From an optimization exercise on the open Yosys and OpenROAD flow, aimed at a short achievable clock period and few clock cycles; shortcuts taken in it are not production practice. RTL that was checked went through simulation tests only; none was proved equivalent to the original. The series may have gaps, and a smaller design here may also do less where the tests do not look. Only the layout flow was run in runs 2 and 3; the RTL was not checked for function there.

File: flow/run.sh
#!/bin/bash
# synth_recipe.tcl (not shown) runs the flow's synth.tcl, then flattens the netlist and writes it again
# the make line also repeats each setting of config.mk as NAME=value (left out here)
make -C /OpenROAD-flow-scripts/flow DESIGN_CONFIG=/design/flow/config.mk WORK_HOME=/design/flow/orfs CLKGATE_MAP_FILE= SYNTH_SCRIPT=/design/flow/synth_recipe.tcl finish
File: flow/config.mk
export PLATFORM = sky130hd
export DESIGN_NAME = avion_cpu
export DESIGN_NICKNAME = avion_cpu
export VERILOG_FILES = /design/flow/design.v
export SDC_FILE = /design/flow/constraint.sdc
export NUM_CORES = 4
export LEC_CHECK = 0
export CAP_MARGIN = 20
export CORE_MARGIN = 2
export CORE_UTILIZATION = 40
export SLEW_MARGIN = 20
File: flow/constraint.sdc
create_clock -name core_clock -period 20.0 [get_ports {clk}]
set_input_delay 4.0000 -clock core_clock [delete_from_list [all_inputs] [get_ports {clk}]]
set_output_delay 4.0000 -clock core_clock [all_outputs]
set_load 0.01 [all_outputs]
File: flow/design.v
module avion_cpu #(
    parameter ADDRESS_WIDTH = 6,
    parameter DATA_WIDTH = 10
)(
    input clk, 
    input rst, 
    output reg [DATA_WIDTH-1:0] MDRIn, 
    output reg RAMWr, 
    output reg [ADDRESS_WIDTH-1:0] MAR, 
    input [DATA_WIDTH-1:0] MDROut, 
    output reg [5:0] PC,
    output halted
);
reg [DATA_WIDTH - 1:0] IR, IRNext;
reg [5:0] PCNext;
reg [9:0] ACC, ACCNext;
reg [2:0] state, stateNext;
assign halted = (state == 4);
always @(posedge clk) begin
    state <= stateNext;
    PC    <= PCNext;
    IR    <= IRNext;
    ACC   <= ACCNext;
end
always @(*) begin
    stateNext = state;
    PCNext    = PC;
    IRNext    = IR;
    ACCNext   = ACC;
    MAR       = 0;
    RAMWr     = 0;
    MDRIn     = 0;
    if (rst) begin
        stateNext = 0;
        PCNext    = 0;
        IRNext    = 0;
        ACCNext   = 0;
        MAR       = 0;
        RAMWr     = 0;
        MDRIn     = 0;
    end else begin
        case (state)
            0: begin
                MAR = PC;
                RAMWr = 0;
                stateNext = 1;
            end
            1: begin
                IRNext = MDROut;
                PCNext = PC + 1;
                stateNext = 2;
            end
            2: begin
                if (IR[9:6] < 6) begin
                    MAR = IR[5:0];
                    stateNext = 3;
                end else if (IR[9:6] == 6) begin
                    PCNext = IR[5:0];
                    stateNext = 0;
                end else if (IR[9:6] == 7) begin
                    if (ACC == 0)
                        PCNext = IR[5:0];
                    stateNext = 0;
                end else if (IR[9:6] == 8) begin
                    stateNext = 0;
                end else if (IR[9:6] == 9) begin
                    stateNext = 4;
                end
            end
            3: begin
                stateNext = 0;
                RAMWr = 0;
                MAR = 0;
                if (IR[9:6] == 0) begin
                    ACCNext = MDROut;
                end else if (IR[9:6] == 1) begin
                    MAR    = IR[5:0];
                    RAMWr  = 1;
                    MDRIn  = ACC;
                end else if (IR[9:6] == 2) begin
                    ACCNext = ACC + MDROut;
                end else if (IR[9:6] == 3) begin
                    ACCNext = ACC - MDROut;
                end else if (IR[9:6] == 4) begin
                    ACCNext = ACC * MDROut;
                end else if (IR[9:6] == 5) begin
                    if (MDROut != 0)
                        ACCNext = ACC / MDROut;
                    else
                        ACCNext = 0;
                end
            end
            4: begin
                stateNext = 4;  
            end
        endcase
    end
end
endmodule
**Run 1: signal wires on met1**

Cells faint in the background.
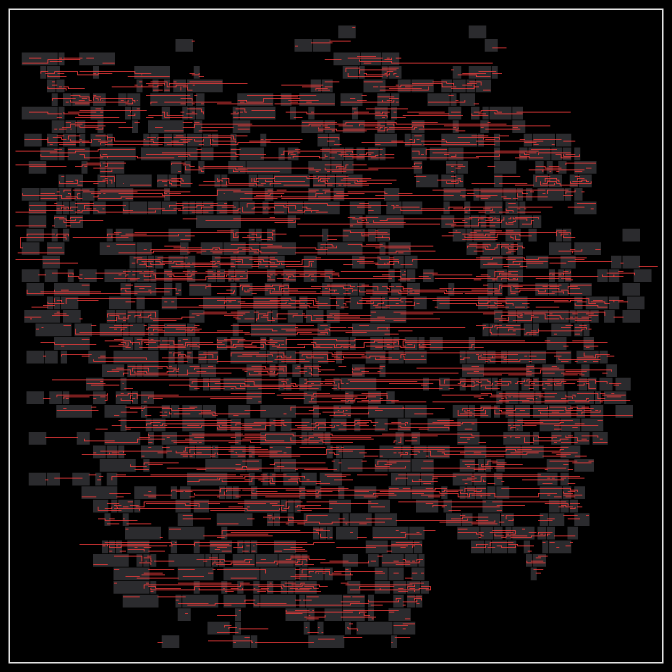
share of all routed wire: 44%
longest straight run: 47.4 um
nets with wire on the layer: 931
M1 GR Usage: 0.328
vias post-DR: 6420
final wirelength: 20700 um

**Run 1: signal wires on met2**

The bar under the picture is 50 um long.
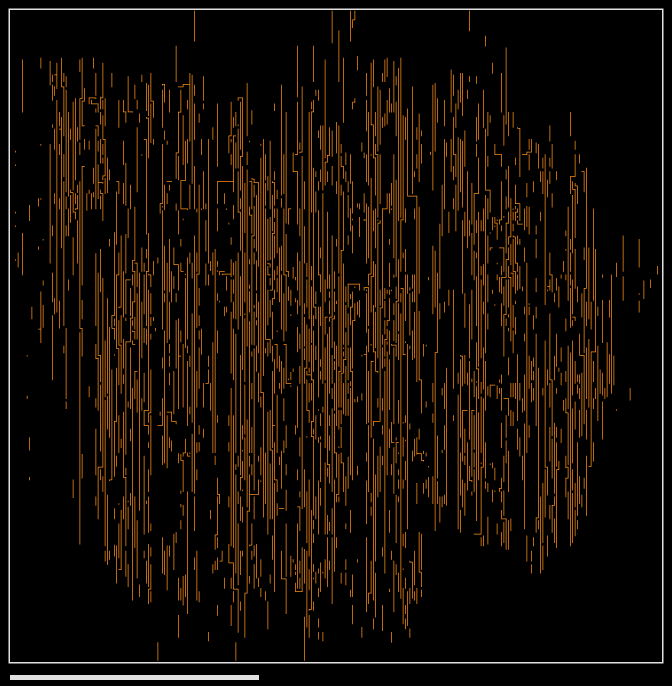
main direction: vertical
longest straight run: 70.7 um
GR Util met2: 0.419

**Run 1: metal 3**

The bar under the picture is 50 um long.
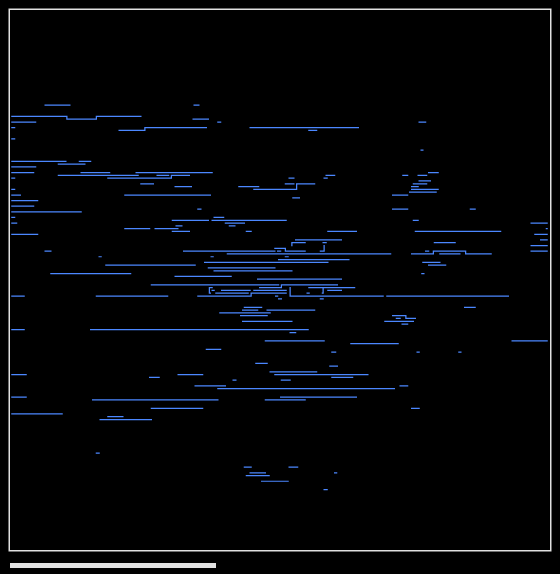
wire length on this layer: 1310 um
main direction: horizontal
nets with wire on the layer: 119
share of all routed wire: 6.3%
longest straight run: 52.7 um
met3 usage: 0.0318

==> flow_summary_export.csv, run 1 <==
group,metric,value,unit
placed_design,numPortBuffers,35,
sta,maxSlewHeadroom,0.420,
min_path,min-delay-start,"IR[0]",
layout,syn_to_final_growth,12.2,%
global_routing,grt_pass1_wl,33000,um
die,die_y,131,um
route,drt-vias-per-instance,5.89,
clock_network,clock_latency,0.28,ns
setup_path,cp.required,20.15,ns
logic_synthesis,syn-cell-area,6440,sq um
clock_network,clock-root-buffer,"clkbuf_16",
sta,fin_skew,0.00633,ns
logic_synthesis,yosysWarnings,1,
layout,fin_area,7220,sq um
route,drcViolationCount,0,
sta,final-setup-viol-count,0,
status,status,"timing/DRC/antenna clean",
logic_synthesis,synth_area_leader_cell,"ha_1",
setup_path,reg2reg_to,"ACC[0]",
global_routing,grt-ovfl-total,0,
die,dieArea,17100,sq um
layout,flops_and_latches,29,
setup_path,crit_top_cell,"ha_1",
setup_path,critPathKind,"primary input to flip-flop",
logic_synthesis,async_flop_share,0,
placed_design,dpl.cell_count,1081,
logic_synthesis,ys_types,72,
layout,largest_cell_class,"multi-input gates",
logic_synthesis,ys.flop_type,"dfxtp_1",
layout,clk_share,0.0218,
setup_path,worstSetupEndpoint,"ACC[0]",
layout,buf_share,0.0693,
sta,worst_slack,1.36,ns
placed_design,placed_cell_area,7050,sq um
placed_design,place.gp.congestion,0.932,
layout,clkbuf_count,7,
setup_path,slowest_delay,0.67,ns
setup_path,arrival,18.79,ns
layout,nFillCells,1618,
route,drtAntennaViolNets,0,
logic_synthesis,synthCells,850,
sta,period_share,0.932,
sta,fmax,53.6,MHz
clock_network,tritoncts,"built",
route,highest_layer,"met4",
sta,final_hold_viol_count,0,
layout,finalNonFillerCells,1090,
flow_run,drv_cap,0,
global_routing,grt_usage,0.249,
route,wl_met1,9140,um
layout,seq-cell-share,0.0804,
layout,antenna_cells,0,
route,met2_length,9380,um
clock_network,clock-sinks,29,
logic_synthesis,synth_nets,987,
layout,drive_gt1_frac,0.0709,
layout,utilization,0.456,
die,io_pins,36,
setup_path,slowest_stage,"clkdlybuf4s50_1",
global_routing,grt_max_degree,41,
sta,min_period,18.64,ns
sta,fin_tns_setup,0,ns
setup_path,r2r_setup_slack,5.44,ns
setup_path,startpoint_type,"primary input",
logic_synthesis,ys_seq_area_frac,0.0902,
setup_path,critPathMaxFanout,14,
placed_design,place_ws,0.596,ns
setup_path,crit_start,"MDROut[7]",
sta,worst_pin_slew,0.863,ns
die,n_tap_cell,216,
clock_network,clk_pin_slew,0.06,ns
min_path,hold_path_end,"PC[0]",
route,first_iter_violations,649,
die,initial_core_util,0.407,
placed_design,hpwl,15600,um
setup_path,endpoint_kind,"flip-flop",
layout,layout_commonest_cell,"ha_1",
logic_synthesis,synth-edff-count,0,
die,coreArea,15800,sq um
logic_synthesis,avgSynthCellArea,7.57,sq um
route,drt-pass1-iter-count,5,
layout,fin_nets,1010,
logic_synthesis,synth_common_cells,"ha_1, nor2_1, nand2_1",
setup_path,r2r_cells,61,
route,wl_per_cell,19.0,um
logic_synthesis,synth-seq-cells,29,
layout,n_all_buffers,55,
layout,nonClockInverterCount,67,
logic_synthesis,synthTopCellsByArea,"ha_1, dfxtp_1, fa_1",
route,dr_wl_met3,1310,um
clock_network,cts_buffers,5,
layout,regArea,581,sq um
Testbench counts for the RTL of run 1, summed over its fixed seeds: cycles 95,145.
[run 1: worst max-delay path: cells and delay by family]
| kind | cells | cell delay, ns |
|---|---|---|
| and+or+nand+nor | 16 | 3.05 |
| AOI/OAI and AO/OA | 32 | 6.91 |
| buffers and inverters | 2 | 0.85 |
| adders and majority gates | 9 | 2.80 |
| muxes | 3 | 1.13 |
[run 1: cells by family (layout without fill, tap and decap cells)]
group / Yosys count / in the layout / synth area share
muxes: 30 / 30 / 0.0517
and+or+nand+nor: 297 / 297 / 0.223
buffers and inverters: 106 / 130 / 0.0626
DFF: 29 / 29 / 0.0902
AOI/OAI and AO/OA: 211 / 211 / 0.227
xor gates and xnor gates: 52 / 52 / 0.0750
adders and majority gates: 125 / 125 / 0.271
[run 1: repair_timing]
item	CTS	global route
endpoints found under the setup margin	0	1
buffers inserted	0	1
gates resized for setup	0	3
endpoints found under the hold margin	0	0
**Run 1: clock wiring as the flow saved it**

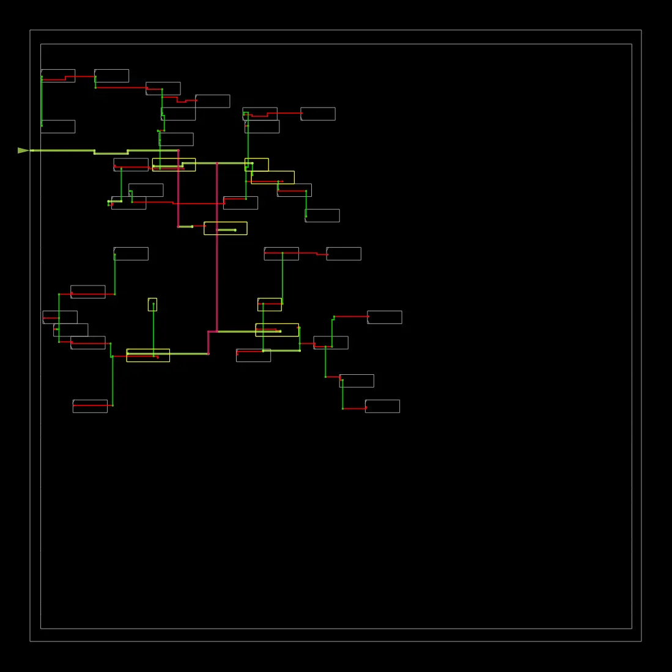

--- run 2 (diff from run 1) ---
==> flow/design.v (replaced) <==
module avion_cpu #(
    parameter ADDRESS_WIDTH = 6,
    parameter DATA_WIDTH = 10
)(
    input clk,
    input rst,
    output reg [DATA_WIDTH-1:0] MDRIn,
    output reg RAMWr,
    output reg [ADDRESS_WIDTH-1:0] MAR,
    input [DATA_WIDTH-1:0] MDROut,
    output reg [5:0] PC,
    output reg halted
);
localparam OP_LOD = 4'd0, OP_STO = 4'd1, OP_ADD = 4'd2, OP_SUB = 4'd3,
           OP_MUL = 4'd4, OP_DIV = 4'd5, OP_JMP = 4'd6, OP_JMZ = 4'd7,
           OP_HLT = 4'd9;
reg [9:0]  cd [0:63];    
reg [63:0] cv;           
reg [63:0] rq;           
reg [5:0] fpc;           
reg       s2v;           
reg [9:0] s2ir;
reg [5:0] s2pc1;         
reg [9:0] acc;
reg       rdv;           
reg       flv;           
reg [5:0] fla;
reg        mdb;          
reg [1:0]  mdph;
reg [9:0]  opr;
reg [9:0]  dq;           
reg [10:0] drem;         
reg [2:0]  dcnt;
wire [3:0] op  = s2ir[9:6];
wire [5:0] ea  = s2ir[5:0];
wire       run = s2v & ~halted;
wire       uses_opnd = run & (op == OP_LOD || op == OP_ADD || op == OP_SUB ||
                              op == OP_MUL || op == OP_DIV);
wire [9:0] opnd  = cd[ea];
wire       opnd_ok = cv[ea];
wire       s2_miss = uses_opnd & ~opnd_ok & ~mdb;
wire       is_md = (op == OP_MUL || op == OP_DIV);
reg [10:0] r1, r2;
reg [9:0]  q1, q2;
always @(*) begin
    r1 = {drem[9:0], dq[9]};
    q1 = {dq[8:0], 1'b0};
    if (r1 >= {1'b0, opr}) begin r1 = r1 - {1'b0, opr}; q1[0] = 1'b1; end
    r2 = {r1[9:0], q1[9]};
    q2 = {q1[8:0], 1'b0};
    if (r2 >= {1'b0, opr}) begin r2 = r2 - {1'b0, opr}; q2[0] = 1'b1; end
end
wire md_done = mdb & ((s2ir[9:6] == OP_MUL) ? 1'b1 : (dcnt == 3'd4));
wire s2_busy = s2_miss | (run & is_md & ~md_done);    
wire sto     = run & (op == OP_STO);
wire jmz_tk  = run & (op == OP_JMZ) & (acc == 10'd0);
wire hlt     = run & (op == OP_HLT);
wire       byp   = sto & (ea == fpc);
wire [9:0] fw    = byp ? acc : cd[fpc];
wire       f_hit = byp | cv[fpc];
wire       f_jmp = (fw[9:6] == OP_JMP);
wire [63:0] need = ~(cv | rq);
wire        d2   = s2_miss & need[ea];
wire        d1   = ~halted & ~f_hit & need[fpc];
wire [127:0] need2 = {need, need} >> fpc;
reg  [5:0]  pfo;
reg         pfv;
integer k;
always @(*) begin
    pfo = 6'd0; pfv = 1'b0;
    for (k = 63; k >= 0; k = k - 1)
        if (need2[k]) begin pfo = k[5:0]; pfv = 1'b1; end
end
wire [5:0] pfa = fpc + pfo;
always @(posedge clk) begin
    if (rst) begin
        cv <= 64'd0; rq <= 64'd1;
        fpc <= 6'd0; s2v <= 1'b0; s2ir <= 10'd0; s2pc1 <= 6'd0; acc <= 10'd0;
        MAR <= 6'd0; RAMWr <= 1'b0; MDRIn <= 10'd0; rdv <= 1'b1; flv <= 1'b0; fla <= 6'd0;
        halted <= 1'b0; PC <= 6'd0;
        mdb <= 1'b0; mdph <= 2'd0; dcnt <= 3'd0;
    end else begin
        flv <= rdv; fla <= MAR;
        if (flv && !cv[fla]) begin cd[fla] <= MDROut; cv[fla] <= 1'b1; end
        RAMWr <= 1'b0; rdv <= 1'b0;
        if (sto) begin
            cd[ea] <= acc; cv[ea] <= 1'b1; rq[ea] <= 1'b1;
            MAR <= ea; RAMWr <= 1'b1; MDRIn <= acc;
        end else if (d2) begin
            MAR <= ea; rdv <= 1'b1; rq[ea] <= 1'b1;
        end else if (d1) begin
            MAR <= fpc; rdv <= 1'b1; rq[fpc] <= 1'b1;
        end else if (pfv) begin
            MAR <= pfa; rdv <= 1'b1; rq[pfa] <= 1'b1;
        end
        if (run && !s2_busy) begin
            case (op)
                OP_LOD: acc <= opnd;
                OP_ADD: acc <= acc + opnd;
                OP_SUB: acc <= acc - opnd;
                OP_MUL: acc <= acc * opr;
                OP_DIV: acc <= (opr == 10'd0) ? 10'd0 : q2;
                default: ;
            endcase
        end
        if (hlt) begin halted <= 1'b1; PC <= s2pc1; end
        if (run && is_md && !s2_miss) begin
            if (!mdb) begin
                mdb <= 1'b1; opr <= opnd; dq <= acc; drem <= 11'd0; dcnt <= 3'd0;
            end else if (md_done) begin
                mdb <= 1'b0;
            end else begin
                dq <= q2; drem <= r2; dcnt <= dcnt + 3'd1;
            end
        end
        if (!s2_busy && !halted) begin
            if (jmz_tk) begin
                fpc <= ea; s2v <= 1'b0;
            end else if (f_hit && !hlt) begin
                fpc <= f_jmp ? fw[5:0] : fpc + 6'd1;
                s2v <= ~f_jmp; s2ir <= fw; s2pc1 <= fpc + 6'd1;
            end else begin
                s2v <= 1'b0;
            end
        end
    end
end
endmodule
**Run 2: clock wiring as the flow saved it**

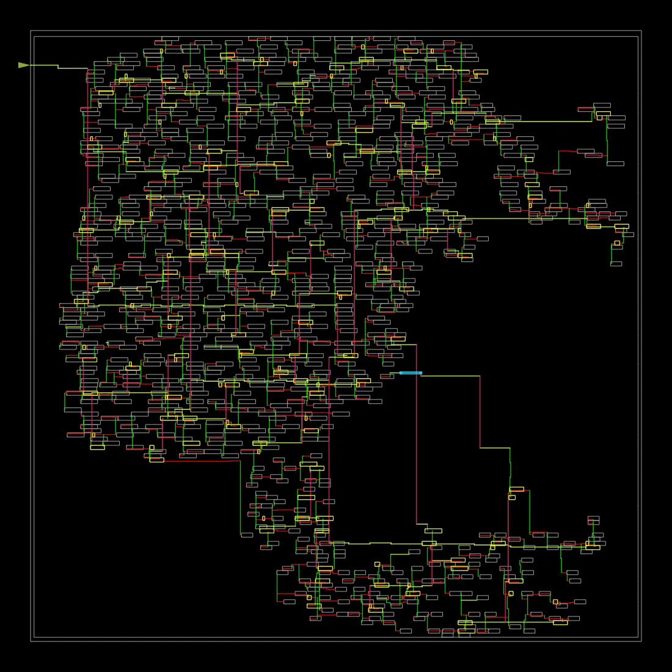
TritonCTS buffer count: 99
clk sinks: 879

**Run 2: signal wires on met2**

The bar under the picture is 100 um long.
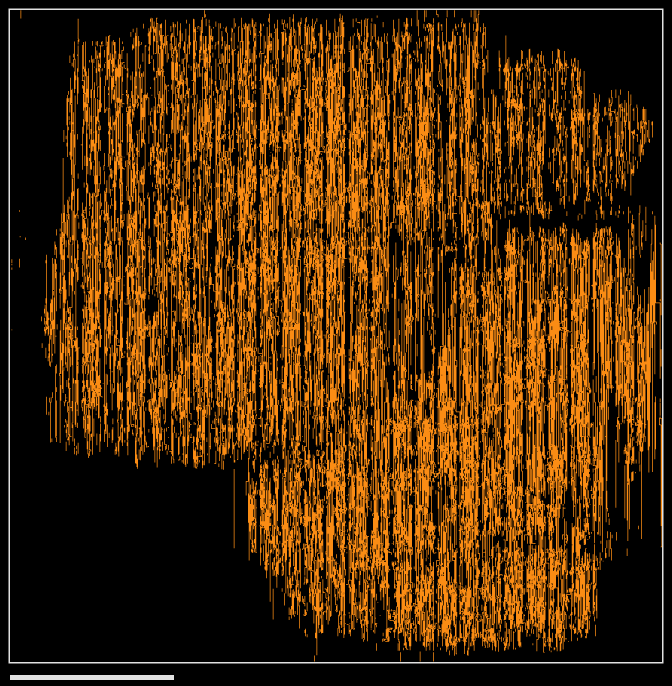
longest straight run: 166 um
nets with wire on the layer: 4484
wire length on this layer: 113 mm
vias post-DR: 49100
final wirelength: 253000 um

==> run 2 against run 1 <==
Compared with the run above: die area rose to 9.3 times the previous value; via count rose to 7.6 times the previous value; critical path type is now flip-flop to flip-flop; largest cell class unchanged.
==> flow_summary_export.csv, run 2 <==
group,metric,value,unit
layout,layout_commonest_cell,"edfxtp_1",
global_routing,grt_usage,0.314,
die,dieArea,159000,sq um
status,status,"timing/DRC/antenna clean",
clock_network,tritoncts,"built",
global_routing,grt_max_degree,94,
placed_design,place_ws,11.40,ns
sta,fmax,112,MHz
clock_network,clock_latency,0.80,ns
flow_run,drv_cap,0,
route,drcViolationCount,0,
sta,maxSlewHeadroom,0.147,
logic_synthesis,synthTopCellsByArea,"edfxtp_1, mux4_2, mux2_2",
logic_synthesis,yosysTopAreaCellShare,0.324,
logic_synthesis,synth_nets,5348,
layout,utilization,0.439,
setup_path,r2r_cells,25,
layout,largest_register_ffs,640,
clock_network,post_cts_buffers,0,
setup_path,critPathMaxFanout,61,
route,drt-pass1-iter-count,6,
layout,top_register,"cd",
layout,syn_to_final_growth,8.76,%
placed_design,hpwl,176000,um
sta,rsz0062_at_grt,"no",
layout,drive_gt1_frac,0.322,
global_routing,grt_pass1_vias,47000,
die,die_y,398,um
logic_synthesis,synth_common_cells,"edfxtp_1, mux2_2, mux4_2",
clock_network,clock_path_buffers,3,
sta,period_share,0.447,
logic_synthesis,syn-cell-area,62200,sq um
sta,drv_slew,0,
logic_synthesis,synth.most_common_cell,"edfxtp_1",
die,num_rows,144,
layout,fin_area,67600,sq um
sta,fin_skew,0.144,ns
logic_synthesis,ys_types,92,
global_routing,grt-ovfl-total,0,
setup_path,slowest_delay,0.87,ns
clock_network,postCtsResizedCells,0,
logic_synthesis,synth_area_leader_cell,"edfxtp_1",
logic_synthesis,async_flop_share,0,
layout,fin_nets,5124,
logic_synthesis,synthCells,5232,
min_path,holdPathStages,2,
die,io_pins,36,
logic_synthesis,ys.flop_type,"edfxtp_1",
logic_synthesis,ys_seq_area_frac,0.391,
layout,final_cell_mix,"edfxtp_1, mux2_2, mux4_2",
global_routing,grt_pass1_wl,359000,um
placed_design,place.gp.congestion,1.02,
clock_network,clock-root-buffer,"clkbuf_16",
min_path,hold_path_class,"flip-flop to flip-flop",
sta,min_period,8.94,ns
setup_path,critPathKind,"flip-flop to flip-flop",
setup_path,crit_buf_inv,2,
route,first_iter_violations,7137,
sta,final-setup-viol-count,0,
setup_path,cp_num_cells,25,
clock_network,htreeDepth,3,
placed_design,placed_cell_area,64300,sq um
global_routing,antenna_found_initial,13,
die,die_x,398,um
setup_path,endpoint_kind,"flip-flop",
placed_design,numPortBuffers,35,
sta,worst_slack,11.06,ns
layout,top_regs,"cd: 640 flops, cv: 64 flops, rq: 64 flops",
layout,finalNonFillerCells,7141,
route,wl_per_cell,35.4,um
placed_design,dpl.cell_count,6951,
setup_path,arrival,9.63,ns
clock_network,clk_pin_slew,0.07,ns
sta,fin_tns_setup,0,ns
setup_path,cp.required,20.69,ns
logic_synthesis,synth-edff-count,670,
clock_network,cts_hold_buf,0,
logic_synthesis,yosysWarnings,1,
logic_synthesis,synth-seq-cells,879,
route,drt-vias-per-instance,6.87,
route,drtAntennaViolNets,0,
die,coreArea,154000,sq um
setup_path,slowest_stage,"o31ai_1",
sta,worst_pin_slew,1.26,ns
sta,hold_slack,0.458,ns
die,initial_core_util,0.403,
setup_path,crit_family,"compound AO/OA/AOI/OAI gates",
logic_synthesis,avgSynthCellArea,11.9,sq um
setup_path,startpoint_type,"flip-flop",
sta,final_hold_viol_count,0,
**Run 2: signal wires on met1**

Cells faint in the background.
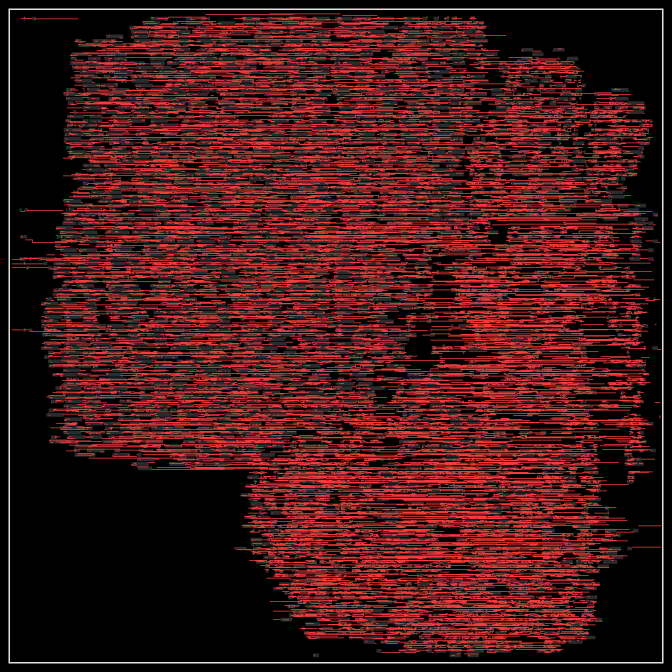
wire length on this layer: 96.4 mm
longest straight run: 81.9 um
M1 GR Usage: 0.417

run 2: worst paths after layout:
check,start,to,slack [ns]
max,fpc[1],rq[33],11.06
min,MDRIn[7],MDRIn[7],0.46
min reg2reg,MDRIn[7],MDRIn[7],0.46
max reg2reg,fpc[1],rq[33],11.06
run 2: cells by family after synthesis:
group,synth area share
fa+ha+maj,0.0241
mux,0.330
simple gates,0.0991
compound gates,0.105
xor+xnor,0.0119
buf+inv,0.0394
flops,0.391
run 2: per-layer routing:
| metal | up-vias | global-route usage | part of all wire |
|---|---|---|---|
| li1 | 20100 | - | - |
| met1 | 25200 | 0.417 | 0.38 |
| met2 | 3133 | 0.479 | 0.45 |
| met3 | 625 | 0.0804 | 0.11 |
| met4 | 12 | 0.154 | 0.057 |
| met5 | - | 0 | 0.00032 |
run 2: layout make-up:
class                           instances  area (sq um)
Multi-Input combinational cell       3734         35500
Tap cell                             2044          2560
Inverter                               88           332
Clock inverter                         60           643
Sequential cell                       879         24400
Fill cell                           14400         86600
Antenna cell                            5          12.5
Timing Repair Buffer                  206          1610
Clock buffer                          125          2620
**Run 2: metal 3**

The bar under the picture is 100 um long.
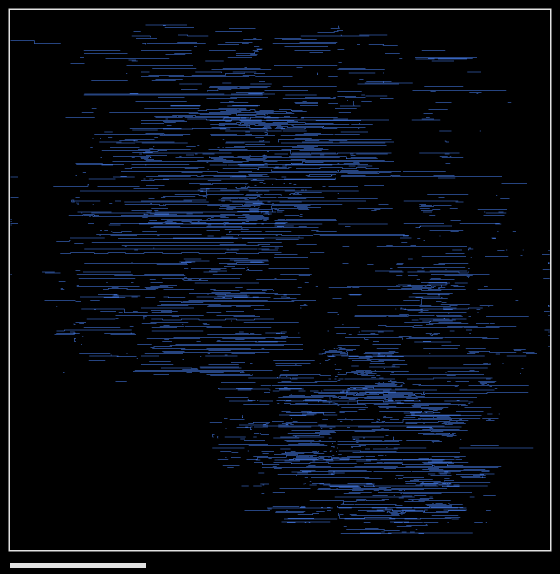

==> run 3: a larger rewrite; changed files in full <==
removed: flow/run.sh
==> flow/design.v <==
module avion_cpu #(
    parameter ADDRESS_WIDTH = 6,
    parameter DATA_WIDTH = 10
)(
    input clk,
    input rst,
    output reg [DATA_WIDTH-1:0] MDRIn,
    output reg RAMWr,
    output reg [ADDRESS_WIDTH-1:0] MAR,
    input [DATA_WIDTH-1:0] MDROut,
    output reg [5:0] PC,
    output reg halted
);
localparam OP_LOD = 4'd0, OP_STO = 4'd1, OP_ADD = 4'd2, OP_SUB = 4'd3,
           OP_MUL = 4'd4, OP_DIV = 4'd5, OP_JMP = 4'd6, OP_JMZ = 4'd7,
           OP_HLT = 4'd9;
function is_dop(input [3:0] o);    
    is_dop = (o == OP_LOD) | (o == OP_ADD) | (o == OP_SUB) | (o == OP_MUL) | (o == OP_DIV);
endfunction
reg [9:0]  cd [0:63];    
reg [63:0] cv;           
reg [63:0] rq;           
reg [5:0] fpc;           
reg       s2v;           
reg [9:0] s2ir;
reg [9:0] acc;
reg       rdv;           
reg       flv;           
reg [5:0] fla;
reg       oqv;           
reg [5:0] oqa;
reg [5:0] pp;            
reg        mdb;          
reg [9:0]  opr;
reg [9:0]  dq;           
reg [10:0] drem;         
reg [2:0]  dcnt;
wire [3:0] op  = s2ir[9:6];
wire [5:0] ea  = s2ir[5:0];
wire       run = s2v & ~halted;
wire       uses_opnd = run & is_dop(op);
wire [9:0] opnd  = cd[ea];
wire       s2_miss = uses_opnd & ~cv[ea] & ~mdb;
wire       is_mul = (op == OP_MUL);
wire       is_div = (op == OP_DIV);
wire       dz  = (opnd == 10'd0);
wire       ge1 = (acc >= opnd);
wire       ge2 = ({1'b0, acc} >= {opnd, 1'b0});
wire       dfast = dz | ~ge2;
reg [10:0] r1, r2;
reg [9:0]  q1, q2;
always @(*) begin
    r1 = {drem[9:0], dq[9]};
    q1 = {dq[8:0], 1'b0};
    if (r1 >= {1'b0, opr}) begin r1 = r1 - {1'b0, opr}; q1[0] = 1'b1; end
    r2 = {r1[9:0], q1[9]};
    q2 = {q1[8:0], 1'b0};
    if (r2 >= {1'b0, opr}) begin r2 = r2 - {1'b0, opr}; q2[0] = 1'b1; end
end
wire [2:0] lzp = acc[9:8] != 2'd0 ? 3'd0 :
                 acc[7:6] != 2'd0 ? 3'd1 :
                 acc[5:4] != 2'd0 ? 3'd2 :
                 acc[3:2] != 2'd0 ? 3'd3 : 3'd4;
wire md_first = run & (is_mul | is_div) & ~mdb & ~s2_miss;
wire md_start = md_first & (is_mul | ~dfast);
wire md_done  = mdb & (is_mul | (dcnt == 3'd4));
wire s2_busy  = s2_miss | md_start | (mdb & ~md_done);
wire sto      = run & (op == OP_STO);
wire jmz_tk   = run & (op == OP_JMZ) & (acc == 10'd0);
wire hlt2     = run & (op == OP_HLT);
wire [5:0] fpc1  = fpc + 6'd1;
wire       byp0  = sto & (ea == fpc);
wire       byp1  = sto & (ea == fpc1);
wire [9:0] w0    = byp0 ? acc : cd[fpc];
wire [9:0] w1    = byp1 ? acc : cd[fpc1];
wire       h0    = byp0 | cv[fpc];
wire       h1    = byp1 | cv[fpc1];
wire       j0    = (w0[9:6] == OP_JMP);
wire       fold  = h1 & (w1[9:6] == OP_JMP) & (w0[9:6] != OP_HLT) &
                   ~((w0[9:6] == OP_STO) & (w0[5:0] == fpc1));
wire       hlt1  = h0 & (w0[9:6] == OP_HLT) & ~(run & ((op == OP_STO) | (op == OP_JMZ)));
wire       halt_now = ~halted & (hlt2 | hlt1);
wire [63:0] need = ~(cv | rq);
wire        d2   = s2_miss & need[ea];
wire        d1   = ~halted & ~h0 & need[fpc];
wire        o1   = oqv & need[oqa];
wire        p1   = need[pp];
always @(posedge clk) begin
    if (rst) begin
        cv <= 64'd0; rq <= 64'd1;
        fpc <= 6'd0; s2v <= 1'b0; s2ir <= 10'd0; acc <= 10'd0;
        MAR <= 6'd0; RAMWr <= 1'b0; MDRIn <= 10'd0; rdv <= 1'b1; flv <= 1'b0; fla <= 6'd0;
        oqv <= 1'b0; oqa <= 6'd0; pp <= 6'd1;
        halted <= 1'b0; PC <= 6'd0;
        mdb <= 1'b0; dcnt <= 3'd0;
    end else begin
        flv <= rdv; fla <= MAR;
        if (flv && !cv[fla]) begin cd[fla] <= MDROut; cv[fla] <= 1'b1; end
        if (flv && is_dop(MDROut[9:6])) begin oqv <= 1'b1; oqa <= MDROut[5:0]; end
        else if (o1) oqv <= 1'b0;
        RAMWr <= 1'b0; rdv <= 1'b0;
        if (sto) begin
            cd[ea] <= acc; cv[ea] <= 1'b1; rq[ea] <= 1'b1;
            MAR <= ea; RAMWr <= 1'b1; MDRIn <= acc;
        end else if (d2) begin
            MAR <= ea; rdv <= 1'b1; rq[ea] <= 1'b1;
        end else if (d1) begin
            MAR <= fpc; rdv <= 1'b1; rq[fpc] <= 1'b1;
        end else if (o1) begin
            MAR <= oqa; rdv <= 1'b1; rq[oqa] <= 1'b1;
        end else if (p1) begin
            MAR <= pp; rdv <= 1'b1; rq[pp] <= 1'b1; pp <= pp + 6'd1;
        end else begin
            pp <= pp + 6'd1;
        end
        if (run && !s2_busy) begin
            case (op)
                OP_LOD: acc <= opnd;
                OP_ADD: acc <= acc + opnd;
                OP_SUB: acc <= acc - opnd;
                OP_MUL: acc <= acc * opr;
                OP_DIV: acc <= mdb ? q2 : {9'd0, ge1 & ~dz};
                default: ;
            endcase
        end
        if (halt_now) begin halted <= 1'b1; PC <= hlt2 ? fpc : fpc1; end
        if (md_start) begin
            mdb <= 1'b1; opr <= opnd;
            dq <= acc << {lzp, 1'b0}; drem <= 11'd0; dcnt <= lzp;
        end else if (md_done) begin
            mdb <= 1'b0;
        end else if (mdb) begin
            dq <= q2; drem <= r2; dcnt <= dcnt + 3'd1;
        end
        if (!s2_busy && !halted) begin
            if (jmz_tk) begin
                fpc <= ea; s2v <= 1'b0;
            end else if (h0 && !hlt2) begin
                fpc <= j0 ? w0[5:0] : fold ? w1[5:0] : fpc1;
                s2v <= ~j0; s2ir <= w0;
            end else begin
                s2v <= 1'b0;
            end
        end
    end
end
endmodule
==> flow/flow/run.sh <==
#!/bin/bash
set -euo pipefail
bash standard.sh SETUP_SLACK_MARGIN=${MARGIN:-14.5} finish > standard_flow.log 2>&1
==> flow/standard.sh <==
#!/bin/bash
# synth_recipe.tcl (not shown) runs the flow's synth.tcl, then flattens the netlist and writes it again
# the make line also repeats each setting of config.mk as NAME=value (left out here)
make -C /OpenROAD-flow-scripts/flow DESIGN_CONFIG=/design/flow/config.mk WORK_HOME=/design/flow/orfs CLKGATE_MAP_FILE= SYNTH_SCRIPT=/design/flow/synth_recipe.tcl "${@:-finish}"
**Run 3: metal 3**

The bar under the picture is 100 um long.
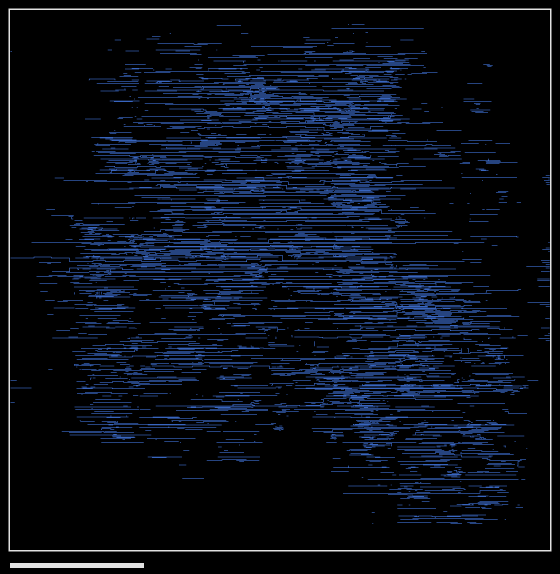
nets with wire on the layer: 1175
longest straight run: 179 um
vias post-DR: 54800
met3 usage: 0.110

**Run 3: signal wires on met2**

The bar under the picture is 100 um long.
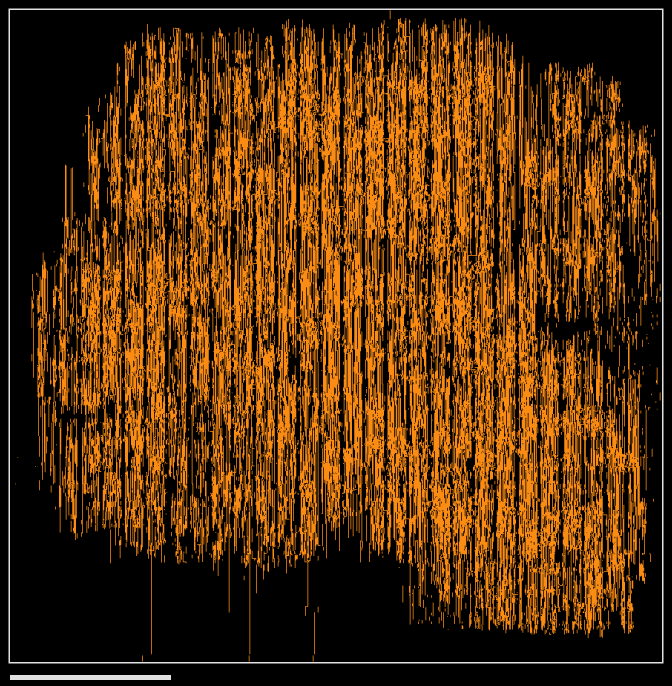
wire length on this layer: 124 mm
longest straight run: 130 um
share of all routed wire: 43%
GR Util met2: 0.505
final wirelength: 291000 um

**Run 3: clock wiring as the flow saved it**

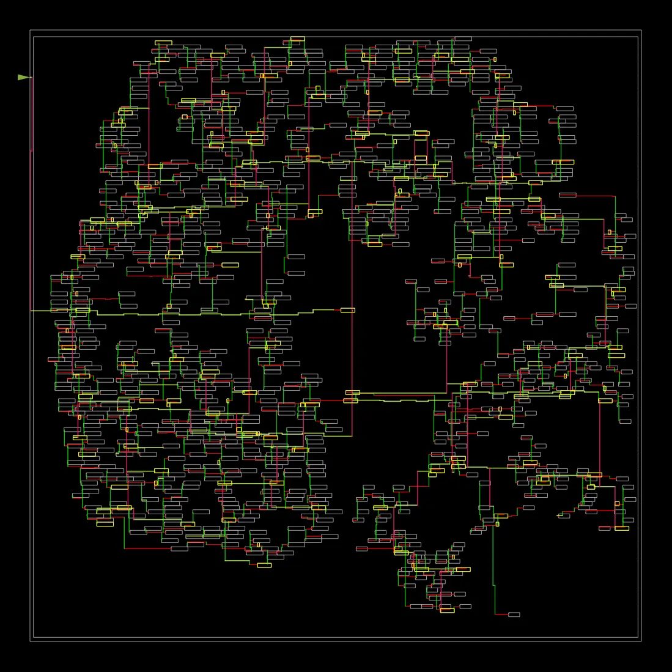
clk sinks: 886
clock latency on the worst-skew pair: 0.80 ns
final sequential cell count: 886
clk_skew: 0.0607 ns

==> run 3 against run 2 <==
Compared with the run above: worst hold slack worse by 0.016 ns; cell area is 7.4% higher; fmax is 60% higher; final cell count is 7.4% higher; global-route usage is 3.2 points higher; area after synthesis is 3.1% higher.
==> flow_summary_export.csv, run 3 <==
group,metric,value,unit
status,status,"timing/DRC/antenna clean",
die,num_rows,146,
logic_synthesis,ys_seq_area_frac,0.381,
logic_synthesis,synth_top_family_by_area,"multiplexers",
clock_network,clk_pin_slew,0.06,ns
logic_synthesis,async_flop_share,0,
logic_synthesis,yosysTopAreaCellShare,0.314,
logic_synthesis,ys_types,87,
layout,syn_to_final_growth,13.3,%
global_routing,grt_pass1_vias,50900,
logic_synthesis,synth_compound_area_frac,0.114,
layout,top_regs,"cd: 640 flops, cv: 64 flops, rq: 64 flops",
sta,worst_pin_slew,1.22,ns
placed_design,numPortBuffers,35,
die,dieArea,163000,sq um
route,wl_per_cell,37.9,um
logic_synthesis,synth-seq-cells,886,
min_path,min-delay-start,"rdv",
clock_network,htreeDepth,3,
min_path,hold_path_class,"flip-flop to flip-flop",
sta,drv_slew,0,
clock_network,cts_buffers,102,
logic_synthesis,synthAdderAreaFrac,0.0269,
min_path,holdPathStages,1,
clock_network,postCtsResizedCells,187,
logic_synthesis,synth_area_leader_cell,"edfxtp_1",
route,drtAntennaViolNets,0,
sta,final-setup-viol-count,0,
logic_synthesis,synth_common_cells,"edfxtp_1, mux4_2, mux2_2",
sta,fmax,180,MHz
route,wl_met1,105000,um
clock_network,cts_hold_buf,0,
layout,fin_area,72700,sq um
setup_path,cp.required,20.54,ns
global_routing,grt_usage,0.347,
logic_synthesis,yosys.area_share.simple,0.111,
global_routing,gr-usage-met1,0.450,
clock_network,post_cts_buffers,63,
clock_network,clock-root-buffer,"clkbuf_16",
setup_path,reg2reg_from,"s2ir[2]",
layout,layout_commonest_cell,"edfxtp_1",
die,coreArea,159000,sq um
min_path,hold_path_end,"flv",
sta,rsz0062_at_grt,"yes",
logic_synthesis,synth-edff-count,670,
logic_synthesis,synthTopCellsByArea,"edfxtp_1, mux4_2, mux2_2",
route,dr_wl_met3,39900,um
sta,maxSlewHeadroom,0.177,
route,drt-pass1-iter-count,8,
global_routing,antenna_found_initial,28,
clock_network,clock_path_buffers,3,
route,met2_length,124000,um
die,io_pins,36,
layout,final_cell_mix,"edfxtp_1, mux4_2, mux2_2",
logic_synthesis,synth_nets,5802,
route,drt-vias-per-instance,7.14,
logic_synthesis,synthCells,5668,
setup_path,r2r_setup_slack,14.56,ns
layout,largest_register_ffs,640,
die,initial_core_util,0.404,
setup_path,critPathKind,"primary input to flip-flop",
sta,worst_slack,14.43,ns
placed_design,place_ws,12.74,ns
placed_design,hpwl,200000,um
logic_synthesis,syn-cell-area,64100,sq um
==> run 3: final cells by class <==
type | instances | area, sq um | area share
Inverter | 168 | 636 | 0.00875
Clock inverter | 56 | 648 | 0.00892
Sequential cell | 886 | 24500 | 0.337
Multi-Input combinational cell | 4053 | 38200 | 0.526
Timing Repair Buffer | 284 | 3210 | 0.0441
Tap cell | 2072 | 2590 | 0.0357
Clock buffer | 131 | 2800 | 0.0385
Antenna cell | 19 | 47.5 | 0.000654
==> run 3: per-stage QoR <==
step                instances   util
floorplan                5668      -
global placement         7364  0.420
detailed placement       7364  0.420
CTS                      7617  0.453
global route             7654  0.457
finish                   7669  0.458
==> run 3: worst max-delay path by stage <==
stage,startpoint,to,slack [ns],depth (start not counted)
3_5_place_dp,flip-flop,drem[5],12.74,18
5_1_grt,rst,cd[40][9],14.43,6
2_1_floorplan,rst,cd[56][0],14.43,4
6_report,rst,cd[40][9],14.43,6
3_3_place_gp,flip-flop,drem[6],12.73,18
4_1_cts,rst,cd[40][4],14.49,6
==> run 3: critical path: stages <==
cell and delay [ns]:
buf_12 0.22, nor2_4 0.32, nand4b_1 0.19, buf_4 0.34
nor2_2 0.56, mux2_2 0.41
**Run 3: met4 routing**

Cells faint in the background.
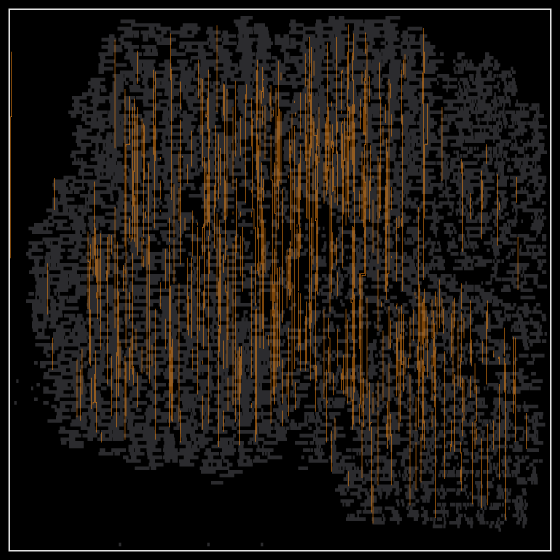

--- run 4 (changed files replaced; the others as in run 3) ---
==> flow/design.v <==
module avion_cpu #(
    parameter ADDRESS_WIDTH = 6,
    parameter DATA_WIDTH = 10
)(
    input clk,
    input rst,
    output reg [DATA_WIDTH-1:0] MDRIn,
    output reg RAMWr,
    output reg [ADDRESS_WIDTH-1:0] MAR,
    input [DATA_WIDTH-1:0] MDROut,
    output reg [5:0] PC,
    output reg halted
);
localparam OP_LOD = 4'd0, OP_STO = 4'd1, OP_ADD = 4'd2, OP_SUB = 4'd3,
           OP_MUL = 4'd4, OP_DIV = 4'd5, OP_JMP = 4'd6, OP_JMZ = 4'd7,
           OP_NOP = 4'd8, OP_HLT = 4'd9;
function is_dop(input [3:0] o);    
    is_dop = (o == OP_LOD) | (o == OP_ADD) | (o == OP_SUB) | (o == OP_MUL) | (o == OP_DIV);
endfunction
function is_las(input [3:0] o);    
    is_las = (o == OP_LOD) | (o == OP_ADD) | (o == OP_SUB);
endfunction
reg [9:0]  cd [0:63];    
reg [63:0] cv;           
reg [63:0] rq;           
reg [5:0] fpc;           
reg [5:0] fpc1, fpc2;    
reg [9:0] acc;
reg       s2v;           
reg [5:0] a0, a1;        
reg       u0, u1;        
reg       cb;            
reg [1:0] ct0, ct1;      
reg       cwe;           
reg       cst;           
reg       csr;           
reg [5:0] csa;           
reg       cb1;           
reg [1:0] cjz;           
reg [5:0] cja;           
reg       cmul, cdiv, chlt;
reg       cmd1;          
reg       clod0;         
reg       rdv;           
reg       rdk;           
reg       flv;           
reg       flk;
reg [5:0] fla;
reg       oqv0, oqv1;    
reg [5:0] oqa0, oqa1;
reg [5:0] pp;            
reg        mdb;          
reg [9:0]  opr;
reg        dnrm;         
reg [10:0] dr;           
reg [10:0] ds;           
reg [9:0]  dqq;          
reg [2:0]  dn;           
wire       run = s2v & ~halted;
wire       pb0 = RAMWr & (MAR == a0);
wire       pb1 = RAMWr & (MAR == a1);
wire [9:0] e0  = pb0 ? MDRIn : cd[a0];
wire [9:0] e1  = cb1 ? acc : pb1 ? MDRIn : cd[a1];
wire       m0  = run & u0 & ~cv[a0] & ~mdb;
wire       m1  = run & u1 & ~cv[a1];
wire       s2_miss = m0 | m1;
wire [9:0] t0  = ct0[0] ? e0 : ct0[1] ? ~e0 : 10'd0;
wire [9:0] t1  = ct1[0] ? e1 : ct1[1] ? ~e1 : 10'd0;
wire [9:0] sum = (cb ? acc : 10'd0) + t0 + t1 + {8'd0, ct0[1] & ct1[1], ct0[1] ^ ct1[1]};
wire [9:0] mo  = cmd1 ? e1 : e0;                      
wire [9:0] mb  = (cmd1 & clod0) ? e0 : acc;           
wire       dz  = (mo == 10'd0);
wire       ge1 = (mb >= mo);
wire       ge2 = ({1'b0, mb} >= {mo, 1'b0});
wire       dfast = dz | ~ge2;
function [3:0] msb10(input [9:0] x);
    integer b;
    begin
        msb10 = 4'd0;
        for (b = 1; b < 10; b = b + 1) if (x[b]) msb10 = b[3:0];
    end
endfunction
wire [3:0] kd  = msb10(dr[9:0]) - msb10(opr);             
wire [2:0] kc  = kd[3:1];                                 
wire [3:0] ksh = {kc, 1'b1};                              
reg [10:0] x1, x2, y1;
reg [9:0]  q3;
always @(*) begin
    q3 = {dqq[7:0], 2'b00};
    x1 = dr;
    if (x1 >= ds) begin x1 = x1 - ds; q3[1] = 1'b1; end
    y1 = {1'b0, ds[10:1]};
    x2 = x1;
    if (x2 >= y1) begin x2 = x2 - y1; q3[0] = 1'b1; end
end
wire md_first = run & (cmul | cdiv) & ~mdb & ~s2_miss;
wire md_start = md_first & (cmul | ~dfast);
wire md_done  = mdb & (cmul | (~dnrm & (dn == 3'd0)));
wire s2_busy  = s2_miss | md_start | (mdb & ~md_done);
wire s2_go    = run & ~s2_busy;
wire sto_ex   = s2_go & cst;
wire [9:0] stv = csr ? sum : acc;
wire jmz_tk = s2_go & (cjz[0] ? (acc == 10'd0) : cjz[1] ? (e0 == 10'd0) : 1'b0);
wire hlt2   = run & chlt;
wire       k0    = (sto_ex & (csa == fpc))  | (RAMWr & (MAR == fpc));
wire       k1    = (sto_ex & (csa == fpc1)) | (RAMWr & (MAR == fpc1));
wire       k2    = (sto_ex & (csa == fpc2)) | (RAMWr & (MAR == fpc2));
wire [9:0] w0    = cd[fpc];
wire [9:0] w1    = cd[fpc1];
wire [9:0] w2    = cd[fpc2];
wire       h0    = ~k0 & cv[fpc];
wire       h1    = ~k1 & cv[fpc1];
wire       h2    = ~k2 & cv[fpc2];
wire [3:0] f0    = w0[9:6];
wire [3:0] f1    = w1[9:6];
wire [3:0] f2    = w2[9:6];
wire       j0    = (f0 == OP_JMP);
wire       st0   = (f0 == OP_STO);
wire       st1   = (f1 == OP_STO);
wire       n0    = (f0 == OP_NOP);
wire       hit1  = st0 & (w0[5:0] == fpc1);            
wire       pchain = (is_las(f0) | st0 | n0) & is_las(f1);
wire       pstore = (is_las(f0) | n0) & st1;
wire       pjmz   = ((f0 == OP_LOD) | st0) & (f1 == OP_JMZ);
wire       pnop   = (f1 == OP_NOP) & ~j0 & (f0 != OP_JMZ) & (f0 != OP_HLT);
wire       pmul   = (is_las(f0) | st0 | n0) & (f1 == OP_MUL);
wire       pdiv   = ((f0 == OP_LOD) | st0 | n0) & (f1 == OP_DIV);
wire       pair  = h1 & ~hit1 & (pchain | pstore | pjmz | pnop | pmul | pdiv);
wire       fold1 = ~pair & h1 & (f1 == OP_JMP) & (f0 != OP_HLT) & ~hit1;
wire       fold2 = pair & h2 & (f2 == OP_JMP) & ~(st0 & (w0[5:0] == fpc2)) &
                   ~(st1 & (w1[5:0] == fpc2));
wire       hlt1  = h0 & (f0 == OP_HLT) & ~(run & (cst | (cjz != 2'd0)));
wire       halt_now = ~halted & (hlt2 | hlt1);
reg        nu0, nu1, ncb, ncwe, ncst, ncsr, ncb1;
reg  [1:0] nct0, nct1, ncjz;
reg  [5:0] ncsa, ncja;
always @(*) begin
    nu0 = is_dop(f0); nu1 = 1'b0;
    ncb = (f0 != OP_LOD); nct0 = (f0 == OP_ADD) ? 2'b01 : (f0 == OP_SUB) ? 2'b10 :
                                 (f0 == OP_LOD) ? 2'b01 : 2'b00;
    nct1 = 2'b00; ncwe = is_las(f0);
    ncst = st0; ncsr = 1'b0; ncsa = w0[5:0]; ncb1 = 1'b0;
    ncjz = (f0 == OP_JMZ) ? 2'b01 : 2'b00; ncja = w0[5:0];
    if (pair) begin
        if ((f1 == OP_MUL) | (f1 == OP_DIV)) begin
            ncb1 = st0 & (w1[5:0] == w0[5:0]);
            nu1 = ~ncb1;
        end
        if (is_las(f1)) begin
            ncwe = 1'b1;
            ncb1 = st0 & (w1[5:0] == w0[5:0]);
            nu1 = ~ncb1;
            if (f1 == OP_LOD) begin ncb = 1'b0; nct0 = 2'b00; nct1 = 2'b01; end
            else nct1 = (f1 == OP_ADD) ? 2'b01 : 2'b10;
        end
        if (st1) begin ncst = 1'b1; ncsr = 1'b1; ncsa = w1[5:0]; end
        if (f1 == OP_JMZ) begin ncjz = st0 ? 2'b01 : 2'b10; ncja = w1[5:0]; end
    end
end
wire [63:0] need = ~(cv | rq);
wire        d2   = m0 ? need[a0] : (m1 & need[a1]);
wire [5:0]  d2a  = m0 ? a0 : a1;
wire        d1   = ~halted & ~h0 & ~k0 & need[fpc];
wire        o1   = oqv0 & need[oqa0];
wire        p1   = need[pp];
wire [5:0]  pp1  = pp + 6'd1;
wire        p2   = need[pp1];
wire        push = flv & flk & is_dop(MDROut[9:6]);
wire        pop  = oqv0 & ~(d2 | d1 | sto_ex);    
always @(posedge clk) begin
    if (flv && !cv[fla]) cd[fla] <= MDROut;
    if (RAMWr) cd[MAR] <= MDRIn;
end
always @(posedge clk) begin
    if (rst) begin
        cv <= 64'd0; rq <= 64'd1;
        fpc <= 6'd0; fpc1 <= 6'd1; fpc2 <= 6'd2; s2v <= 1'b0; acc <= 10'd0;
        a0 <= 6'd0; a1 <= 6'd0; u0 <= 1'b0; u1 <= 1'b0; cb <= 1'b0; ct0 <= 2'd0; ct1 <= 2'd0;
        cwe <= 1'b0; cst <= 1'b0; csr <= 1'b0; csa <= 6'd0; cb1 <= 1'b0; cjz <= 2'd0; cja <= 6'd0;
        cmul <= 1'b0; cdiv <= 1'b0; chlt <= 1'b0; cmd1 <= 1'b0; clod0 <= 1'b0;
        MAR <= 6'd0; RAMWr <= 1'b0; MDRIn <= 10'd0;
        rdv <= 1'b1; rdk <= 1'b1; flv <= 1'b0; flk <= 1'b0; fla <= 6'd0;
        oqv0 <= 1'b0; oqv1 <= 1'b0; oqa0 <= 6'd0; oqa1 <= 6'd0; pp <= 6'd1;
        halted <= 1'b0; PC <= 6'd0;
        mdb <= 1'b0; opr <= 10'd0; dnrm <= 1'b0; dr <= 11'd0; ds <= 11'd0; dqq <= 10'd0; dn <= 3'd0;
    end else begin
        flv <= rdv; fla <= MAR; flk <= rdk;
        if (flv && !cv[fla]) cv[fla] <= 1'b1;
        if (pop) begin
            if (push && oqv1) begin oqa0 <= oqa1; oqa1 <= MDROut[5:0]; end
            else if (push) begin oqa0 <= MDROut[5:0]; oqv1 <= 1'b0; end
            else begin oqv0 <= oqv1; oqa0 <= oqa1; oqv1 <= 1'b0; end
        end else if (push) begin
            if (!oqv0) begin oqv0 <= 1'b1; oqa0 <= MDROut[5:0]; end
            else begin oqv1 <= 1'b1; oqa1 <= MDROut[5:0]; end
        end
        RAMWr <= 1'b0; rdv <= 1'b0; rdk <= 1'b0;
        if (sto_ex) begin
            cv[csa] <= 1'b1; rq[csa] <= 1'b1;
            MAR <= csa; RAMWr <= 1'b1; MDRIn <= stv;
        end else if (d2) begin
            MAR <= d2a; rdv <= 1'b1; rq[d2a] <= 1'b1;
        end else if (d1) begin
            MAR <= fpc; rdv <= 1'b1; rdk <= 1'b1; rq[fpc] <= 1'b1; pp <= fpc1;
        end else if (o1) begin
            MAR <= oqa0; rdv <= 1'b1; rq[oqa0] <= 1'b1;
        end else if (p1) begin
            MAR <= pp; rdv <= 1'b1; rdk <= 1'b1; rq[pp] <= 1'b1; pp <= pp1;
        end else if (p2) begin
            MAR <= pp1; rdv <= 1'b1; rdk <= 1'b1; rq[pp1] <= 1'b1; pp <= pp + 6'd2;
        end else begin
            pp <= pp + 6'd2;
        end
        if (s2_go) begin
            if (cmul)      acc <= acc * opr;
            else if (cdiv) acc <= mdb ? q3 : {9'd0, ge1 & ~dz};
            else if (cwe)  acc <= sum;
        end else if (md_start && cwe) begin
            acc <= sum;                                   
        end
        if (halt_now) begin halted <= 1'b1; PC <= hlt2 ? fpc : fpc1; end
        if (md_start) begin
            mdb <= 1'b1; opr <= mo; dr <= {1'b0, mb}; dnrm <= 1'b1;
        end else if (md_done) begin
            mdb <= 1'b0;
        end else if (mdb && dnrm) begin
            dnrm <= 1'b0; ds <= {1'b0, opr} << ksh; dqq <= 10'd0; dn <= kc;
        end else if (mdb) begin
            dr <= x2; ds <= {2'b00, ds[10:2]}; dqq <= q3; dn <= dn - 3'd1;
        end
        if (!s2_busy && !halted) begin
            if (jmz_tk) begin
                fpc <= cja; fpc1 <= cja + 6'd1; fpc2 <= cja + 6'd2; s2v <= 1'b0;
            end else if (h0 && !hlt2 && !j0) begin
                fpc  <= fold1 ? w1[5:0] : fold2 ? w2[5:0] : pair ? fpc2 : fpc1;
                fpc1 <= fold1 ? w1[5:0] + 6'd1 : fold2 ? w2[5:0] + 6'd1 : pair ? fpc2 + 6'd1 : fpc2;
                fpc2 <= fold1 ? w1[5:0] + 6'd2 : fold2 ? w2[5:0] + 6'd2 : pair ? fpc2 + 6'd2 : fpc2 + 6'd1;
                s2v <= 1'b1;
                a0 <= w0[5:0]; a1 <= w1[5:0]; u0 <= nu0; u1 <= nu1;
                cb <= ncb; ct0 <= nct0; ct1 <= nct1; cwe <= ncwe;
                cst <= ncst; csr <= ncsr; csa <= ncsa; cb1 <= ncb1; cjz <= ncjz; cja <= ncja;
                cmul <= (f0 == OP_MUL) | (pair & (f1 == OP_MUL));
                cdiv <= (f0 == OP_DIV) | (pair & (f1 == OP_DIV));
                cmd1 <= pair & ((f1 == OP_MUL) | (f1 == OP_DIV));
                clod0 <= (f0 == OP_LOD);
                chlt <= (f0 == OP_HLT);
            end else if (h0 && !hlt2 && j0) begin
                fpc <= w0[5:0]; fpc1 <= w0[5:0] + 6'd1; fpc2 <= w0[5:0] + 6'd2; s2v <= 1'b0;
            end else begin
                s2v <= 1'b0;
            end
        end
    end
end
endmodule
**Run 4: met4 routing**

Cells faint in the background.
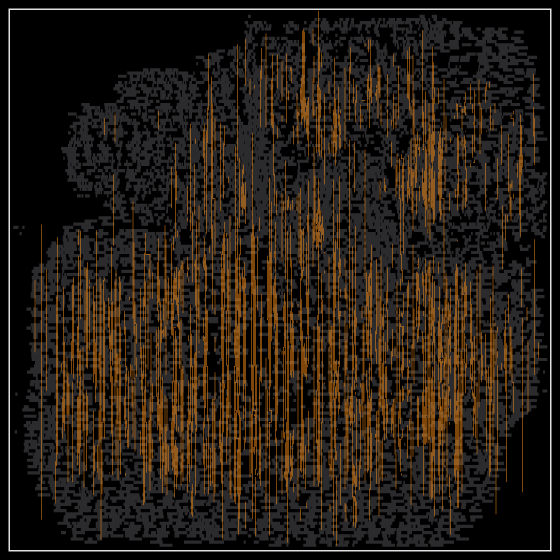
main direction: vertical
wire length on this layer: 41.3 mm
share of all routed wire: 8.1%
longest straight run: 269 um
vias post-DR: 84400
final wirelength: 509000 um

**Run 4: clock wiring as the flow saved it**

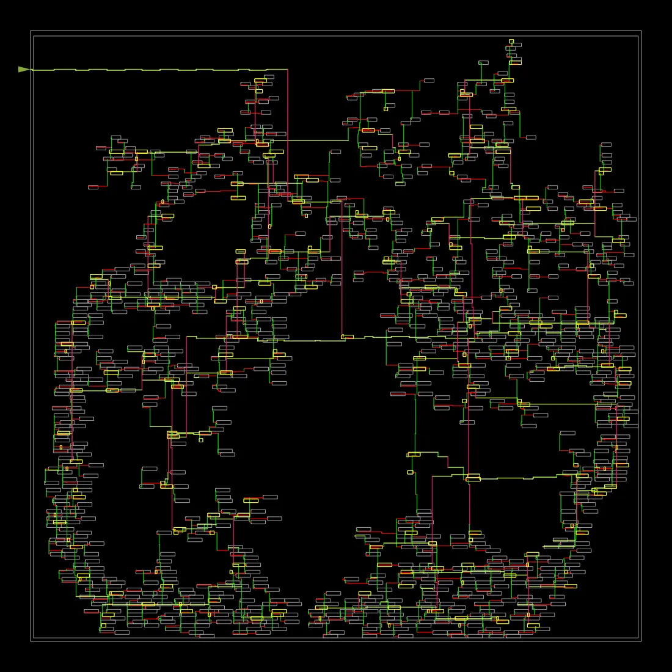
final sequential cell count: 968
TritonCTS buffer count: 117
clk_skew: 0.0467 ns
Clock Buffer Count: 131
clk sinks: 968

**Run 4: signal wires on met1**

Cells faint in the background.
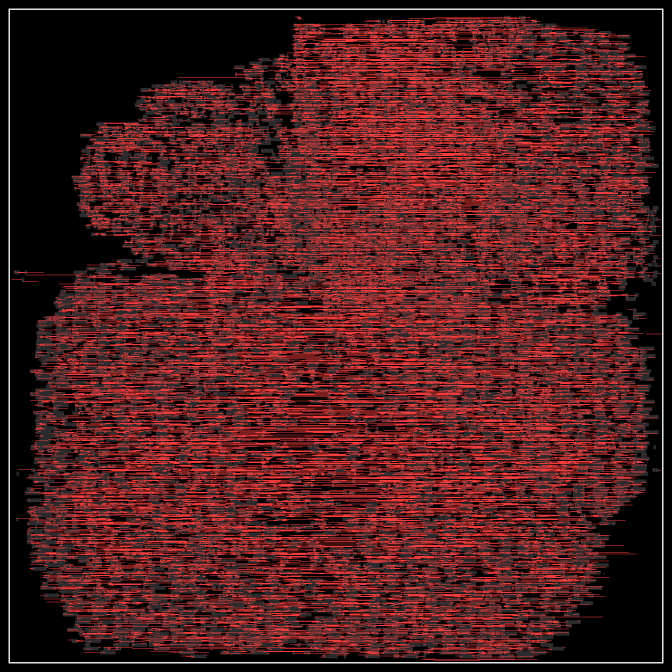
longest straight run: 122 um
nets with wire on the layer: 7573
share of all routed wire: 35%
M1 GR Usage: 0.555

==> run 4 against run 3 <==
Compared with the run above: still clean on timing, DRC and antenna; via count up 54%; critical path depth up 21; die area up 33%; synthesized cell count up 35%; fmax down 12%; setup slack worse by 0.78 ns; sequential share of layout area down 9.0 points; largest cell class unchanged; highest routed layer unchanged.
==> flow_summary_export.csv, run 4 <==
group,metric,value,unit
status,status,"timing/DRC/antenna clean",
global_routing,grt_max_degree,104,
clock_network,tritoncts,"built",
setup_path,arrival,7.02,ns
logic_synthesis,synthTopCellsByArea,"mux4_2, edfxtp_1, mux2_2",
logic_synthesis,synth.most_common_cell,"mux4_2",
logic_synthesis,avgSynthCellArea,11.2,sq um
sta,fmax,157,MHz
route,dr_wl_met3,93100,um
placed_design,place.gp.congestion,1.11,
placed_design,placed_cell_area,88400,sq um
layout,fin_nets,7959,
global_routing,busiest_layer,"met2",
flow_run,drv_cap,0,
logic_synthesis,synth-edff-count,640,
layout,nFillCells,18700,
layout,finalNonFillerCells,10800,
layout,clk_share,0.0400,
clock_network,clk_pin_slew,0.06,ns
sta,period_share,0.317,
logic_synthesis,yosysTopAreaCellShare,0.235,
clock_network,clock-root-buffer,"clkbuf_16",
setup_path,r2r_cells,27,
global_routing,grt_pass1_wl,679000,um
layout,buf_share,0.0945,
logic_synthesis,muxShareOfSynthArea,0.385,
setup_path,slowest_stage,"nor2_1",
layout,final_cell_mix,"mux4_2, mux2_2, edfxtp_1",
logic_synthesis,synth-xor-area-share,0.0194,
layout,largest_register_ffs,640,
logic_synthesis,synth_area_leader_cell,"mux4_2",
sta,min_period,6.35,ns
sta,worst_pin_slew,1.33,ns
die,io_pins,36,
setup_path,slowest_delay,0.93,ns
logic_synthesis,syn-cell-area,85600,sq um
global_routing,grt-ovfl-total,0,
layout,multi_input_area_share,0.578,
sta,final-setup-viol-count,0,
layout,largest_cell_class,"multi-input gates",
route,drt-vias-per-instance,7.83,
min_path,holdPathStages,2,
die,die_x,467,um
die,die_y,467,um
logic_synthesis,synthAdderAreaFrac,0.0265,
global_routing,met3_usage,0.262,
layout,antenna_cells,57,
sta,final_hold_viol_count,0,
layout,layout_commonest_cell,"mux4_2",
clock_network,htreeDepth,3,
sta,drv_slew,0,
layout,multiInputGateArea,60600,sq um
logic_synthesis,synthCells,7647,
setup_path,startpoint_type,"flip-flop",
setup_path,crit_family,"compound AO/OA/AOI/OAI gates",
die,dieArea,218000,sq um
setup_path,cp_num_cells,27,
setup_path,critPathMaxFanout,38,
global_routing,grt_pass1_vias,77200,
setup_path,reg2reg_to,"MDRIn[9]",
logic_synthesis,async_flop_share,0,
layout,multi_input_gates,5725,
clock_network,clock_latency,0.85,ns
route,wl_met1,176000,um
setup_path,r2r_setup_slack,13.65,ns
global_routing,grt_usage,0.453,
min_path,min-delay-start,"dqq[7]",
die,n_tap_cell,2821,
die,initial_core_util,0.403,
clock_network,postCtsResizedCells,1049,
route,drt-pass1-iter-count,14,
route,wl_per_cell,47.3,um
sta,rsz0062_at_grt,"yes",
layout,fin_area,105000,sq um
clock_network,cts_hold_buf,0,
global_routing,use_met2,0.605,
layout,utilization,0.494,
logic_synthesis,yosys.area_share.simple,0.102,
layout,seq-cell-share,0.247,
route,drcViolationCount,0,
logic_synthesis,synth_common_cells,"mux4_2, mux2_2, edfxtp_1",
min_path,hold_path_class,"flip-flop to flip-flop",
route,met2_length,197000,um
layout,syn_to_final_growth,22.4,%
clock_network,post_cts_buffers,356,
setup_path,cp.required,20.67,ns
setup_path,critPathKind,"flip-flop to flip-flop",
placed_design,hpwl,341000,um
clock_network,clock_path_buffers,3,
min_path,hold_path_end,"dqq[7]",
placed_design,numPortBuffers,35,
layout,top_register,"cd",
route,highest_layer,"met5",
logic_synthesis,synth_compound_area_frac,0.118,
placed_design,dpl.cell_count,9965,
Testbench counts for the RTL of run 4, summed over its fixed seeds: cycles 22,558.
[run 4: cell types whose count changed in the layout (fill, tap and decap cells not counted), moves of 57 or more]
cell / delta
mux2i_1: +289
a22oi_1: +118
o221ai_1: -80
dfxtp_1: +92
buf_4: +282
xnor2_1: +57
nor2_1: +116
mux2_2: +181
o21ai_1: +57
mux4_2: +342
o21ai_0: -175
buf_6: +125
[run 4: stage by stage]
stage                     hold slack, ns  worst slack, ns
final                              0.457            13.65
after global routing               0.478            13.60
after CTS                          0.456            13.82
after detailed placement           0.449            10.02
after global placement             0.435             9.92
after floorplan                    0.414            14.46
[run 4: tightest hold or removal path: cells and delay by family (launching register included)]
kind             cells  cell delay [ns]
flip-flops           1             0.31
AND/OR/NAND/NOR      1             0.05
AO/OA/AOI/OAI        1             0.05
--- run 5 (changed files replaced; the others as in run 4) ---
==> flow/design.v <==
module avion_cpu #(
    parameter ADDRESS_WIDTH = 6,
    parameter DATA_WIDTH = 10
)(
    input clk,
    input rst,
    output reg [DATA_WIDTH-1:0] MDRIn,
    output reg RAMWr,
    output reg [ADDRESS_WIDTH-1:0] MAR,
    input [DATA_WIDTH-1:0] MDROut,
    output reg [5:0] PC,
    output reg halted
);
localparam OP_LOD = 4'd0, OP_STO = 4'd1, OP_ADD = 4'd2, OP_SUB = 4'd3,
           OP_MUL = 4'd4, OP_DIV = 4'd5, OP_JMP = 4'd6, OP_JMZ = 4'd7,
           OP_NOP = 4'd8, OP_HLT = 4'd9;
function is_dop(input [3:0] o);    
    is_dop = (o == OP_LOD) | (o == OP_ADD) | (o == OP_SUB) | (o == OP_MUL) | (o == OP_DIV);
endfunction
function is_las(input [3:0] o);    
    is_las = (o == OP_LOD) | (o == OP_ADD) | (o == OP_SUB);
endfunction
reg [9:0]  cd [0:63];    
reg [63:0] cv;           
reg [63:0] rq;           
reg [5:0] fpc;           
reg [5:0] fpc1, fpc2;    
reg [63:0] foh;          
reg [9:0] acc;
reg       s2v;           
reg [5:0] a0, a1;        
reg [63:0] oh0, oh1;     
reg       u0, u1;        
reg       cb;            
reg [1:0] ct0, ct1;      
reg       cwe;           
reg       cst;           
reg       csr;           
reg       csl;           
reg [5:0] csa;           
reg       cb1;           
reg [1:0] cjz;           
reg [5:0] cja;           
reg       cmul, cdiv, chlt;
reg       cmd1;          
reg       clod0;         
reg       rdv;           
reg       rdk;           
reg       flv;           
reg       flk;
reg [5:0] fla;
reg       oqv0, oqv1;    
reg [5:0] oqa0, oqa1;
reg [5:0] pp;            
reg        mdb;          
reg [9:0]  opr;
reg        dnrm;         
reg [10:0] dr;           
reg [10:0] ds;           
reg [9:0]  dqq;          
reg [2:0]  dn;           
function [63:0] dec6(input [5:0] x);
    begin
        dec6 = 64'd0;
        dec6[x] = 1'b1;
    end
endfunction
function [9:0] ks_add(input [9:0] a, input [9:0] b, input ci);
    reg [9:0] g, p, gg, pp_;
    integer d, b_;
    begin
        g = a & b; p = a ^ b;
        g[0] = g[0] | (p[0] & ci);
        gg = g; pp_ = p;
        for (d = 1; d < 10; d = d * 2)
            for (b_ = 9; b_ >= d; b_ = b_ - 1) begin
                gg[b_]  = gg[b_] | (pp_[b_] & gg[b_ - d]);
                pp_[b_] = pp_[b_] & pp_[b_ - d];
            end
        ks_add = p ^ {gg[8:0], ci};
    end
endfunction
reg [9:0] w0, w1, w2, w3, e0r, e1r;
reg       cf0, cf1, cf2, cf3, cva0, cva1;
integer i;
always @(*) begin
    w0 = 10'd0; w1 = 10'd0; w2 = 10'd0; w3 = 10'd0; e0r = 10'd0; e1r = 10'd0;
    cf0 = 1'b0; cf1 = 1'b0; cf2 = 1'b0; cf3 = 1'b0; cva0 = 1'b0; cva1 = 1'b0;
    for (i = 0; i < 64; i = i + 1) begin
        w0  = w0  | (cd[i] & {10{foh[i]}});
        w1  = w1  | (cd[(i + 1) & 63] & {10{foh[i]}});
        w2  = w2  | (cd[(i + 2) & 63] & {10{foh[i]}});
        w3  = w3  | (cd[(i + 3) & 63] & {10{foh[i]}});
        e0r = e0r | (cd[i] & {10{oh0[i]}});
        e1r = e1r | (cd[i] & {10{oh1[i]}});
        cf0  = cf0  | (cv[i] & foh[i]);
        cf1  = cf1  | (cv[(i + 1) & 63] & foh[i]);
        cf2  = cf2  | (cv[(i + 2) & 63] & foh[i]);
        cf3  = cf3  | (cv[(i + 3) & 63] & foh[i]);
        cva0 = cva0 | (cv[i] & oh0[i]);
        cva1 = cva1 | (cv[i] & oh1[i]);
    end
end
wire       run = s2v & ~halted;
wire       pb0 = RAMWr & (MAR == a0);
wire       pb1 = RAMWr & (MAR == a1);
wire [9:0] e0  = pb0 ? MDRIn : e0r;
wire [9:0] e1  = cb1 ? acc : pb1 ? MDRIn : e1r;
wire       m0  = run & u0 & ~cva0 & ~mdb;
wire       m1  = run & u1 & ~cva1;
wire       s2_miss = m0 | m1;
wire [9:0] t0  = ct0[0] ? e0 : ct0[1] ? ~e0 : 10'd0;
wire [9:0] t1  = ct1[0] ? e1 : ct1[1] ? ~e1 : 10'd0;
wire [9:0] xb  = cb ? acc : 10'd0;
wire [9:0] cs  = xb ^ t0 ^ t1;
wire [9:0] cc  = {(xb[8:0] & t0[8:0]) | (xb[8:0] & t1[8:0]) | (t0[8:0] & t1[8:0]), ct0[1]};
wire [9:0] sum = ks_add(cs, cc, ct1[1]);
wire [9:0] mo  = cmd1 ? e1 : e0;                      
wire [9:0] mb  = (cmd1 & clod0) ? e0 : acc;           
wire       dz  = (mo == 10'd0);
wire       ge1 = (mb >= mo);
wire       ge2 = ({1'b0, mb} >= {mo, 1'b0});
wire       dfast = dz | ~ge2;
function [3:0] msb10(input [9:0] x);
    integer b;
    begin
        msb10 = 4'd0;
        for (b = 1; b < 10; b = b + 1) if (x[b]) msb10 = b[3:0];
    end
endfunction
wire [3:0] kd  = msb10(dr[9:0]) - msb10(opr);             
wire [2:0] kc  = kd[3:1];                                 
wire [3:0] ksh = {kc, 1'b1};                              
reg [10:0] x1, x2, y1;
reg [9:0]  q3;
always @(*) begin
    q3 = {dqq[7:0], 2'b00};
    x1 = dr;
    if (x1 >= ds) begin x1 = x1 - ds; q3[1] = 1'b1; end
    y1 = {1'b0, ds[10:1]};
    x2 = x1;
    if (x2 >= y1) begin x2 = x2 - y1; q3[0] = 1'b1; end
end
wire md_first = run & (cmul | cdiv) & ~mdb & ~s2_miss;
wire md_start = md_first & (cmul | ~dfast);
wire md_done  = mdb & (cmul | (~dnrm & (dn == 3'd0)));
wire s2_busy  = s2_miss | md_start | (mdb & ~md_done);
wire s2_go    = run & ~s2_busy;
wire sto_ex   = run & cst & ~s2_miss & (csl ? mdb : ~mdb);
wire [9:0] prod = acc * opr;
wire [9:0] stv = csl ? prod : csr ? sum : acc;
wire jmz_tk = s2_go & (cjz[0] ? (acc == 10'd0) : cjz[1] ? (e0 == 10'd0) : 1'b0);
wire hlt2   = run & chlt;
wire       k0    = (sto_ex & (csa == fpc))  | (RAMWr & (MAR == fpc));
wire       k1    = (sto_ex & (csa == fpc1)) | (RAMWr & (MAR == fpc1));
wire       k2    = (sto_ex & (csa == fpc2)) | (RAMWr & (MAR == fpc2));
wire [5:0] fpc3  = fpc2 + 6'd1;
wire       k3    = (sto_ex & (csa == fpc3)) | (RAMWr & (MAR == fpc3));
wire       h0    = ~k0 & cf0;
wire       h1    = ~k1 & cf1;
wire       h2    = ~k2 & cf2;
wire       h3    = ~k3 & cf3;
wire [3:0] f0    = w0[9:6];
wire [3:0] f1    = w1[9:6];
wire [3:0] f2    = w2[9:6];
wire [3:0] f3    = w3[9:6];
wire       j0    = (f0 == OP_JMP);
wire       st0   = (f0 == OP_STO);
wire       st1   = (f1 == OP_STO);
wire       n0    = (f0 == OP_NOP);
wire       hit1  = st0 & (w0[5:0] == fpc1);            
wire       pchain = (is_las(f0) | st0 | n0) & is_las(f1);
wire       pstore = (is_las(f0) | n0) & st1;
wire       pjmz   = ((f0 == OP_LOD) | st0) & (f1 == OP_JMZ);
wire       pnop   = (f1 == OP_NOP) & ~j0 & (f0 != OP_JMZ) & (f0 != OP_HLT);
wire       pmul   = (is_las(f0) | st0 | n0) & (f1 == OP_MUL);
wire       pdiv   = ((f0 == OP_LOD) | st0 | n0) & (f1 == OP_DIV);
wire       pmst   = (f0 == OP_MUL) & st1;
wire       pair  = h1 & ~hit1 & (pchain | pstore | pjmz | pnop | pmul | pdiv | pmst);
wire       triple = pair & pchain & ~st0 & h2 & (f2 == OP_STO);
wire       fold1 = ~pair & h1 & (f1 == OP_JMP) & (f0 != OP_HLT) & ~hit1;
wire       fold2 = pair & ~triple & h2 & (f2 == OP_JMP) & ~(st0 & (w0[5:0] == fpc2)) &
                   ~(st1 & (w1[5:0] == fpc2));
wire       fold3 = triple & h3 & (f3 == OP_JMP) & (w2[5:0] != fpc3);
wire       hlt1  = h0 & (f0 == OP_HLT) & ~(run & (cst | (cjz != 2'd0)));
wire       halt_now = ~halted & (hlt2 | hlt1);
reg        nu0, nu1, ncb, ncwe, ncst, ncsr, ncsl, ncb1;
reg  [1:0] nct0, nct1, ncjz;
reg  [5:0] ncsa, ncja;
always @(*) begin
    nu0 = is_dop(f0); nu1 = 1'b0;
    ncb = (f0 != OP_LOD); nct0 = (f0 == OP_ADD) ? 2'b01 : (f0 == OP_SUB) ? 2'b10 :
                                 (f0 == OP_LOD) ? 2'b01 : 2'b00;
    nct1 = 2'b00; ncwe = is_las(f0);
    ncst = st0; ncsr = 1'b0; ncsl = 1'b0; ncsa = w0[5:0]; ncb1 = 1'b0;
    ncjz = (f0 == OP_JMZ) ? 2'b01 : 2'b00; ncja = w0[5:0];
    if (pair) begin
        if ((f1 == OP_MUL) | (f1 == OP_DIV)) begin
            ncb1 = st0 & (w1[5:0] == w0[5:0]);
            nu1 = ~ncb1;
        end
        if (is_las(f1)) begin
            ncwe = 1'b1;
            ncb1 = st0 & (w1[5:0] == w0[5:0]);
            nu1 = ~ncb1;
            if (f1 == OP_LOD) begin ncb = 1'b0; nct0 = 2'b00; nct1 = 2'b01; end
            else nct1 = (f1 == OP_ADD) ? 2'b01 : 2'b10;
        end
        if (st1) begin ncst = 1'b1; ncsr = 1'b1; ncsl = (f0 == OP_MUL); ncsa = w1[5:0]; end
        if (f1 == OP_JMZ) begin ncjz = st0 ? 2'b01 : 2'b10; ncja = w1[5:0]; end
        if (triple) begin ncst = 1'b1; ncsr = 1'b1; ncsa = w2[5:0]; end
    end
end
wire [63:0] need = ~(cv | rq);
wire        d2   = m0 ? ~rq[a0] : (m1 & ~rq[a1]);
wire [5:0]  d2a  = m0 ? a0 : a1;
wire        d1   = ~halted & ~h0 & ~k0 & ~cf0 & ~rq[fpc];
wire        o1   = oqv0 & need[oqa0];
wire        p1   = need[pp];
wire [5:0]  pp1  = pp + 6'd1;
wire        p2   = need[pp1];
wire        push = flv & flk & is_dop(MDROut[9:6]);
wire        pop  = oqv0 & ~(d2 | d1 | sto_ex);    
always @(posedge clk) begin
    if (flv && !cv[fla]) cd[fla] <= MDROut;
    if (RAMWr) cd[MAR] <= MDRIn;
end
reg rsd;                 
always @(posedge clk) rsd <= rst;
always @(posedge clk) begin
    if (rst) begin
        cv <= 64'd0;
        fpc <= 6'd0; fpc1 <= 6'd1; fpc2 <= 6'd2; foh <= 64'd1; oh0 <= 64'd0; oh1 <= 64'd0; s2v <= 1'b0; acc <= 10'd0;
        a0 <= 6'd0; a1 <= 6'd0; u0 <= 1'b0; u1 <= 1'b0; cb <= 1'b0; ct0 <= 2'd0; ct1 <= 2'd0;
        cwe <= 1'b0; cst <= 1'b0; csr <= 1'b0; csl <= 1'b0; csa <= 6'd0; cb1 <= 1'b0; cjz <= 2'd0; cja <= 6'd0;
        cmul <= 1'b0; cdiv <= 1'b0; chlt <= 1'b0; cmd1 <= 1'b0; clod0 <= 1'b0;
        RAMWr <= 1'b0; MDRIn <= 10'd0;
        rdv <= 1'b1; rdk <= 1'b1; fla <= 6'd0; flk <= 1'b1;
        oqv0 <= 1'b0; oqv1 <= 1'b0; oqa0 <= 6'd0; oqa1 <= 6'd0;
        if (MAR == 6'd0 && !rsd) begin
            flv <= 1'b1; MAR <= 6'd1; rq <= 64'd3; pp <= 6'd2;
        end else begin
            flv <= (MAR == 6'd0); MAR <= 6'd0; rq <= 64'd1; pp <= 6'd1;
        end
        halted <= 1'b0; PC <= 6'd0;
        mdb <= 1'b0; opr <= 10'd0; dnrm <= 1'b0; dr <= 11'd0; ds <= 11'd0; dqq <= 10'd0; dn <= 3'd0;
    end else begin
        flv <= rdv; fla <= MAR; flk <= rdk;
        if (flv && !cv[fla]) cv[fla] <= 1'b1;
        if (pop) begin
            if (push && oqv1) begin oqa0 <= oqa1; oqa1 <= MDROut[5:0]; end
            else if (push) begin oqa0 <= MDROut[5:0]; oqv1 <= 1'b0; end
            else begin oqv0 <= oqv1; oqa0 <= oqa1; oqv1 <= 1'b0; end
        end else if (push) begin
            if (!oqv0) begin oqv0 <= 1'b1; oqa0 <= MDROut[5:0]; end
            else begin oqv1 <= 1'b1; oqa1 <= MDROut[5:0]; end
        end
        RAMWr <= 1'b0; rdv <= 1'b0; rdk <= 1'b0;
        if (sto_ex) begin
            cv[csa] <= 1'b1; rq[csa] <= 1'b1;
            MAR <= csa; RAMWr <= 1'b1; MDRIn <= stv;
        end else if (d2) begin
            MAR <= d2a; rdv <= 1'b1; rq[d2a] <= 1'b1;
        end else if (d1) begin
            MAR <= fpc; rdv <= 1'b1; rdk <= 1'b1; rq[fpc] <= 1'b1; pp <= fpc1;
        end else if (o1) begin
            MAR <= oqa0; rdv <= 1'b1; rq[oqa0] <= 1'b1;
        end else if (p1) begin
            MAR <= pp; rdv <= 1'b1; rdk <= 1'b1; rq[pp] <= 1'b1; pp <= pp1;
        end else if (p2) begin
            MAR <= pp1; rdv <= 1'b1; rdk <= 1'b1; rq[pp1] <= 1'b1; pp <= pp + 6'd2;
        end else begin
            pp <= pp + 6'd2;
        end
        if (halted || halt_now) begin MAR <= 6'd0; rdv <= 1'b0; end
        if (s2_go) begin
            if (cmul)      acc <= prod;
            else if (cdiv) acc <= mdb ? q3 : {9'd0, ge1 & ~dz};
            else if (cwe)  acc <= sum;
        end else if (md_start && cwe) begin
            acc <= sum;                                   
        end
        if (halt_now) begin halted <= 1'b1; PC <= hlt2 ? fpc : fpc1; end
        if (md_start) begin
            mdb <= 1'b1; opr <= mo; dr <= {1'b0, mb}; dnrm <= 1'b1;
        end else if (md_done) begin
            mdb <= 1'b0;
        end else if (mdb && dnrm) begin
            dnrm <= 1'b0; ds <= {1'b0, opr} << ksh; dqq <= 10'd0; dn <= kc;
        end else if (mdb) begin
            dr <= x2; ds <= {2'b00, ds[10:2]}; dqq <= q3; dn <= dn - 3'd1;
        end
        if (!s2_busy && !halted) begin
            if (jmz_tk) begin
                fpc <= cja; fpc1 <= cja + 6'd1; fpc2 <= cja + 6'd2; foh <= dec6(cja); s2v <= 1'b0;
            end else if (h0 && !hlt2 && !j0) begin
                fpc  <= fold1 ? w1[5:0] : fold2 ? w2[5:0] : fold3 ? w3[5:0] :
                        triple ? fpc3 : pair ? fpc2 : fpc1;
                fpc1 <= fold1 ? w1[5:0] + 6'd1 : fold2 ? w2[5:0] + 6'd1 : fold3 ? w3[5:0] + 6'd1 :
                        triple ? fpc2 + 6'd2 : pair ? fpc2 + 6'd1 : fpc2;
                fpc2 <= fold1 ? w1[5:0] + 6'd2 : fold2 ? w2[5:0] + 6'd2 : fold3 ? w3[5:0] + 6'd2 :
                        triple ? fpc2 + 6'd3 : pair ? fpc2 + 6'd2 : fpc2 + 6'd1;
                foh  <= fold1 ? dec6(w1[5:0]) : fold2 ? dec6(w2[5:0]) : fold3 ? dec6(w3[5:0]) :
                        triple ? {foh[60:0], foh[63:61]} :
                        pair ? {foh[61:0], foh[63:62]} : {foh[62:0], foh[63]};
                oh0 <= dec6(w0[5:0]); oh1 <= dec6(w1[5:0]);
                s2v <= 1'b1;
                a0 <= w0[5:0]; a1 <= w1[5:0]; u0 <= nu0; u1 <= nu1;
                cb <= ncb; ct0 <= nct0; ct1 <= nct1; cwe <= ncwe;
                cst <= ncst; csr <= ncsr; csl <= ncsl; csa <= ncsa; cb1 <= ncb1; cjz <= ncjz; cja <= ncja;
                cmul <= (f0 == OP_MUL) | (pair & (f1 == OP_MUL));
                cdiv <= (f0 == OP_DIV) | (pair & (f1 == OP_DIV));
                cmd1 <= pair & ((f1 == OP_MUL) | (f1 == OP_DIV));
                clod0 <= (f0 == OP_LOD);
                chlt <= (f0 == OP_HLT);
            end else if (h0 && !hlt2 && j0) begin
                fpc <= w0[5:0]; fpc1 <= w0[5:0] + 6'd1; fpc2 <= w0[5:0] + 6'd2; foh <= dec6(w0[5:0]);
                s2v <= 1'b0;
            end else begin
                s2v <= 1'b0;
            end
        end
    end
end
endmodule
==> run 5 against run 4 <==
Compared with the run above: synthesized cell count increased by 38%; the flow now stops in global routing; area after synthesis is 9.6% higher.
==> flow_summary_export.csv, run 5 <==
group,metric,value,unit
clock_network,cts_buffers,144,
logic_synthesis,synthCells,10600,
die,io_pins,36,
status,status,"stopped before the end",
logic_synthesis,synth_area_leader_cell,"edfxtp_1",
logic_synthesis,async_flop_share,0,
logic_synthesis,syn-cell-area,93800,sq um
clock_network,clock_path_buffers,3,
logic_synthesis,avgSynthCellArea,8.89,sq um
clock_network,clock-root-buffer,"clkbuf_16",
logic_synthesis,synth.most_common_cell,"nand2_1",
clock_network,post_cts_buffers,486,
placed_design,place_ws,9.97,ns
die,num_rows,177,
global_routing,grt_pass1_wl,1340000,um
logic_synthesis,synth-edff-count,716,
placed_design,hpwl,592000,um
die,die_x,488,um
die,initial_core_util,0.403,
logic_synthesis,synth-seq-cells,1132,
status,firstError,"[ERROR GRT-0116] Global routing finished with congestion. Check the congestion regions in the DRC Viewer.",
clock_network,clock-sinks,1132,
clock_network,cts_hold_buf,0,
logic_synthesis,yosysTopAreaCellShare,0.229,
placed_design,numPortBuffers,35,
status,lastStage,"global routing",
clock_network,htreeDepth,4,
clock_network,postCtsResizedCells,1218,
global_routing,grt-ovfl-total,404,
logic_synthesis,synthTopCellsByArea,"edfxtp_1, dfxtp_1, a221oi_1",
logic_synthesis,ys_types,102,
logic_synthesis,yosysWarnings,1,
global_routing,grt_pass1_vias,131000,
placed_design,place.gp.congestion,1.30,
die,die_y,488,um
logic_synthesis,ys_seq_area_frac,0.318,
logic_synthesis,synth_common_cells,"nand2_1, a221oi_1, clkbuf_1",
logic_synthesis,ys.flop_type,"edfxtp_1",
global_routing,grt_max_degree,217,
logic_synthesis,synth_nets,10700,
global_routing,grt_usage,0.815,
Testbench counts for the RTL of run 5, summed over its fixed seeds: cycles 20,942.
==> run 5: cell types whose count changed after synthesis, sizes merged, moves of 100 or more <==
cell	change
mux2i	-408
mux2	-100
a22o	+767
a22oi	+343
clkbuf	+285
nor3	+200
a221oi	+833
nand2	+441
a21oi	+163
o21ai	+158
nand4	+267
nor2	+217
mux4	-770
==> run 5: cell families after synthesis <==
logic type / after synthesis / share of synthesized area
buffers and inverters: 1385 / 0.0619
DFF: 1132 / 0.318
muxes: 810 / 0.111
adders and majority gates: 179 / 0.0268
and+or+nand+nor: 3002 / 0.153
xor gates and xnor gates: 250 / 0.0233
AOI/OAI and AO/OA: 3796 / 0.306
==> run 5: stage by stage <==
step                      hold WS (ns)  instances  area [sq um]
after CTS                        0.423      13900        114000
after detailed placement         0.405      13100         98300
after floorplan                  0.389      10600         93800
after global placement           0.397      13100         98300
==> run 5: routing by layer <==
layer	GRT overflow	global-route usage
met1	46	0.838
met2	160	0.911
met3	33	0.726
met4	156	0.753
met5	9	0.548
--- run 6 (diff from run 5) ---
--- a/flow/design.v
+++ b/flow/design.v
@@ -81,4 +81,20 @@
     end
 endfunction
+function [11:0] ks_sub11(input [10:0] a, input [10:0] b);
+    reg [10:0] g, p, gg, pp_, bn;
+    integer d, b_;
+    begin
+        bn = ~b;
+        g = a & bn; p = a ^ bn;
+        g[0] = g[0] | p[0];
+        gg = g; pp_ = p;
+        for (d = 1; d < 11; d = d * 2)
+            for (b_ = 10; b_ >= d; b_ = b_ - 1) begin
+                gg[b_]  = gg[b_] | (pp_[b_] & gg[b_ - d]);
+                pp_[b_] = pp_[b_] & pp_[b_ - d];
+            end
+        ks_sub11 = {gg[10], p ^ {gg[9:0], 1'b1}};
+    end
+endfunction
 reg [9:0] w0, w1, w2, w3, e0r, e1r;
 reg       cf0, cf1, cf2, cf3, cva0, cva1;
@@ -119,6 +135,8 @@
 wire [9:0] mb  = (cmd1 & clod0) ? e0 : acc;           
 wire       dz  = (mo == 10'd0);
-wire       ge1 = (mb >= mo);
-wire       ge2 = ({1'b0, mb} >= {mo, 1'b0});
+wire [11:0] cg1 = ks_sub11({1'b0, mb}, {1'b0, mo});
+wire [11:0] cg2 = ks_sub11({1'b0, mb}, {mo, 1'b0});
+wire       ge1 = cg1[11];
+wire       ge2 = cg2[11];
 wire       dfast = dz | ~ge2;
 function [3:0] msb10(input [9:0] x);
@@ -133,12 +151,15 @@
 wire [3:0] ksh = {kc, 1'b1};                              
 reg [10:0] x1, x2, y1;
+reg [11:0] sb1, sb2;
 reg [9:0]  q3;
 always @(*) begin
     q3 = {dqq[7:0], 2'b00};
-    x1 = dr;
-    if (x1 >= ds) begin x1 = x1 - ds; q3[1] = 1'b1; end
+    sb1 = ks_sub11(dr, ds);
+    q3[1] = sb1[11];
+    x1 = sb1[11] ? sb1[10:0] : dr;
     y1 = {1'b0, ds[10:1]};
-    x2 = x1;
-    if (x2 >= y1) begin x2 = x2 - y1; q3[0] = 1'b1; end
+    sb2 = ks_sub11(x1, y1);
+    q3[0] = sb2[11];
+    x2 = sb2[11] ? sb2[10:0] : x1;
 end
 wire md_first = run & (cmul | cdiv) & ~mdb & ~s2_miss;
==> flow/flow/run.sh (replaced) <==
#!/bin/bash
set -euo pipefail
bash standard.sh ADDER_MAP_FILE= SETUP_SLACK_MARGIN=${MARGIN:-14.5} finish > standard_flow.log 2>&1
--- a/flow/config.mk
+++ b/flow/config.mk
@@ -8,4 +8,5 @@
 export CAP_MARGIN = 20
 export CORE_MARGIN = 2
-export CORE_UTILIZATION = 40
+export CORE_UTILIZATION = 30
+export PLACE_DENSITY = 0.45
 export SLEW_MARGIN = 20
==> run 6 against run 5 <==
Compared with the run above: the run again fails in global routing; synthesized cell count down 0.48%; area after synthesis shrank 1.6%.
==> flow_summary_export.csv, run 6 <==
group,metric,value,unit
logic_synthesis,avgSynthCellArea,8.79,sq um
clock_network,post_cts_buffers,299,
global_routing,gr-usage-met1,0.681,
global_routing,grt_max_degree,182,
global_routing,grt-ovfl-total,2,
logic_synthesis,synth-seq-cells,1132,
logic_synthesis,synth-edff-count,716,
logic_synthesis,yosysTopAreaCellShare,0.233,
global_routing,use_met2,0.782,
logic_synthesis,yosysWarnings,1,
placed_design,numPortBuffers,35,
global_routing,grt_usage,0.655,
global_routing,busiest_layer,"met2",
clock_network,cts_buffers,157,
logic_synthesis,synth_nets,10500,
clock_network,htreeDepth,4,
logic_synthesis,async_flop_share,0,
die,initial_core_util,0.302,
logic_synthesis,ys_types,93,
die,die_x,559,um
placed_design,place.gp.congestion,1.21,
clock_network,cts_hold_buf,0,
status,firstError,"[ERROR GRT-0232] Routing congestion too high. Check the congestion heatmap in the GUI.",
logic_synthesis,synthTopCellsByArea,"edfxtp_1, a221oi_1, dfxtp_1",
clock_network,clock-root-buffer,"clkbuf_16",
die,num_rows,203,
global_routing,met3_usage,0.509,
logic_synthesis,synth.most_common_cell,"clkbuf_1",
logic_synthesis,synthCells,10500,
status,status,"stopped before the end",
status,lastStage,"global routing",
die,io_pins,36,
clock_network,clock_path_buffers,4,
clock_network,postCtsResizedCells,888,
placed_design,placed_cell_area,98900,sq um
placed_design,hpwl,617000,um
logic_synthesis,synth_area_leader_cell,"edfxtp_1",
clock_network,clock-sinks,1132,
logic_synthesis,ys.flop_type,"edfxtp_1",
logic_synthesis,syn-cell-area,92300,sq um
logic_synthesis,ys_seq_area_frac,0.323,
logic_synthesis,synth_common_cells,"clkbuf_1, a221oi_1, nand2_1",
die,die_y,559,um
Testbench counts for the RTL of run 6, summed over its fixed seeds: cycles 20,942.
run 6: cell count changes after synthesis, moves of 53 or more:
cell / previous run / this run
a21oi_1: 460 / 569
a221oi_1: 900 / 970
a22o_1: 799 / 930
a22oi_1: 513 / 303
buf_1: 117 / 190
buf_2: 212 / 17
clkbuf_1: 816 / 1047
ha_1: 143 / 0
inv_1: 178 / 89
nand2_1: 904 / 967
nand3_1: 141 / 210
nor3_1: 336 / 203
o211ai_1: 45 / 98
o21ai_0: 364 / 250
run 6: cell families after synthesis:
logic type | count (synthesis) | synth area share
AOI/OAI and AO/OA | 3741 | 0.309
and+or+nand+nor | 3069 | 0.159
buffers and inverters | 1354 | 0.0554
DFF | 1132 | 0.323
muxes | 885 | 0.123
xor gates and xnor gates | 286 | 0.0271
adders and majority gates | 36 | 0.00390
run 6: stage by stage:
step	setup slack [ns]	cells	util
2_1_floorplan	14.52	10500	-
3_3_place_gp	10.83	14000	0.323
3_5_place_dp	12.13	14000	0.323
4_1_cts	14.33	14600	0.362
## Run 7: large edit since run 6, in outline
flow/design.v: 346 -> 404 lines; modules unchanged: 0
  avion_cpu: edited, 346 -> 404 lines
==> flow/flow/run.sh (replaced) <==
#!/bin/bash
set -euo pipefail
bash standard.sh ADDER_MAP_FILE= SETUP_SLACK_MARGIN=${MARGIN:-14.7} finish > standard_flow.log 2>&1
--- a/flow/config.mk
+++ b/flow/config.mk
@@ -8,5 +8,5 @@
 export CAP_MARGIN = 20
 export CORE_MARGIN = 2
-export CORE_UTILIZATION = 30
-export PLACE_DENSITY = 0.45
+export CORE_UTILIZATION = 35
+export PLACE_DENSITY = 0.5
 export SLEW_MARGIN = 20
**Run 7: clock wiring as the flow saved it**

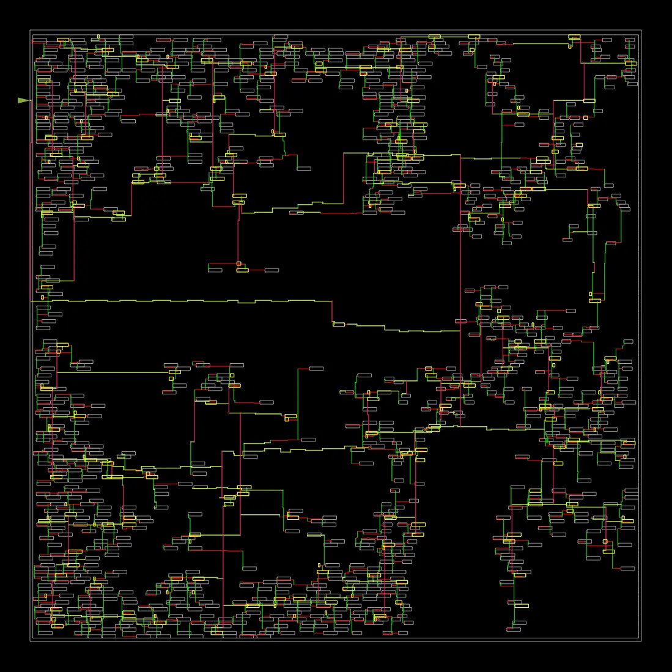
clk sinks: 994
final sequential cell count: 994

**Run 7: met4 routing**

Cells faint in the background.
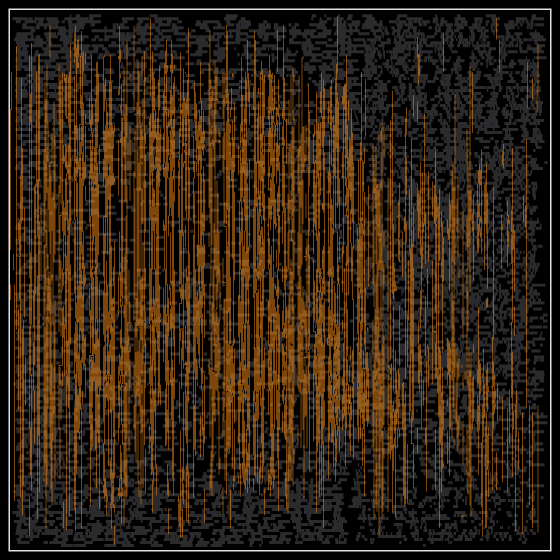
nets with wire on the layer: 954
main direction: vertical
wire length on this layer: 79.9 mm
longest straight run: 345 um
final wirelength: 674000 um
vias post-DR: 92400

==> run 7 against run 6 <==
Compared with the run above: now clean on timing, DRC and antenna; area after synthesis decreased by 10%; synthesized cell count decreased by 23%.
==> flow_summary_export.csv, run 7 <==
group,metric,value,unit
sta,worst_slack,14.26,ns
layout,n_all_buffers,958,
clock_network,clk_pin_slew,0.06,ns
layout,largest_cell_class,"multi-input gates",
logic_synthesis,synth_common_cells,"mux2_2, edfxtp_1, clkbuf_1, nand2_1, mux4_2",
route,drt-vias-per-instance,7.89,
die,num_rows,178,
layout,multiInputGateArea,55200,sq um
die,io_pins,36,
global_routing,gr-usage-met1,0.602,
layout,nonClockInverterCount,99,
sta,min_period,5.74,ns
logic_synthesis,synth.most_common_cell,"mux2_2",
route,met2_length,269000,um
setup_path,slowest_delay,0.81,ns
placed_design,place_ws,11.95,ns
global_routing,antenna_found_initial,148,
clock_network,htreeDepth,4,
layout,seq-cell-share,0.267,
setup_path,cp.required,20.58,ns
logic_synthesis,ys_types,119,
setup_path,reg2reg_to,"wd[9]",
clock_network,cts_buffers,132,
logic_synthesis,muxShareOfSynthArea,0.293,
route,drcViolationCount,0,
clock_network,post_cts_buffers,317,
setup_path,critical_path.cell_chain,"buf_12 > buf_12 > bufbuf_16 > mux4_2 > mux4_2 > a211oi_4 > o31ai_4 > o21ai_0 > xnor3_1 > a2111oi_2 > o211a_1 > a31oi_2 > nand3_4 > buf_6 > a21oi_4 > mux2i_1 > a211oi_2 > a21o_1 > o21ai_2",
clock_network,clock_path_buffers,3,
logic_synthesis,synth-seq-cells,994,
placed_design,dpl.cell_count,10800,
die,dieArea,241000,sq um
layout,finalNonFillerCells,11700,
global_routing,grt_usage,0.538,
sta,final-setup-viol-count,0,
sta,fmax,174,MHz
route,drtAntennaViolNets,0,
layout,fin_area,102000,sq um
setup_path,crit_buf_inv,4,
clock_network,clock-root-buffer,"clkbuf_16",
setup_path,critPathKind,"flip-flop to flip-flop",
route,dr_wl_met3,97900,um
layout,top_register,"cd",
logic_synthesis,yosysWarnings,1,
placed_design,numPortBuffers,35,
logic_synthesis,ys.flop_type,"edfxtp_1",
placed_design,placed_cell_area,86800,sq um
global_routing,grt_max_degree,98,
sta,drv_slew,0,
layout,regArea,27300,sq um
global_routing,busiest_layer,"met2",
sta,rsz0062_at_grt,"yes",
clock_network,tritoncts,"built",
setup_path,arrival,6.32,ns
status,status,"timing/DRC/antenna clean",
logic_synthesis,ys_seq_area_frac,0.328,
sta,fin_skew,0.0533,ns
clock_network,clock_latency,0.90,ns
placed_design,place.gp.congestion,1.15,
setup_path,cp_num_cells,19,
layout,top_regs,"cd: 640 flops, cv: 64 flops, rq: 64 flops",
layout,clkbuf_count,177,
Testbench counts for the RTL of run 7, summed over its fixed seeds: cycles 20,200.
**Run 7: signal wires on met2**

The bar under the picture is 100 um long.
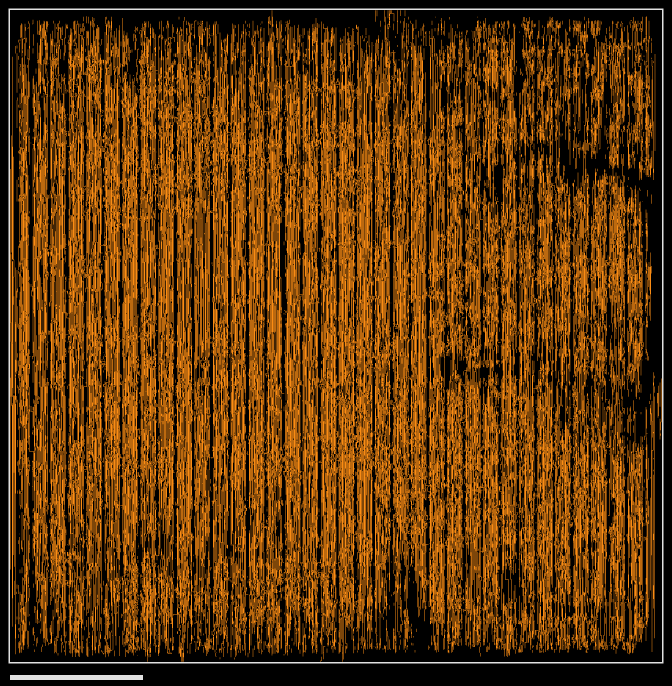
nets with wire on the layer: 7286
longest straight run: 188 um
main direction: vertical
GR Util met2: 0.738

==> run 7: cell types whose count changed after synthesis, moves of 115 or more <==
cell | before | now
buf_1 | 190 | 75
o21ai_0 | 250 | 391
mux4_2 | 132 | 572
nand4_1 | 303 | 96
a221oi_1 | 970 | 157
mux2_2 | 654 | 849
clkbuf_1 | 1047 | 606
a22o_1 | 930 | 96
nor2_1 | 775 | 551
dfxtp_1 | 416 | 268
nand2_1 | 967 | 606
a21oi_1 | 569 | 328
==> run 7: how the worst min path moves through the flow <==
| stage | start | endpoint | slack (ns) | cells past startpoint |
|---|---|---|---|---|
| after CTS | rdk | flk | 0.42 | 1 |
| after global routing | rdk | flk | 0.44 | 1 |
| after global placement | rdk | flk | 0.41 | 1 |
| final | rdk | flk | 0.43 | 1 |
| after floorplan | rdk | flk | 0.39 | 1 |
| after detailed placement | rdk | flk | 0.40 | 1 |
==> run 7: kinds of logic after synthesis <==
kind of cell | count (synthesis)
AOI/OAI and AO/OA | 2008
and+or+nand+nor | 2114
buffers and inverters | 939
DFF | 994
muxes | 1602
adders and majority gates | 41
xor gates and xnor gates | 356
**Run 7: metal 3**

The bar under the picture is 100 um long.
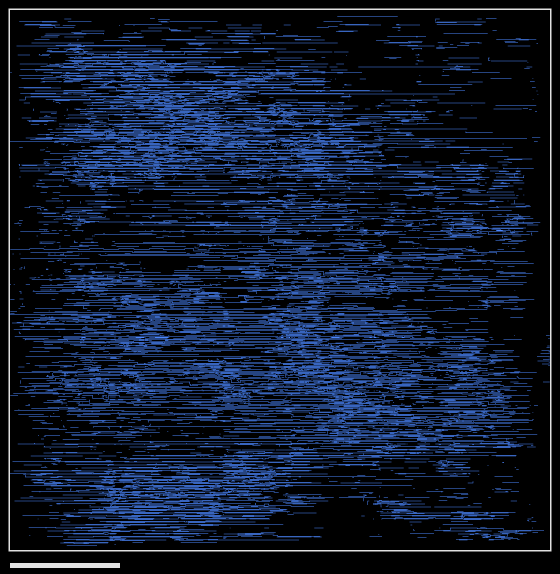

--- run 8 (diff from run 7) ---
--- a/flow/design.v
+++ b/flow/design.v
@@ -129,7 +129,5 @@
 wire [9:0] e1r   = cd[10*a1 +: 10];
 wire [9:0] e2r   = cd[10*a2 +: 10];
-wire       cva0  = cv[a0];
-wire       cva1  = cv[a1];
-wire       cva2  = cv[a2];
+reg        mr0, mr1, mr2;
 function [3:0] dec2(input [1:0] x);
     dec2 = 4'd1 << x;
@@ -149,10 +147,10 @@
 wire [9:0] e0  = pb0 ? wd : e0r;
 wire [9:0] e1  = cb1 ? acc : pb1 ? wd : e1r;
-wire       m0  = run & u0 & ~cva0;
-wire       m1  = run & u1 & ~cva1;
+wire       m0  = run & mr0;
+wire       m1  = run & mr1;
 wire       pb2 = wv & (wa == a2);
 wire [9:0] e2  = pb2 ? wd : e2r;
 wire       z2  = (e2 == 10'd0);
-wire       m2  = run & u2 & ~cva2;
+wire       m2  = run & mr2;
 wire       s2_miss = m0 | m1 | m2;
 wire [9:0] t0  = ct0[0] ? e0 : ct0[1] ? ~e0 : 10'd0;
@@ -241,4 +239,10 @@
 wire       hlt1  = h0 & (f0 == OP_HLT) & ~(run & (cst | (cjz != 2'd0))) & ~mdb;
 wire       halt_now = ~halted & (hlt2 | hlt1);
+wire [5:0] na0 = quad ? w2[5:0] : w0[5:0];
+wire [5:0] na1 = quad ? w3[5:0] : w1[5:0];
+wire [5:0] na2 = w0[5:0];
+wire       nh0 = cv[na0] | (flv & (fla == na0)) | (sto_ex & (sta == na0));
+wire       nh1 = cv[na1] | (flv & (fla == na1)) | (sto_ex & (sta == na1));
+wire       nh2 = cv[na2] | (flv & (fla == na2)) | (sto_ex & (sta == na2));
 reg        nu0, nu1, ncb, ncwe, ncst, ncsr, ncsl, ncb1;
 reg  [1:0] nct0, nct1, ncjz;
@@ -307,4 +311,5 @@
         a0 <= 6'd0; a1 <= 6'd0; u0 <= 1'b0; u1 <= 1'b0; cb <= 1'b0; ct0 <= 2'd0; ct1 <= 2'd0;
         cwe <= 1'b0; cst <= 1'b0; csr <= 1'b0; csl <= 1'b0; csa <= 6'd0; cb1 <= 1'b0; cjz <= 2'd0; cja <= 6'd0; a2 <= 6'd0; u2 <= 1'b0;
+        mr0 <= 1'b0; mr1 <= 1'b0; mr2 <= 1'b0;
         cmul <= 1'b0; cdiv <= 1'b0; chlt <= 1'b0; cmd1 <= 1'b0; clod0 <= 1'b0;
         RAMWr <= 1'b0;
@@ -362,4 +367,7 @@
             dr <= x2; ds <= {2'b00, ds[10:2]}; dqq <= q3; dn <= dn - 3'd1;
         end
+        if ((flv && fla == a0) || (sto_ex && sta == a0)) mr0 <= 1'b0;
+        if ((flv && fla == a1) || (sto_ex && sta == a1)) mr1 <= 1'b0;
+        if ((flv && fla == a2) || (sto_ex && sta == a2)) mr2 <= 1'b0;
         if (!s2_busy && !halted) begin
             if (jmz_tk) begin
@@ -383,6 +391,7 @@
                         gem(fpc1[1:0]);
                 s2v <= 1'b1;
-                a0 <= quad ? w2[5:0] : w0[5:0]; a1 <= quad ? w3[5:0] : w1[5:0]; u0 <= nu0; u1 <= nu1;
-                a2 <= w0[5:0]; u2 <= quad;
+                a0 <= na0; a1 <= na1; u0 <= nu0; u1 <= nu1;
+                a2 <= na2; u2 <= quad;
+                mr0 <= nu0 & ~nh0; mr1 <= nu1 & ~nh1; mr2 <= quad & ~nh2;
                 cb <= ncb; ct0 <= nct0; ct1 <= nct1; cwe <= ncwe;
                 cst <= ncst; csr <= ncsr; csl <= ncsl; csa <= ncsa; cb1 <= ncb1; cjz <= ncjz; cja <= ncja;
--- a/flow/config.mk
+++ b/flow/config.mk
@@ -8,5 +8,5 @@
 export CAP_MARGIN = 20
 export CORE_MARGIN = 2
-export CORE_UTILIZATION = 35
-export PLACE_DENSITY = 0.5
+export CORE_UTILIZATION = 30
+export PLACE_DENSITY = 0.45
 export SLEW_MARGIN = 20
**Run 8: metal 3**

The bar under the picture is 200 um long.
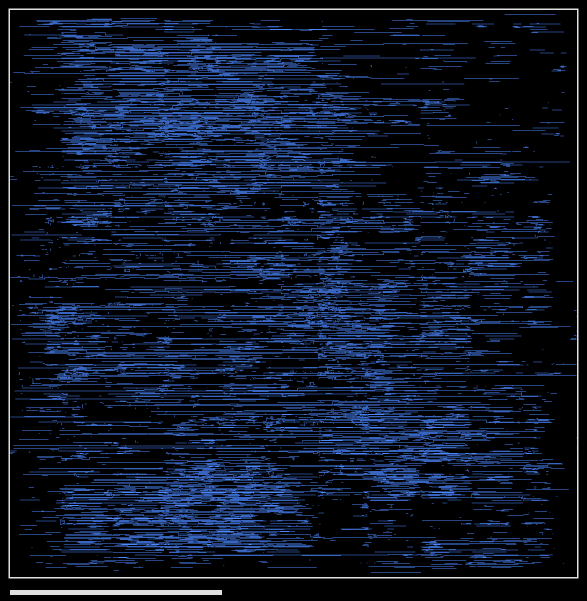
wire length on this layer: 95.9 mm
share of all routed wire: 13%
longest straight run: 285 um
nets with wire on the layer: 2149
met3 usage: 0.216
final wirelength: 751000 um
vias post-DR: 95100

**Run 8: signal wires on met2**

The bar under the picture is 200 um long.
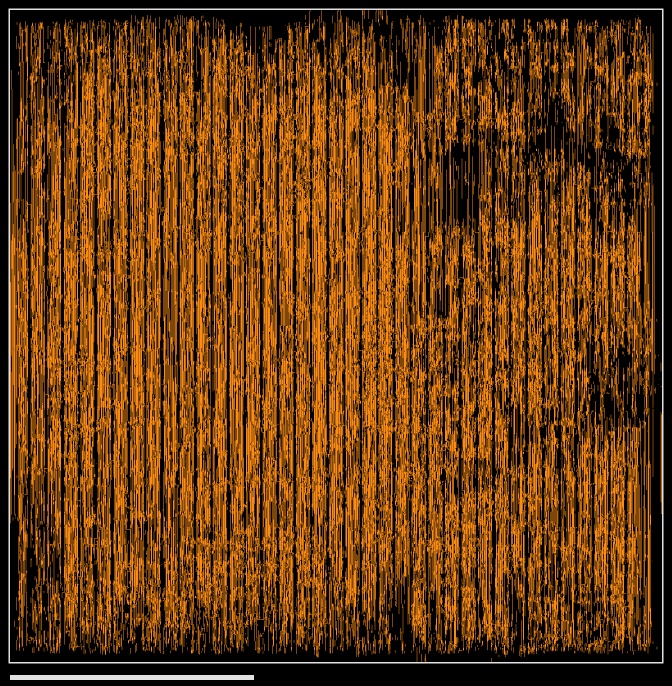
longest straight run: 242 um
wire length on this layer: 308 mm
nets with wire on the layer: 7635
GR Util met2: 0.722

==> run 8 against run 7 <==
Compared with the run above: area after synthesis increased by 1.6%; final cell count up 9.9%; worst hold slack worse by 0.011 ns; critical path type unchanged; non-clock buffer count is 55 higher; clock skew grew 0.055 ns; setup slack got worse by 0.44 ns; clock-buffer cell count grew 4; register-to-register slack lost 0.44 ns; sequential share of layout area fell by 0.87 points; still clean.
==> flow_summary_export.csv, run 8 <==
group,metric,value,unit
logic_synthesis,synthTopCellsByArea,"edfxtp_1, mux4_2, mux2_2",
clock_network,tritoncts,"built",
setup_path,endpoint_kind,"flip-flop",
logic_synthesis,async_flop_share,0,
setup_path,crit_family,"compound AO/OA/AOI/OAI gates",
global_routing,grt_max_degree,77,
clock_network,postCtsResizedCells,953,
layout,finalNonFillerCells,12900,
layout,drive_gt1_frac,0.355,
logic_synthesis,yosysTopAreaCellShare,0.259,
die,die_y,534,um
setup_path,crit_buf_inv,2,
sta,fmax,162,MHz
logic_synthesis,synth_common_cells,"nand2_1, mux2_2, edfxtp_1",
sta,final_hold_viol_count,0,
min_path,hold_path_class,"flip-flop to flip-flop",
route,wl_per_cell,58.3,um
setup_path,r2r_cells,20,
route,highest_layer,"met5",
placed_design,hpwl,527000,um
logic_synthesis,synthAdderAreaFrac,0.00478,
layout,syn_to_final_growth,25.5,%
logic_synthesis,synth_top_family_by_area,"multiplexers",
setup_path,arrival,6.88,ns
route,wl_met1,261000,um
layout,final_cell_mix,"nand2_1, mux2_2, edfxtp_1",
global_routing,grt_usage,0.510,
sta,period_share,0.309,
setup_path,slowest_delay,0.63,ns
flow_run,drv_cap,0,
status,status,"timing/DRC/antenna clean",
clock_network,clock_path_buffers,4,
logic_synthesis,synth-edff-count,726,
clock_network,clock-sinks,994,
route,met2_length,308000,um
global_routing,gr-usage-met1,0.576,
placed_design,dpl.cell_count,11900,
logic_synthesis,ys.flop_type,"edfxtp_1",
route,drt-pass1-iter-count,7,
sta,final-setup-viol-count,0,
logic_synthesis,synth.most_common_cell,"nand2_1",
layout,top_register,"cd",
setup_path,critical_path.cell_chain,"buf_16 > mux4_2 > mux2i_4 > mux4_2 > nand2_1 > o211ai_1 > a2bb2oi_2 > mux2i_1 > or2_1 > maj3_2 > maj3_2 > maj3_2 > maj3_2 > o311ai_4 > nor2_2 > o21a_2 > buf_12 > or3b_1 > a31o_1 > o41ai_1",
placed_design,numPortBuffers,35,
clock_network,clock_latency,0.91,ns
route,drcViolationCount,0,
setup_path,cp.required,20.70,ns
route,first_iter_violations,17300,
setup_path,cp_num_cells,20,
clock_network,clk_pin_slew,0.07,ns
layout,fin_nets,8860,
setup_path,slowest_stage,"mux4_2",
global_routing,busiest_layer,"met2",
min_path,holdPathStages,1,
logic_synthesis,synth-seq-cells,994,
logic_synthesis,yosys.area_share.simple,0.137,
clock_network,htreeDepth,4,
logic_synthesis,synth_area_leader_cell,"edfxtp_1",
Testbench counts for the RTL of run 8, summed over its fixed seeds: cycles 20,200.
**Run 8: met4 routing**

Cells faint in the background.
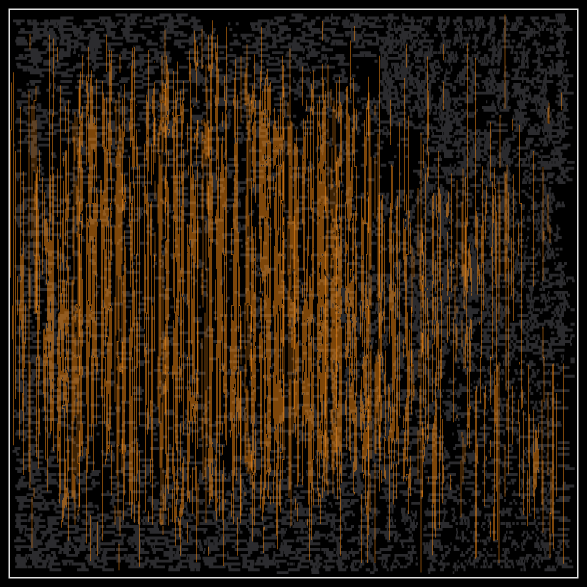
nets with wire on the layer: 899
longest straight run: 402 um
main direction: vertical
share of all routed wire: 11%

-- run 8: changes by cell type in the layout (fill, tap and decap cells not counted), sizes merged, moves of 49 or more --
| cell | previous run | this run |
|---|---|---|
| a211oi | 87 | 139 |
| buf | 917 | 981 |
| diode | 137 | 186 |
| mux2 | 854 | 761 |
| mux2i | 176 | 301 |
| mux4 | 572 | 507 |
| nand2 | 607 | 809 |
| nor2 | 558 | 676 |
| o21ai | 437 | 496 |
| o22ai | 179 | 125 |
| xnor2 | 247 | 300 |
-- run 8: final cells by class --
cell class,instances,area [sq um]
antenna,186,465
clock buffer,181,3890
clock inverter,70,833
fill,27700,174000
inverter,99,418
multi-input combinational,6599,56800
sequential,994,27300
tap,3724,4660
timing repair buffer,1013,11300
-- run 8: per-stage QoR --
step / instance area (sq um) / worst slack (ns)
after floorplan: 84300 / 13.02
after global placement: 89400 / 11.79
after detailed placement: 89600 / 11.77
after CTS: 103000 / 14.04
after global routing: 105000 / 13.93
final: 106000 / 13.82
-- run 8: path summary, 6_finish.rpt --
kind | start | to | slack [ns]
max | a1[1] | dr[1] | 13.82
min | rdk | flk | 0.42
max reg2reg | a1[1] | dr[1] | 13.82
min reg2reg | rdk | flk | 0.42

==> screenshots <==
Signal wires on met1.
Cells faint in the background.
Plate I
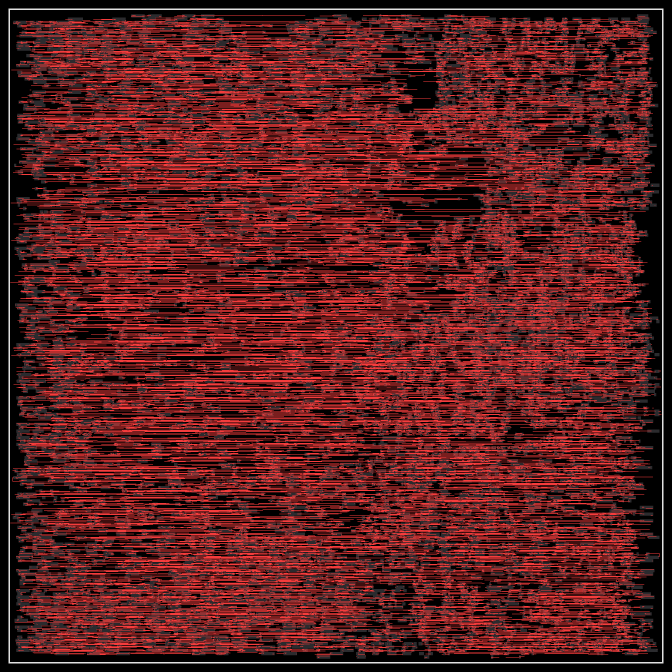
Plate II
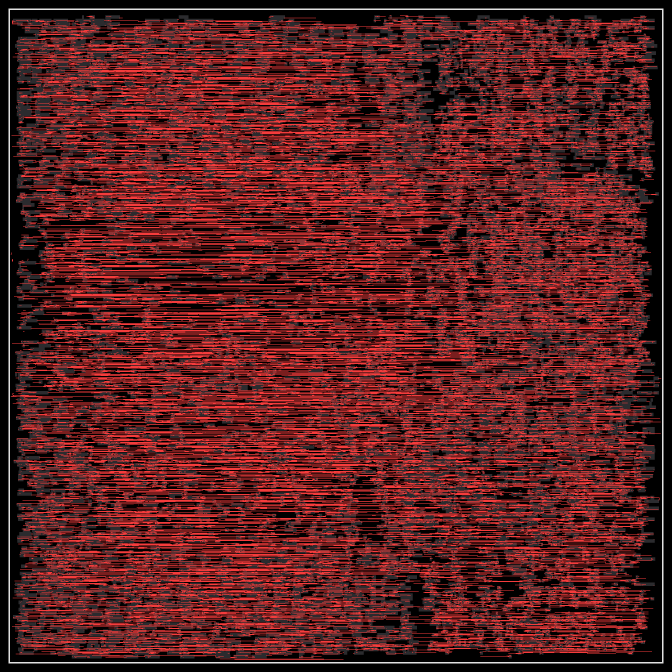
Plate III
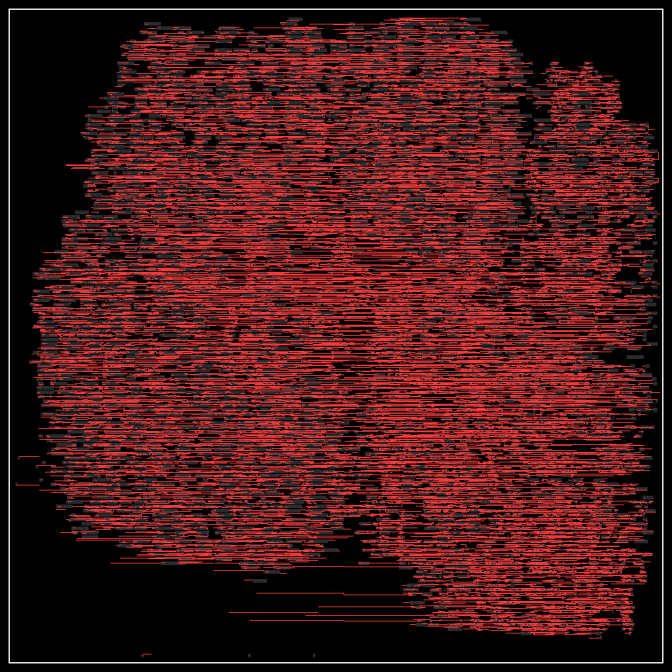
Plate I -> run 8
Plate II -> run 7
Plate III -> run 3

[what the ideal ports hide]
The flow's constraints put no driver on any port. The routed layouts listed below were extracted and timed again, unchanged, in two steps.
Step 1 (the two cells are an assumption about what drives the block):
set clk [get_ports {clk}]
set_driving_cell -lib_cell sky130_fd_sc_hd__clkbuf_16 $clk
set_driving_cell -lib_cell sky130_fd_sc_hd__buf_2 [delete_from_list [all_inputs] $clk]
Step 2, shift: input delay + t, output delay - t, t = (earliest + latest rising clock arrival at the registers) / 2. This alone moves slack from input paths to output paths.
Slacks: ideal ports / drivers / drivers and shift; pairs: ideal ports / drivers.
run	shift t [ns]	setup slack, ns	hold slack, ns	worst slew at a driven data input, ns
run 1	0.311	1.360 / 1.371 / 1.060	0.516 / 0.516 / 0.516	0.03
run 2	0.822	11.064 / 11.064 / 11.064	0.458 / 0.458 / 0.458	0.04
run 3	0.847	14.432 / 14.461 / 13.618	0.442 / 0.442 / 0.442	0.06
run 4	0.920	13.650 / 13.650 / 13.277	0.457 / 0.457 / 0.457	0.15
run 7	0.972	14.261 / 14.261 / 13.740	0.428 / 0.428 / 0.428	0.13
run 8	0.966	13.825 / 13.825 / 13.631	0.417 / 0.417 / 0.417	0.37
After both steps every run listed still meets setup and hold. For run 3, which loses most, drivers alone change the setup slack by +0.029 ns; drivers and shift together by -0.814 ns.
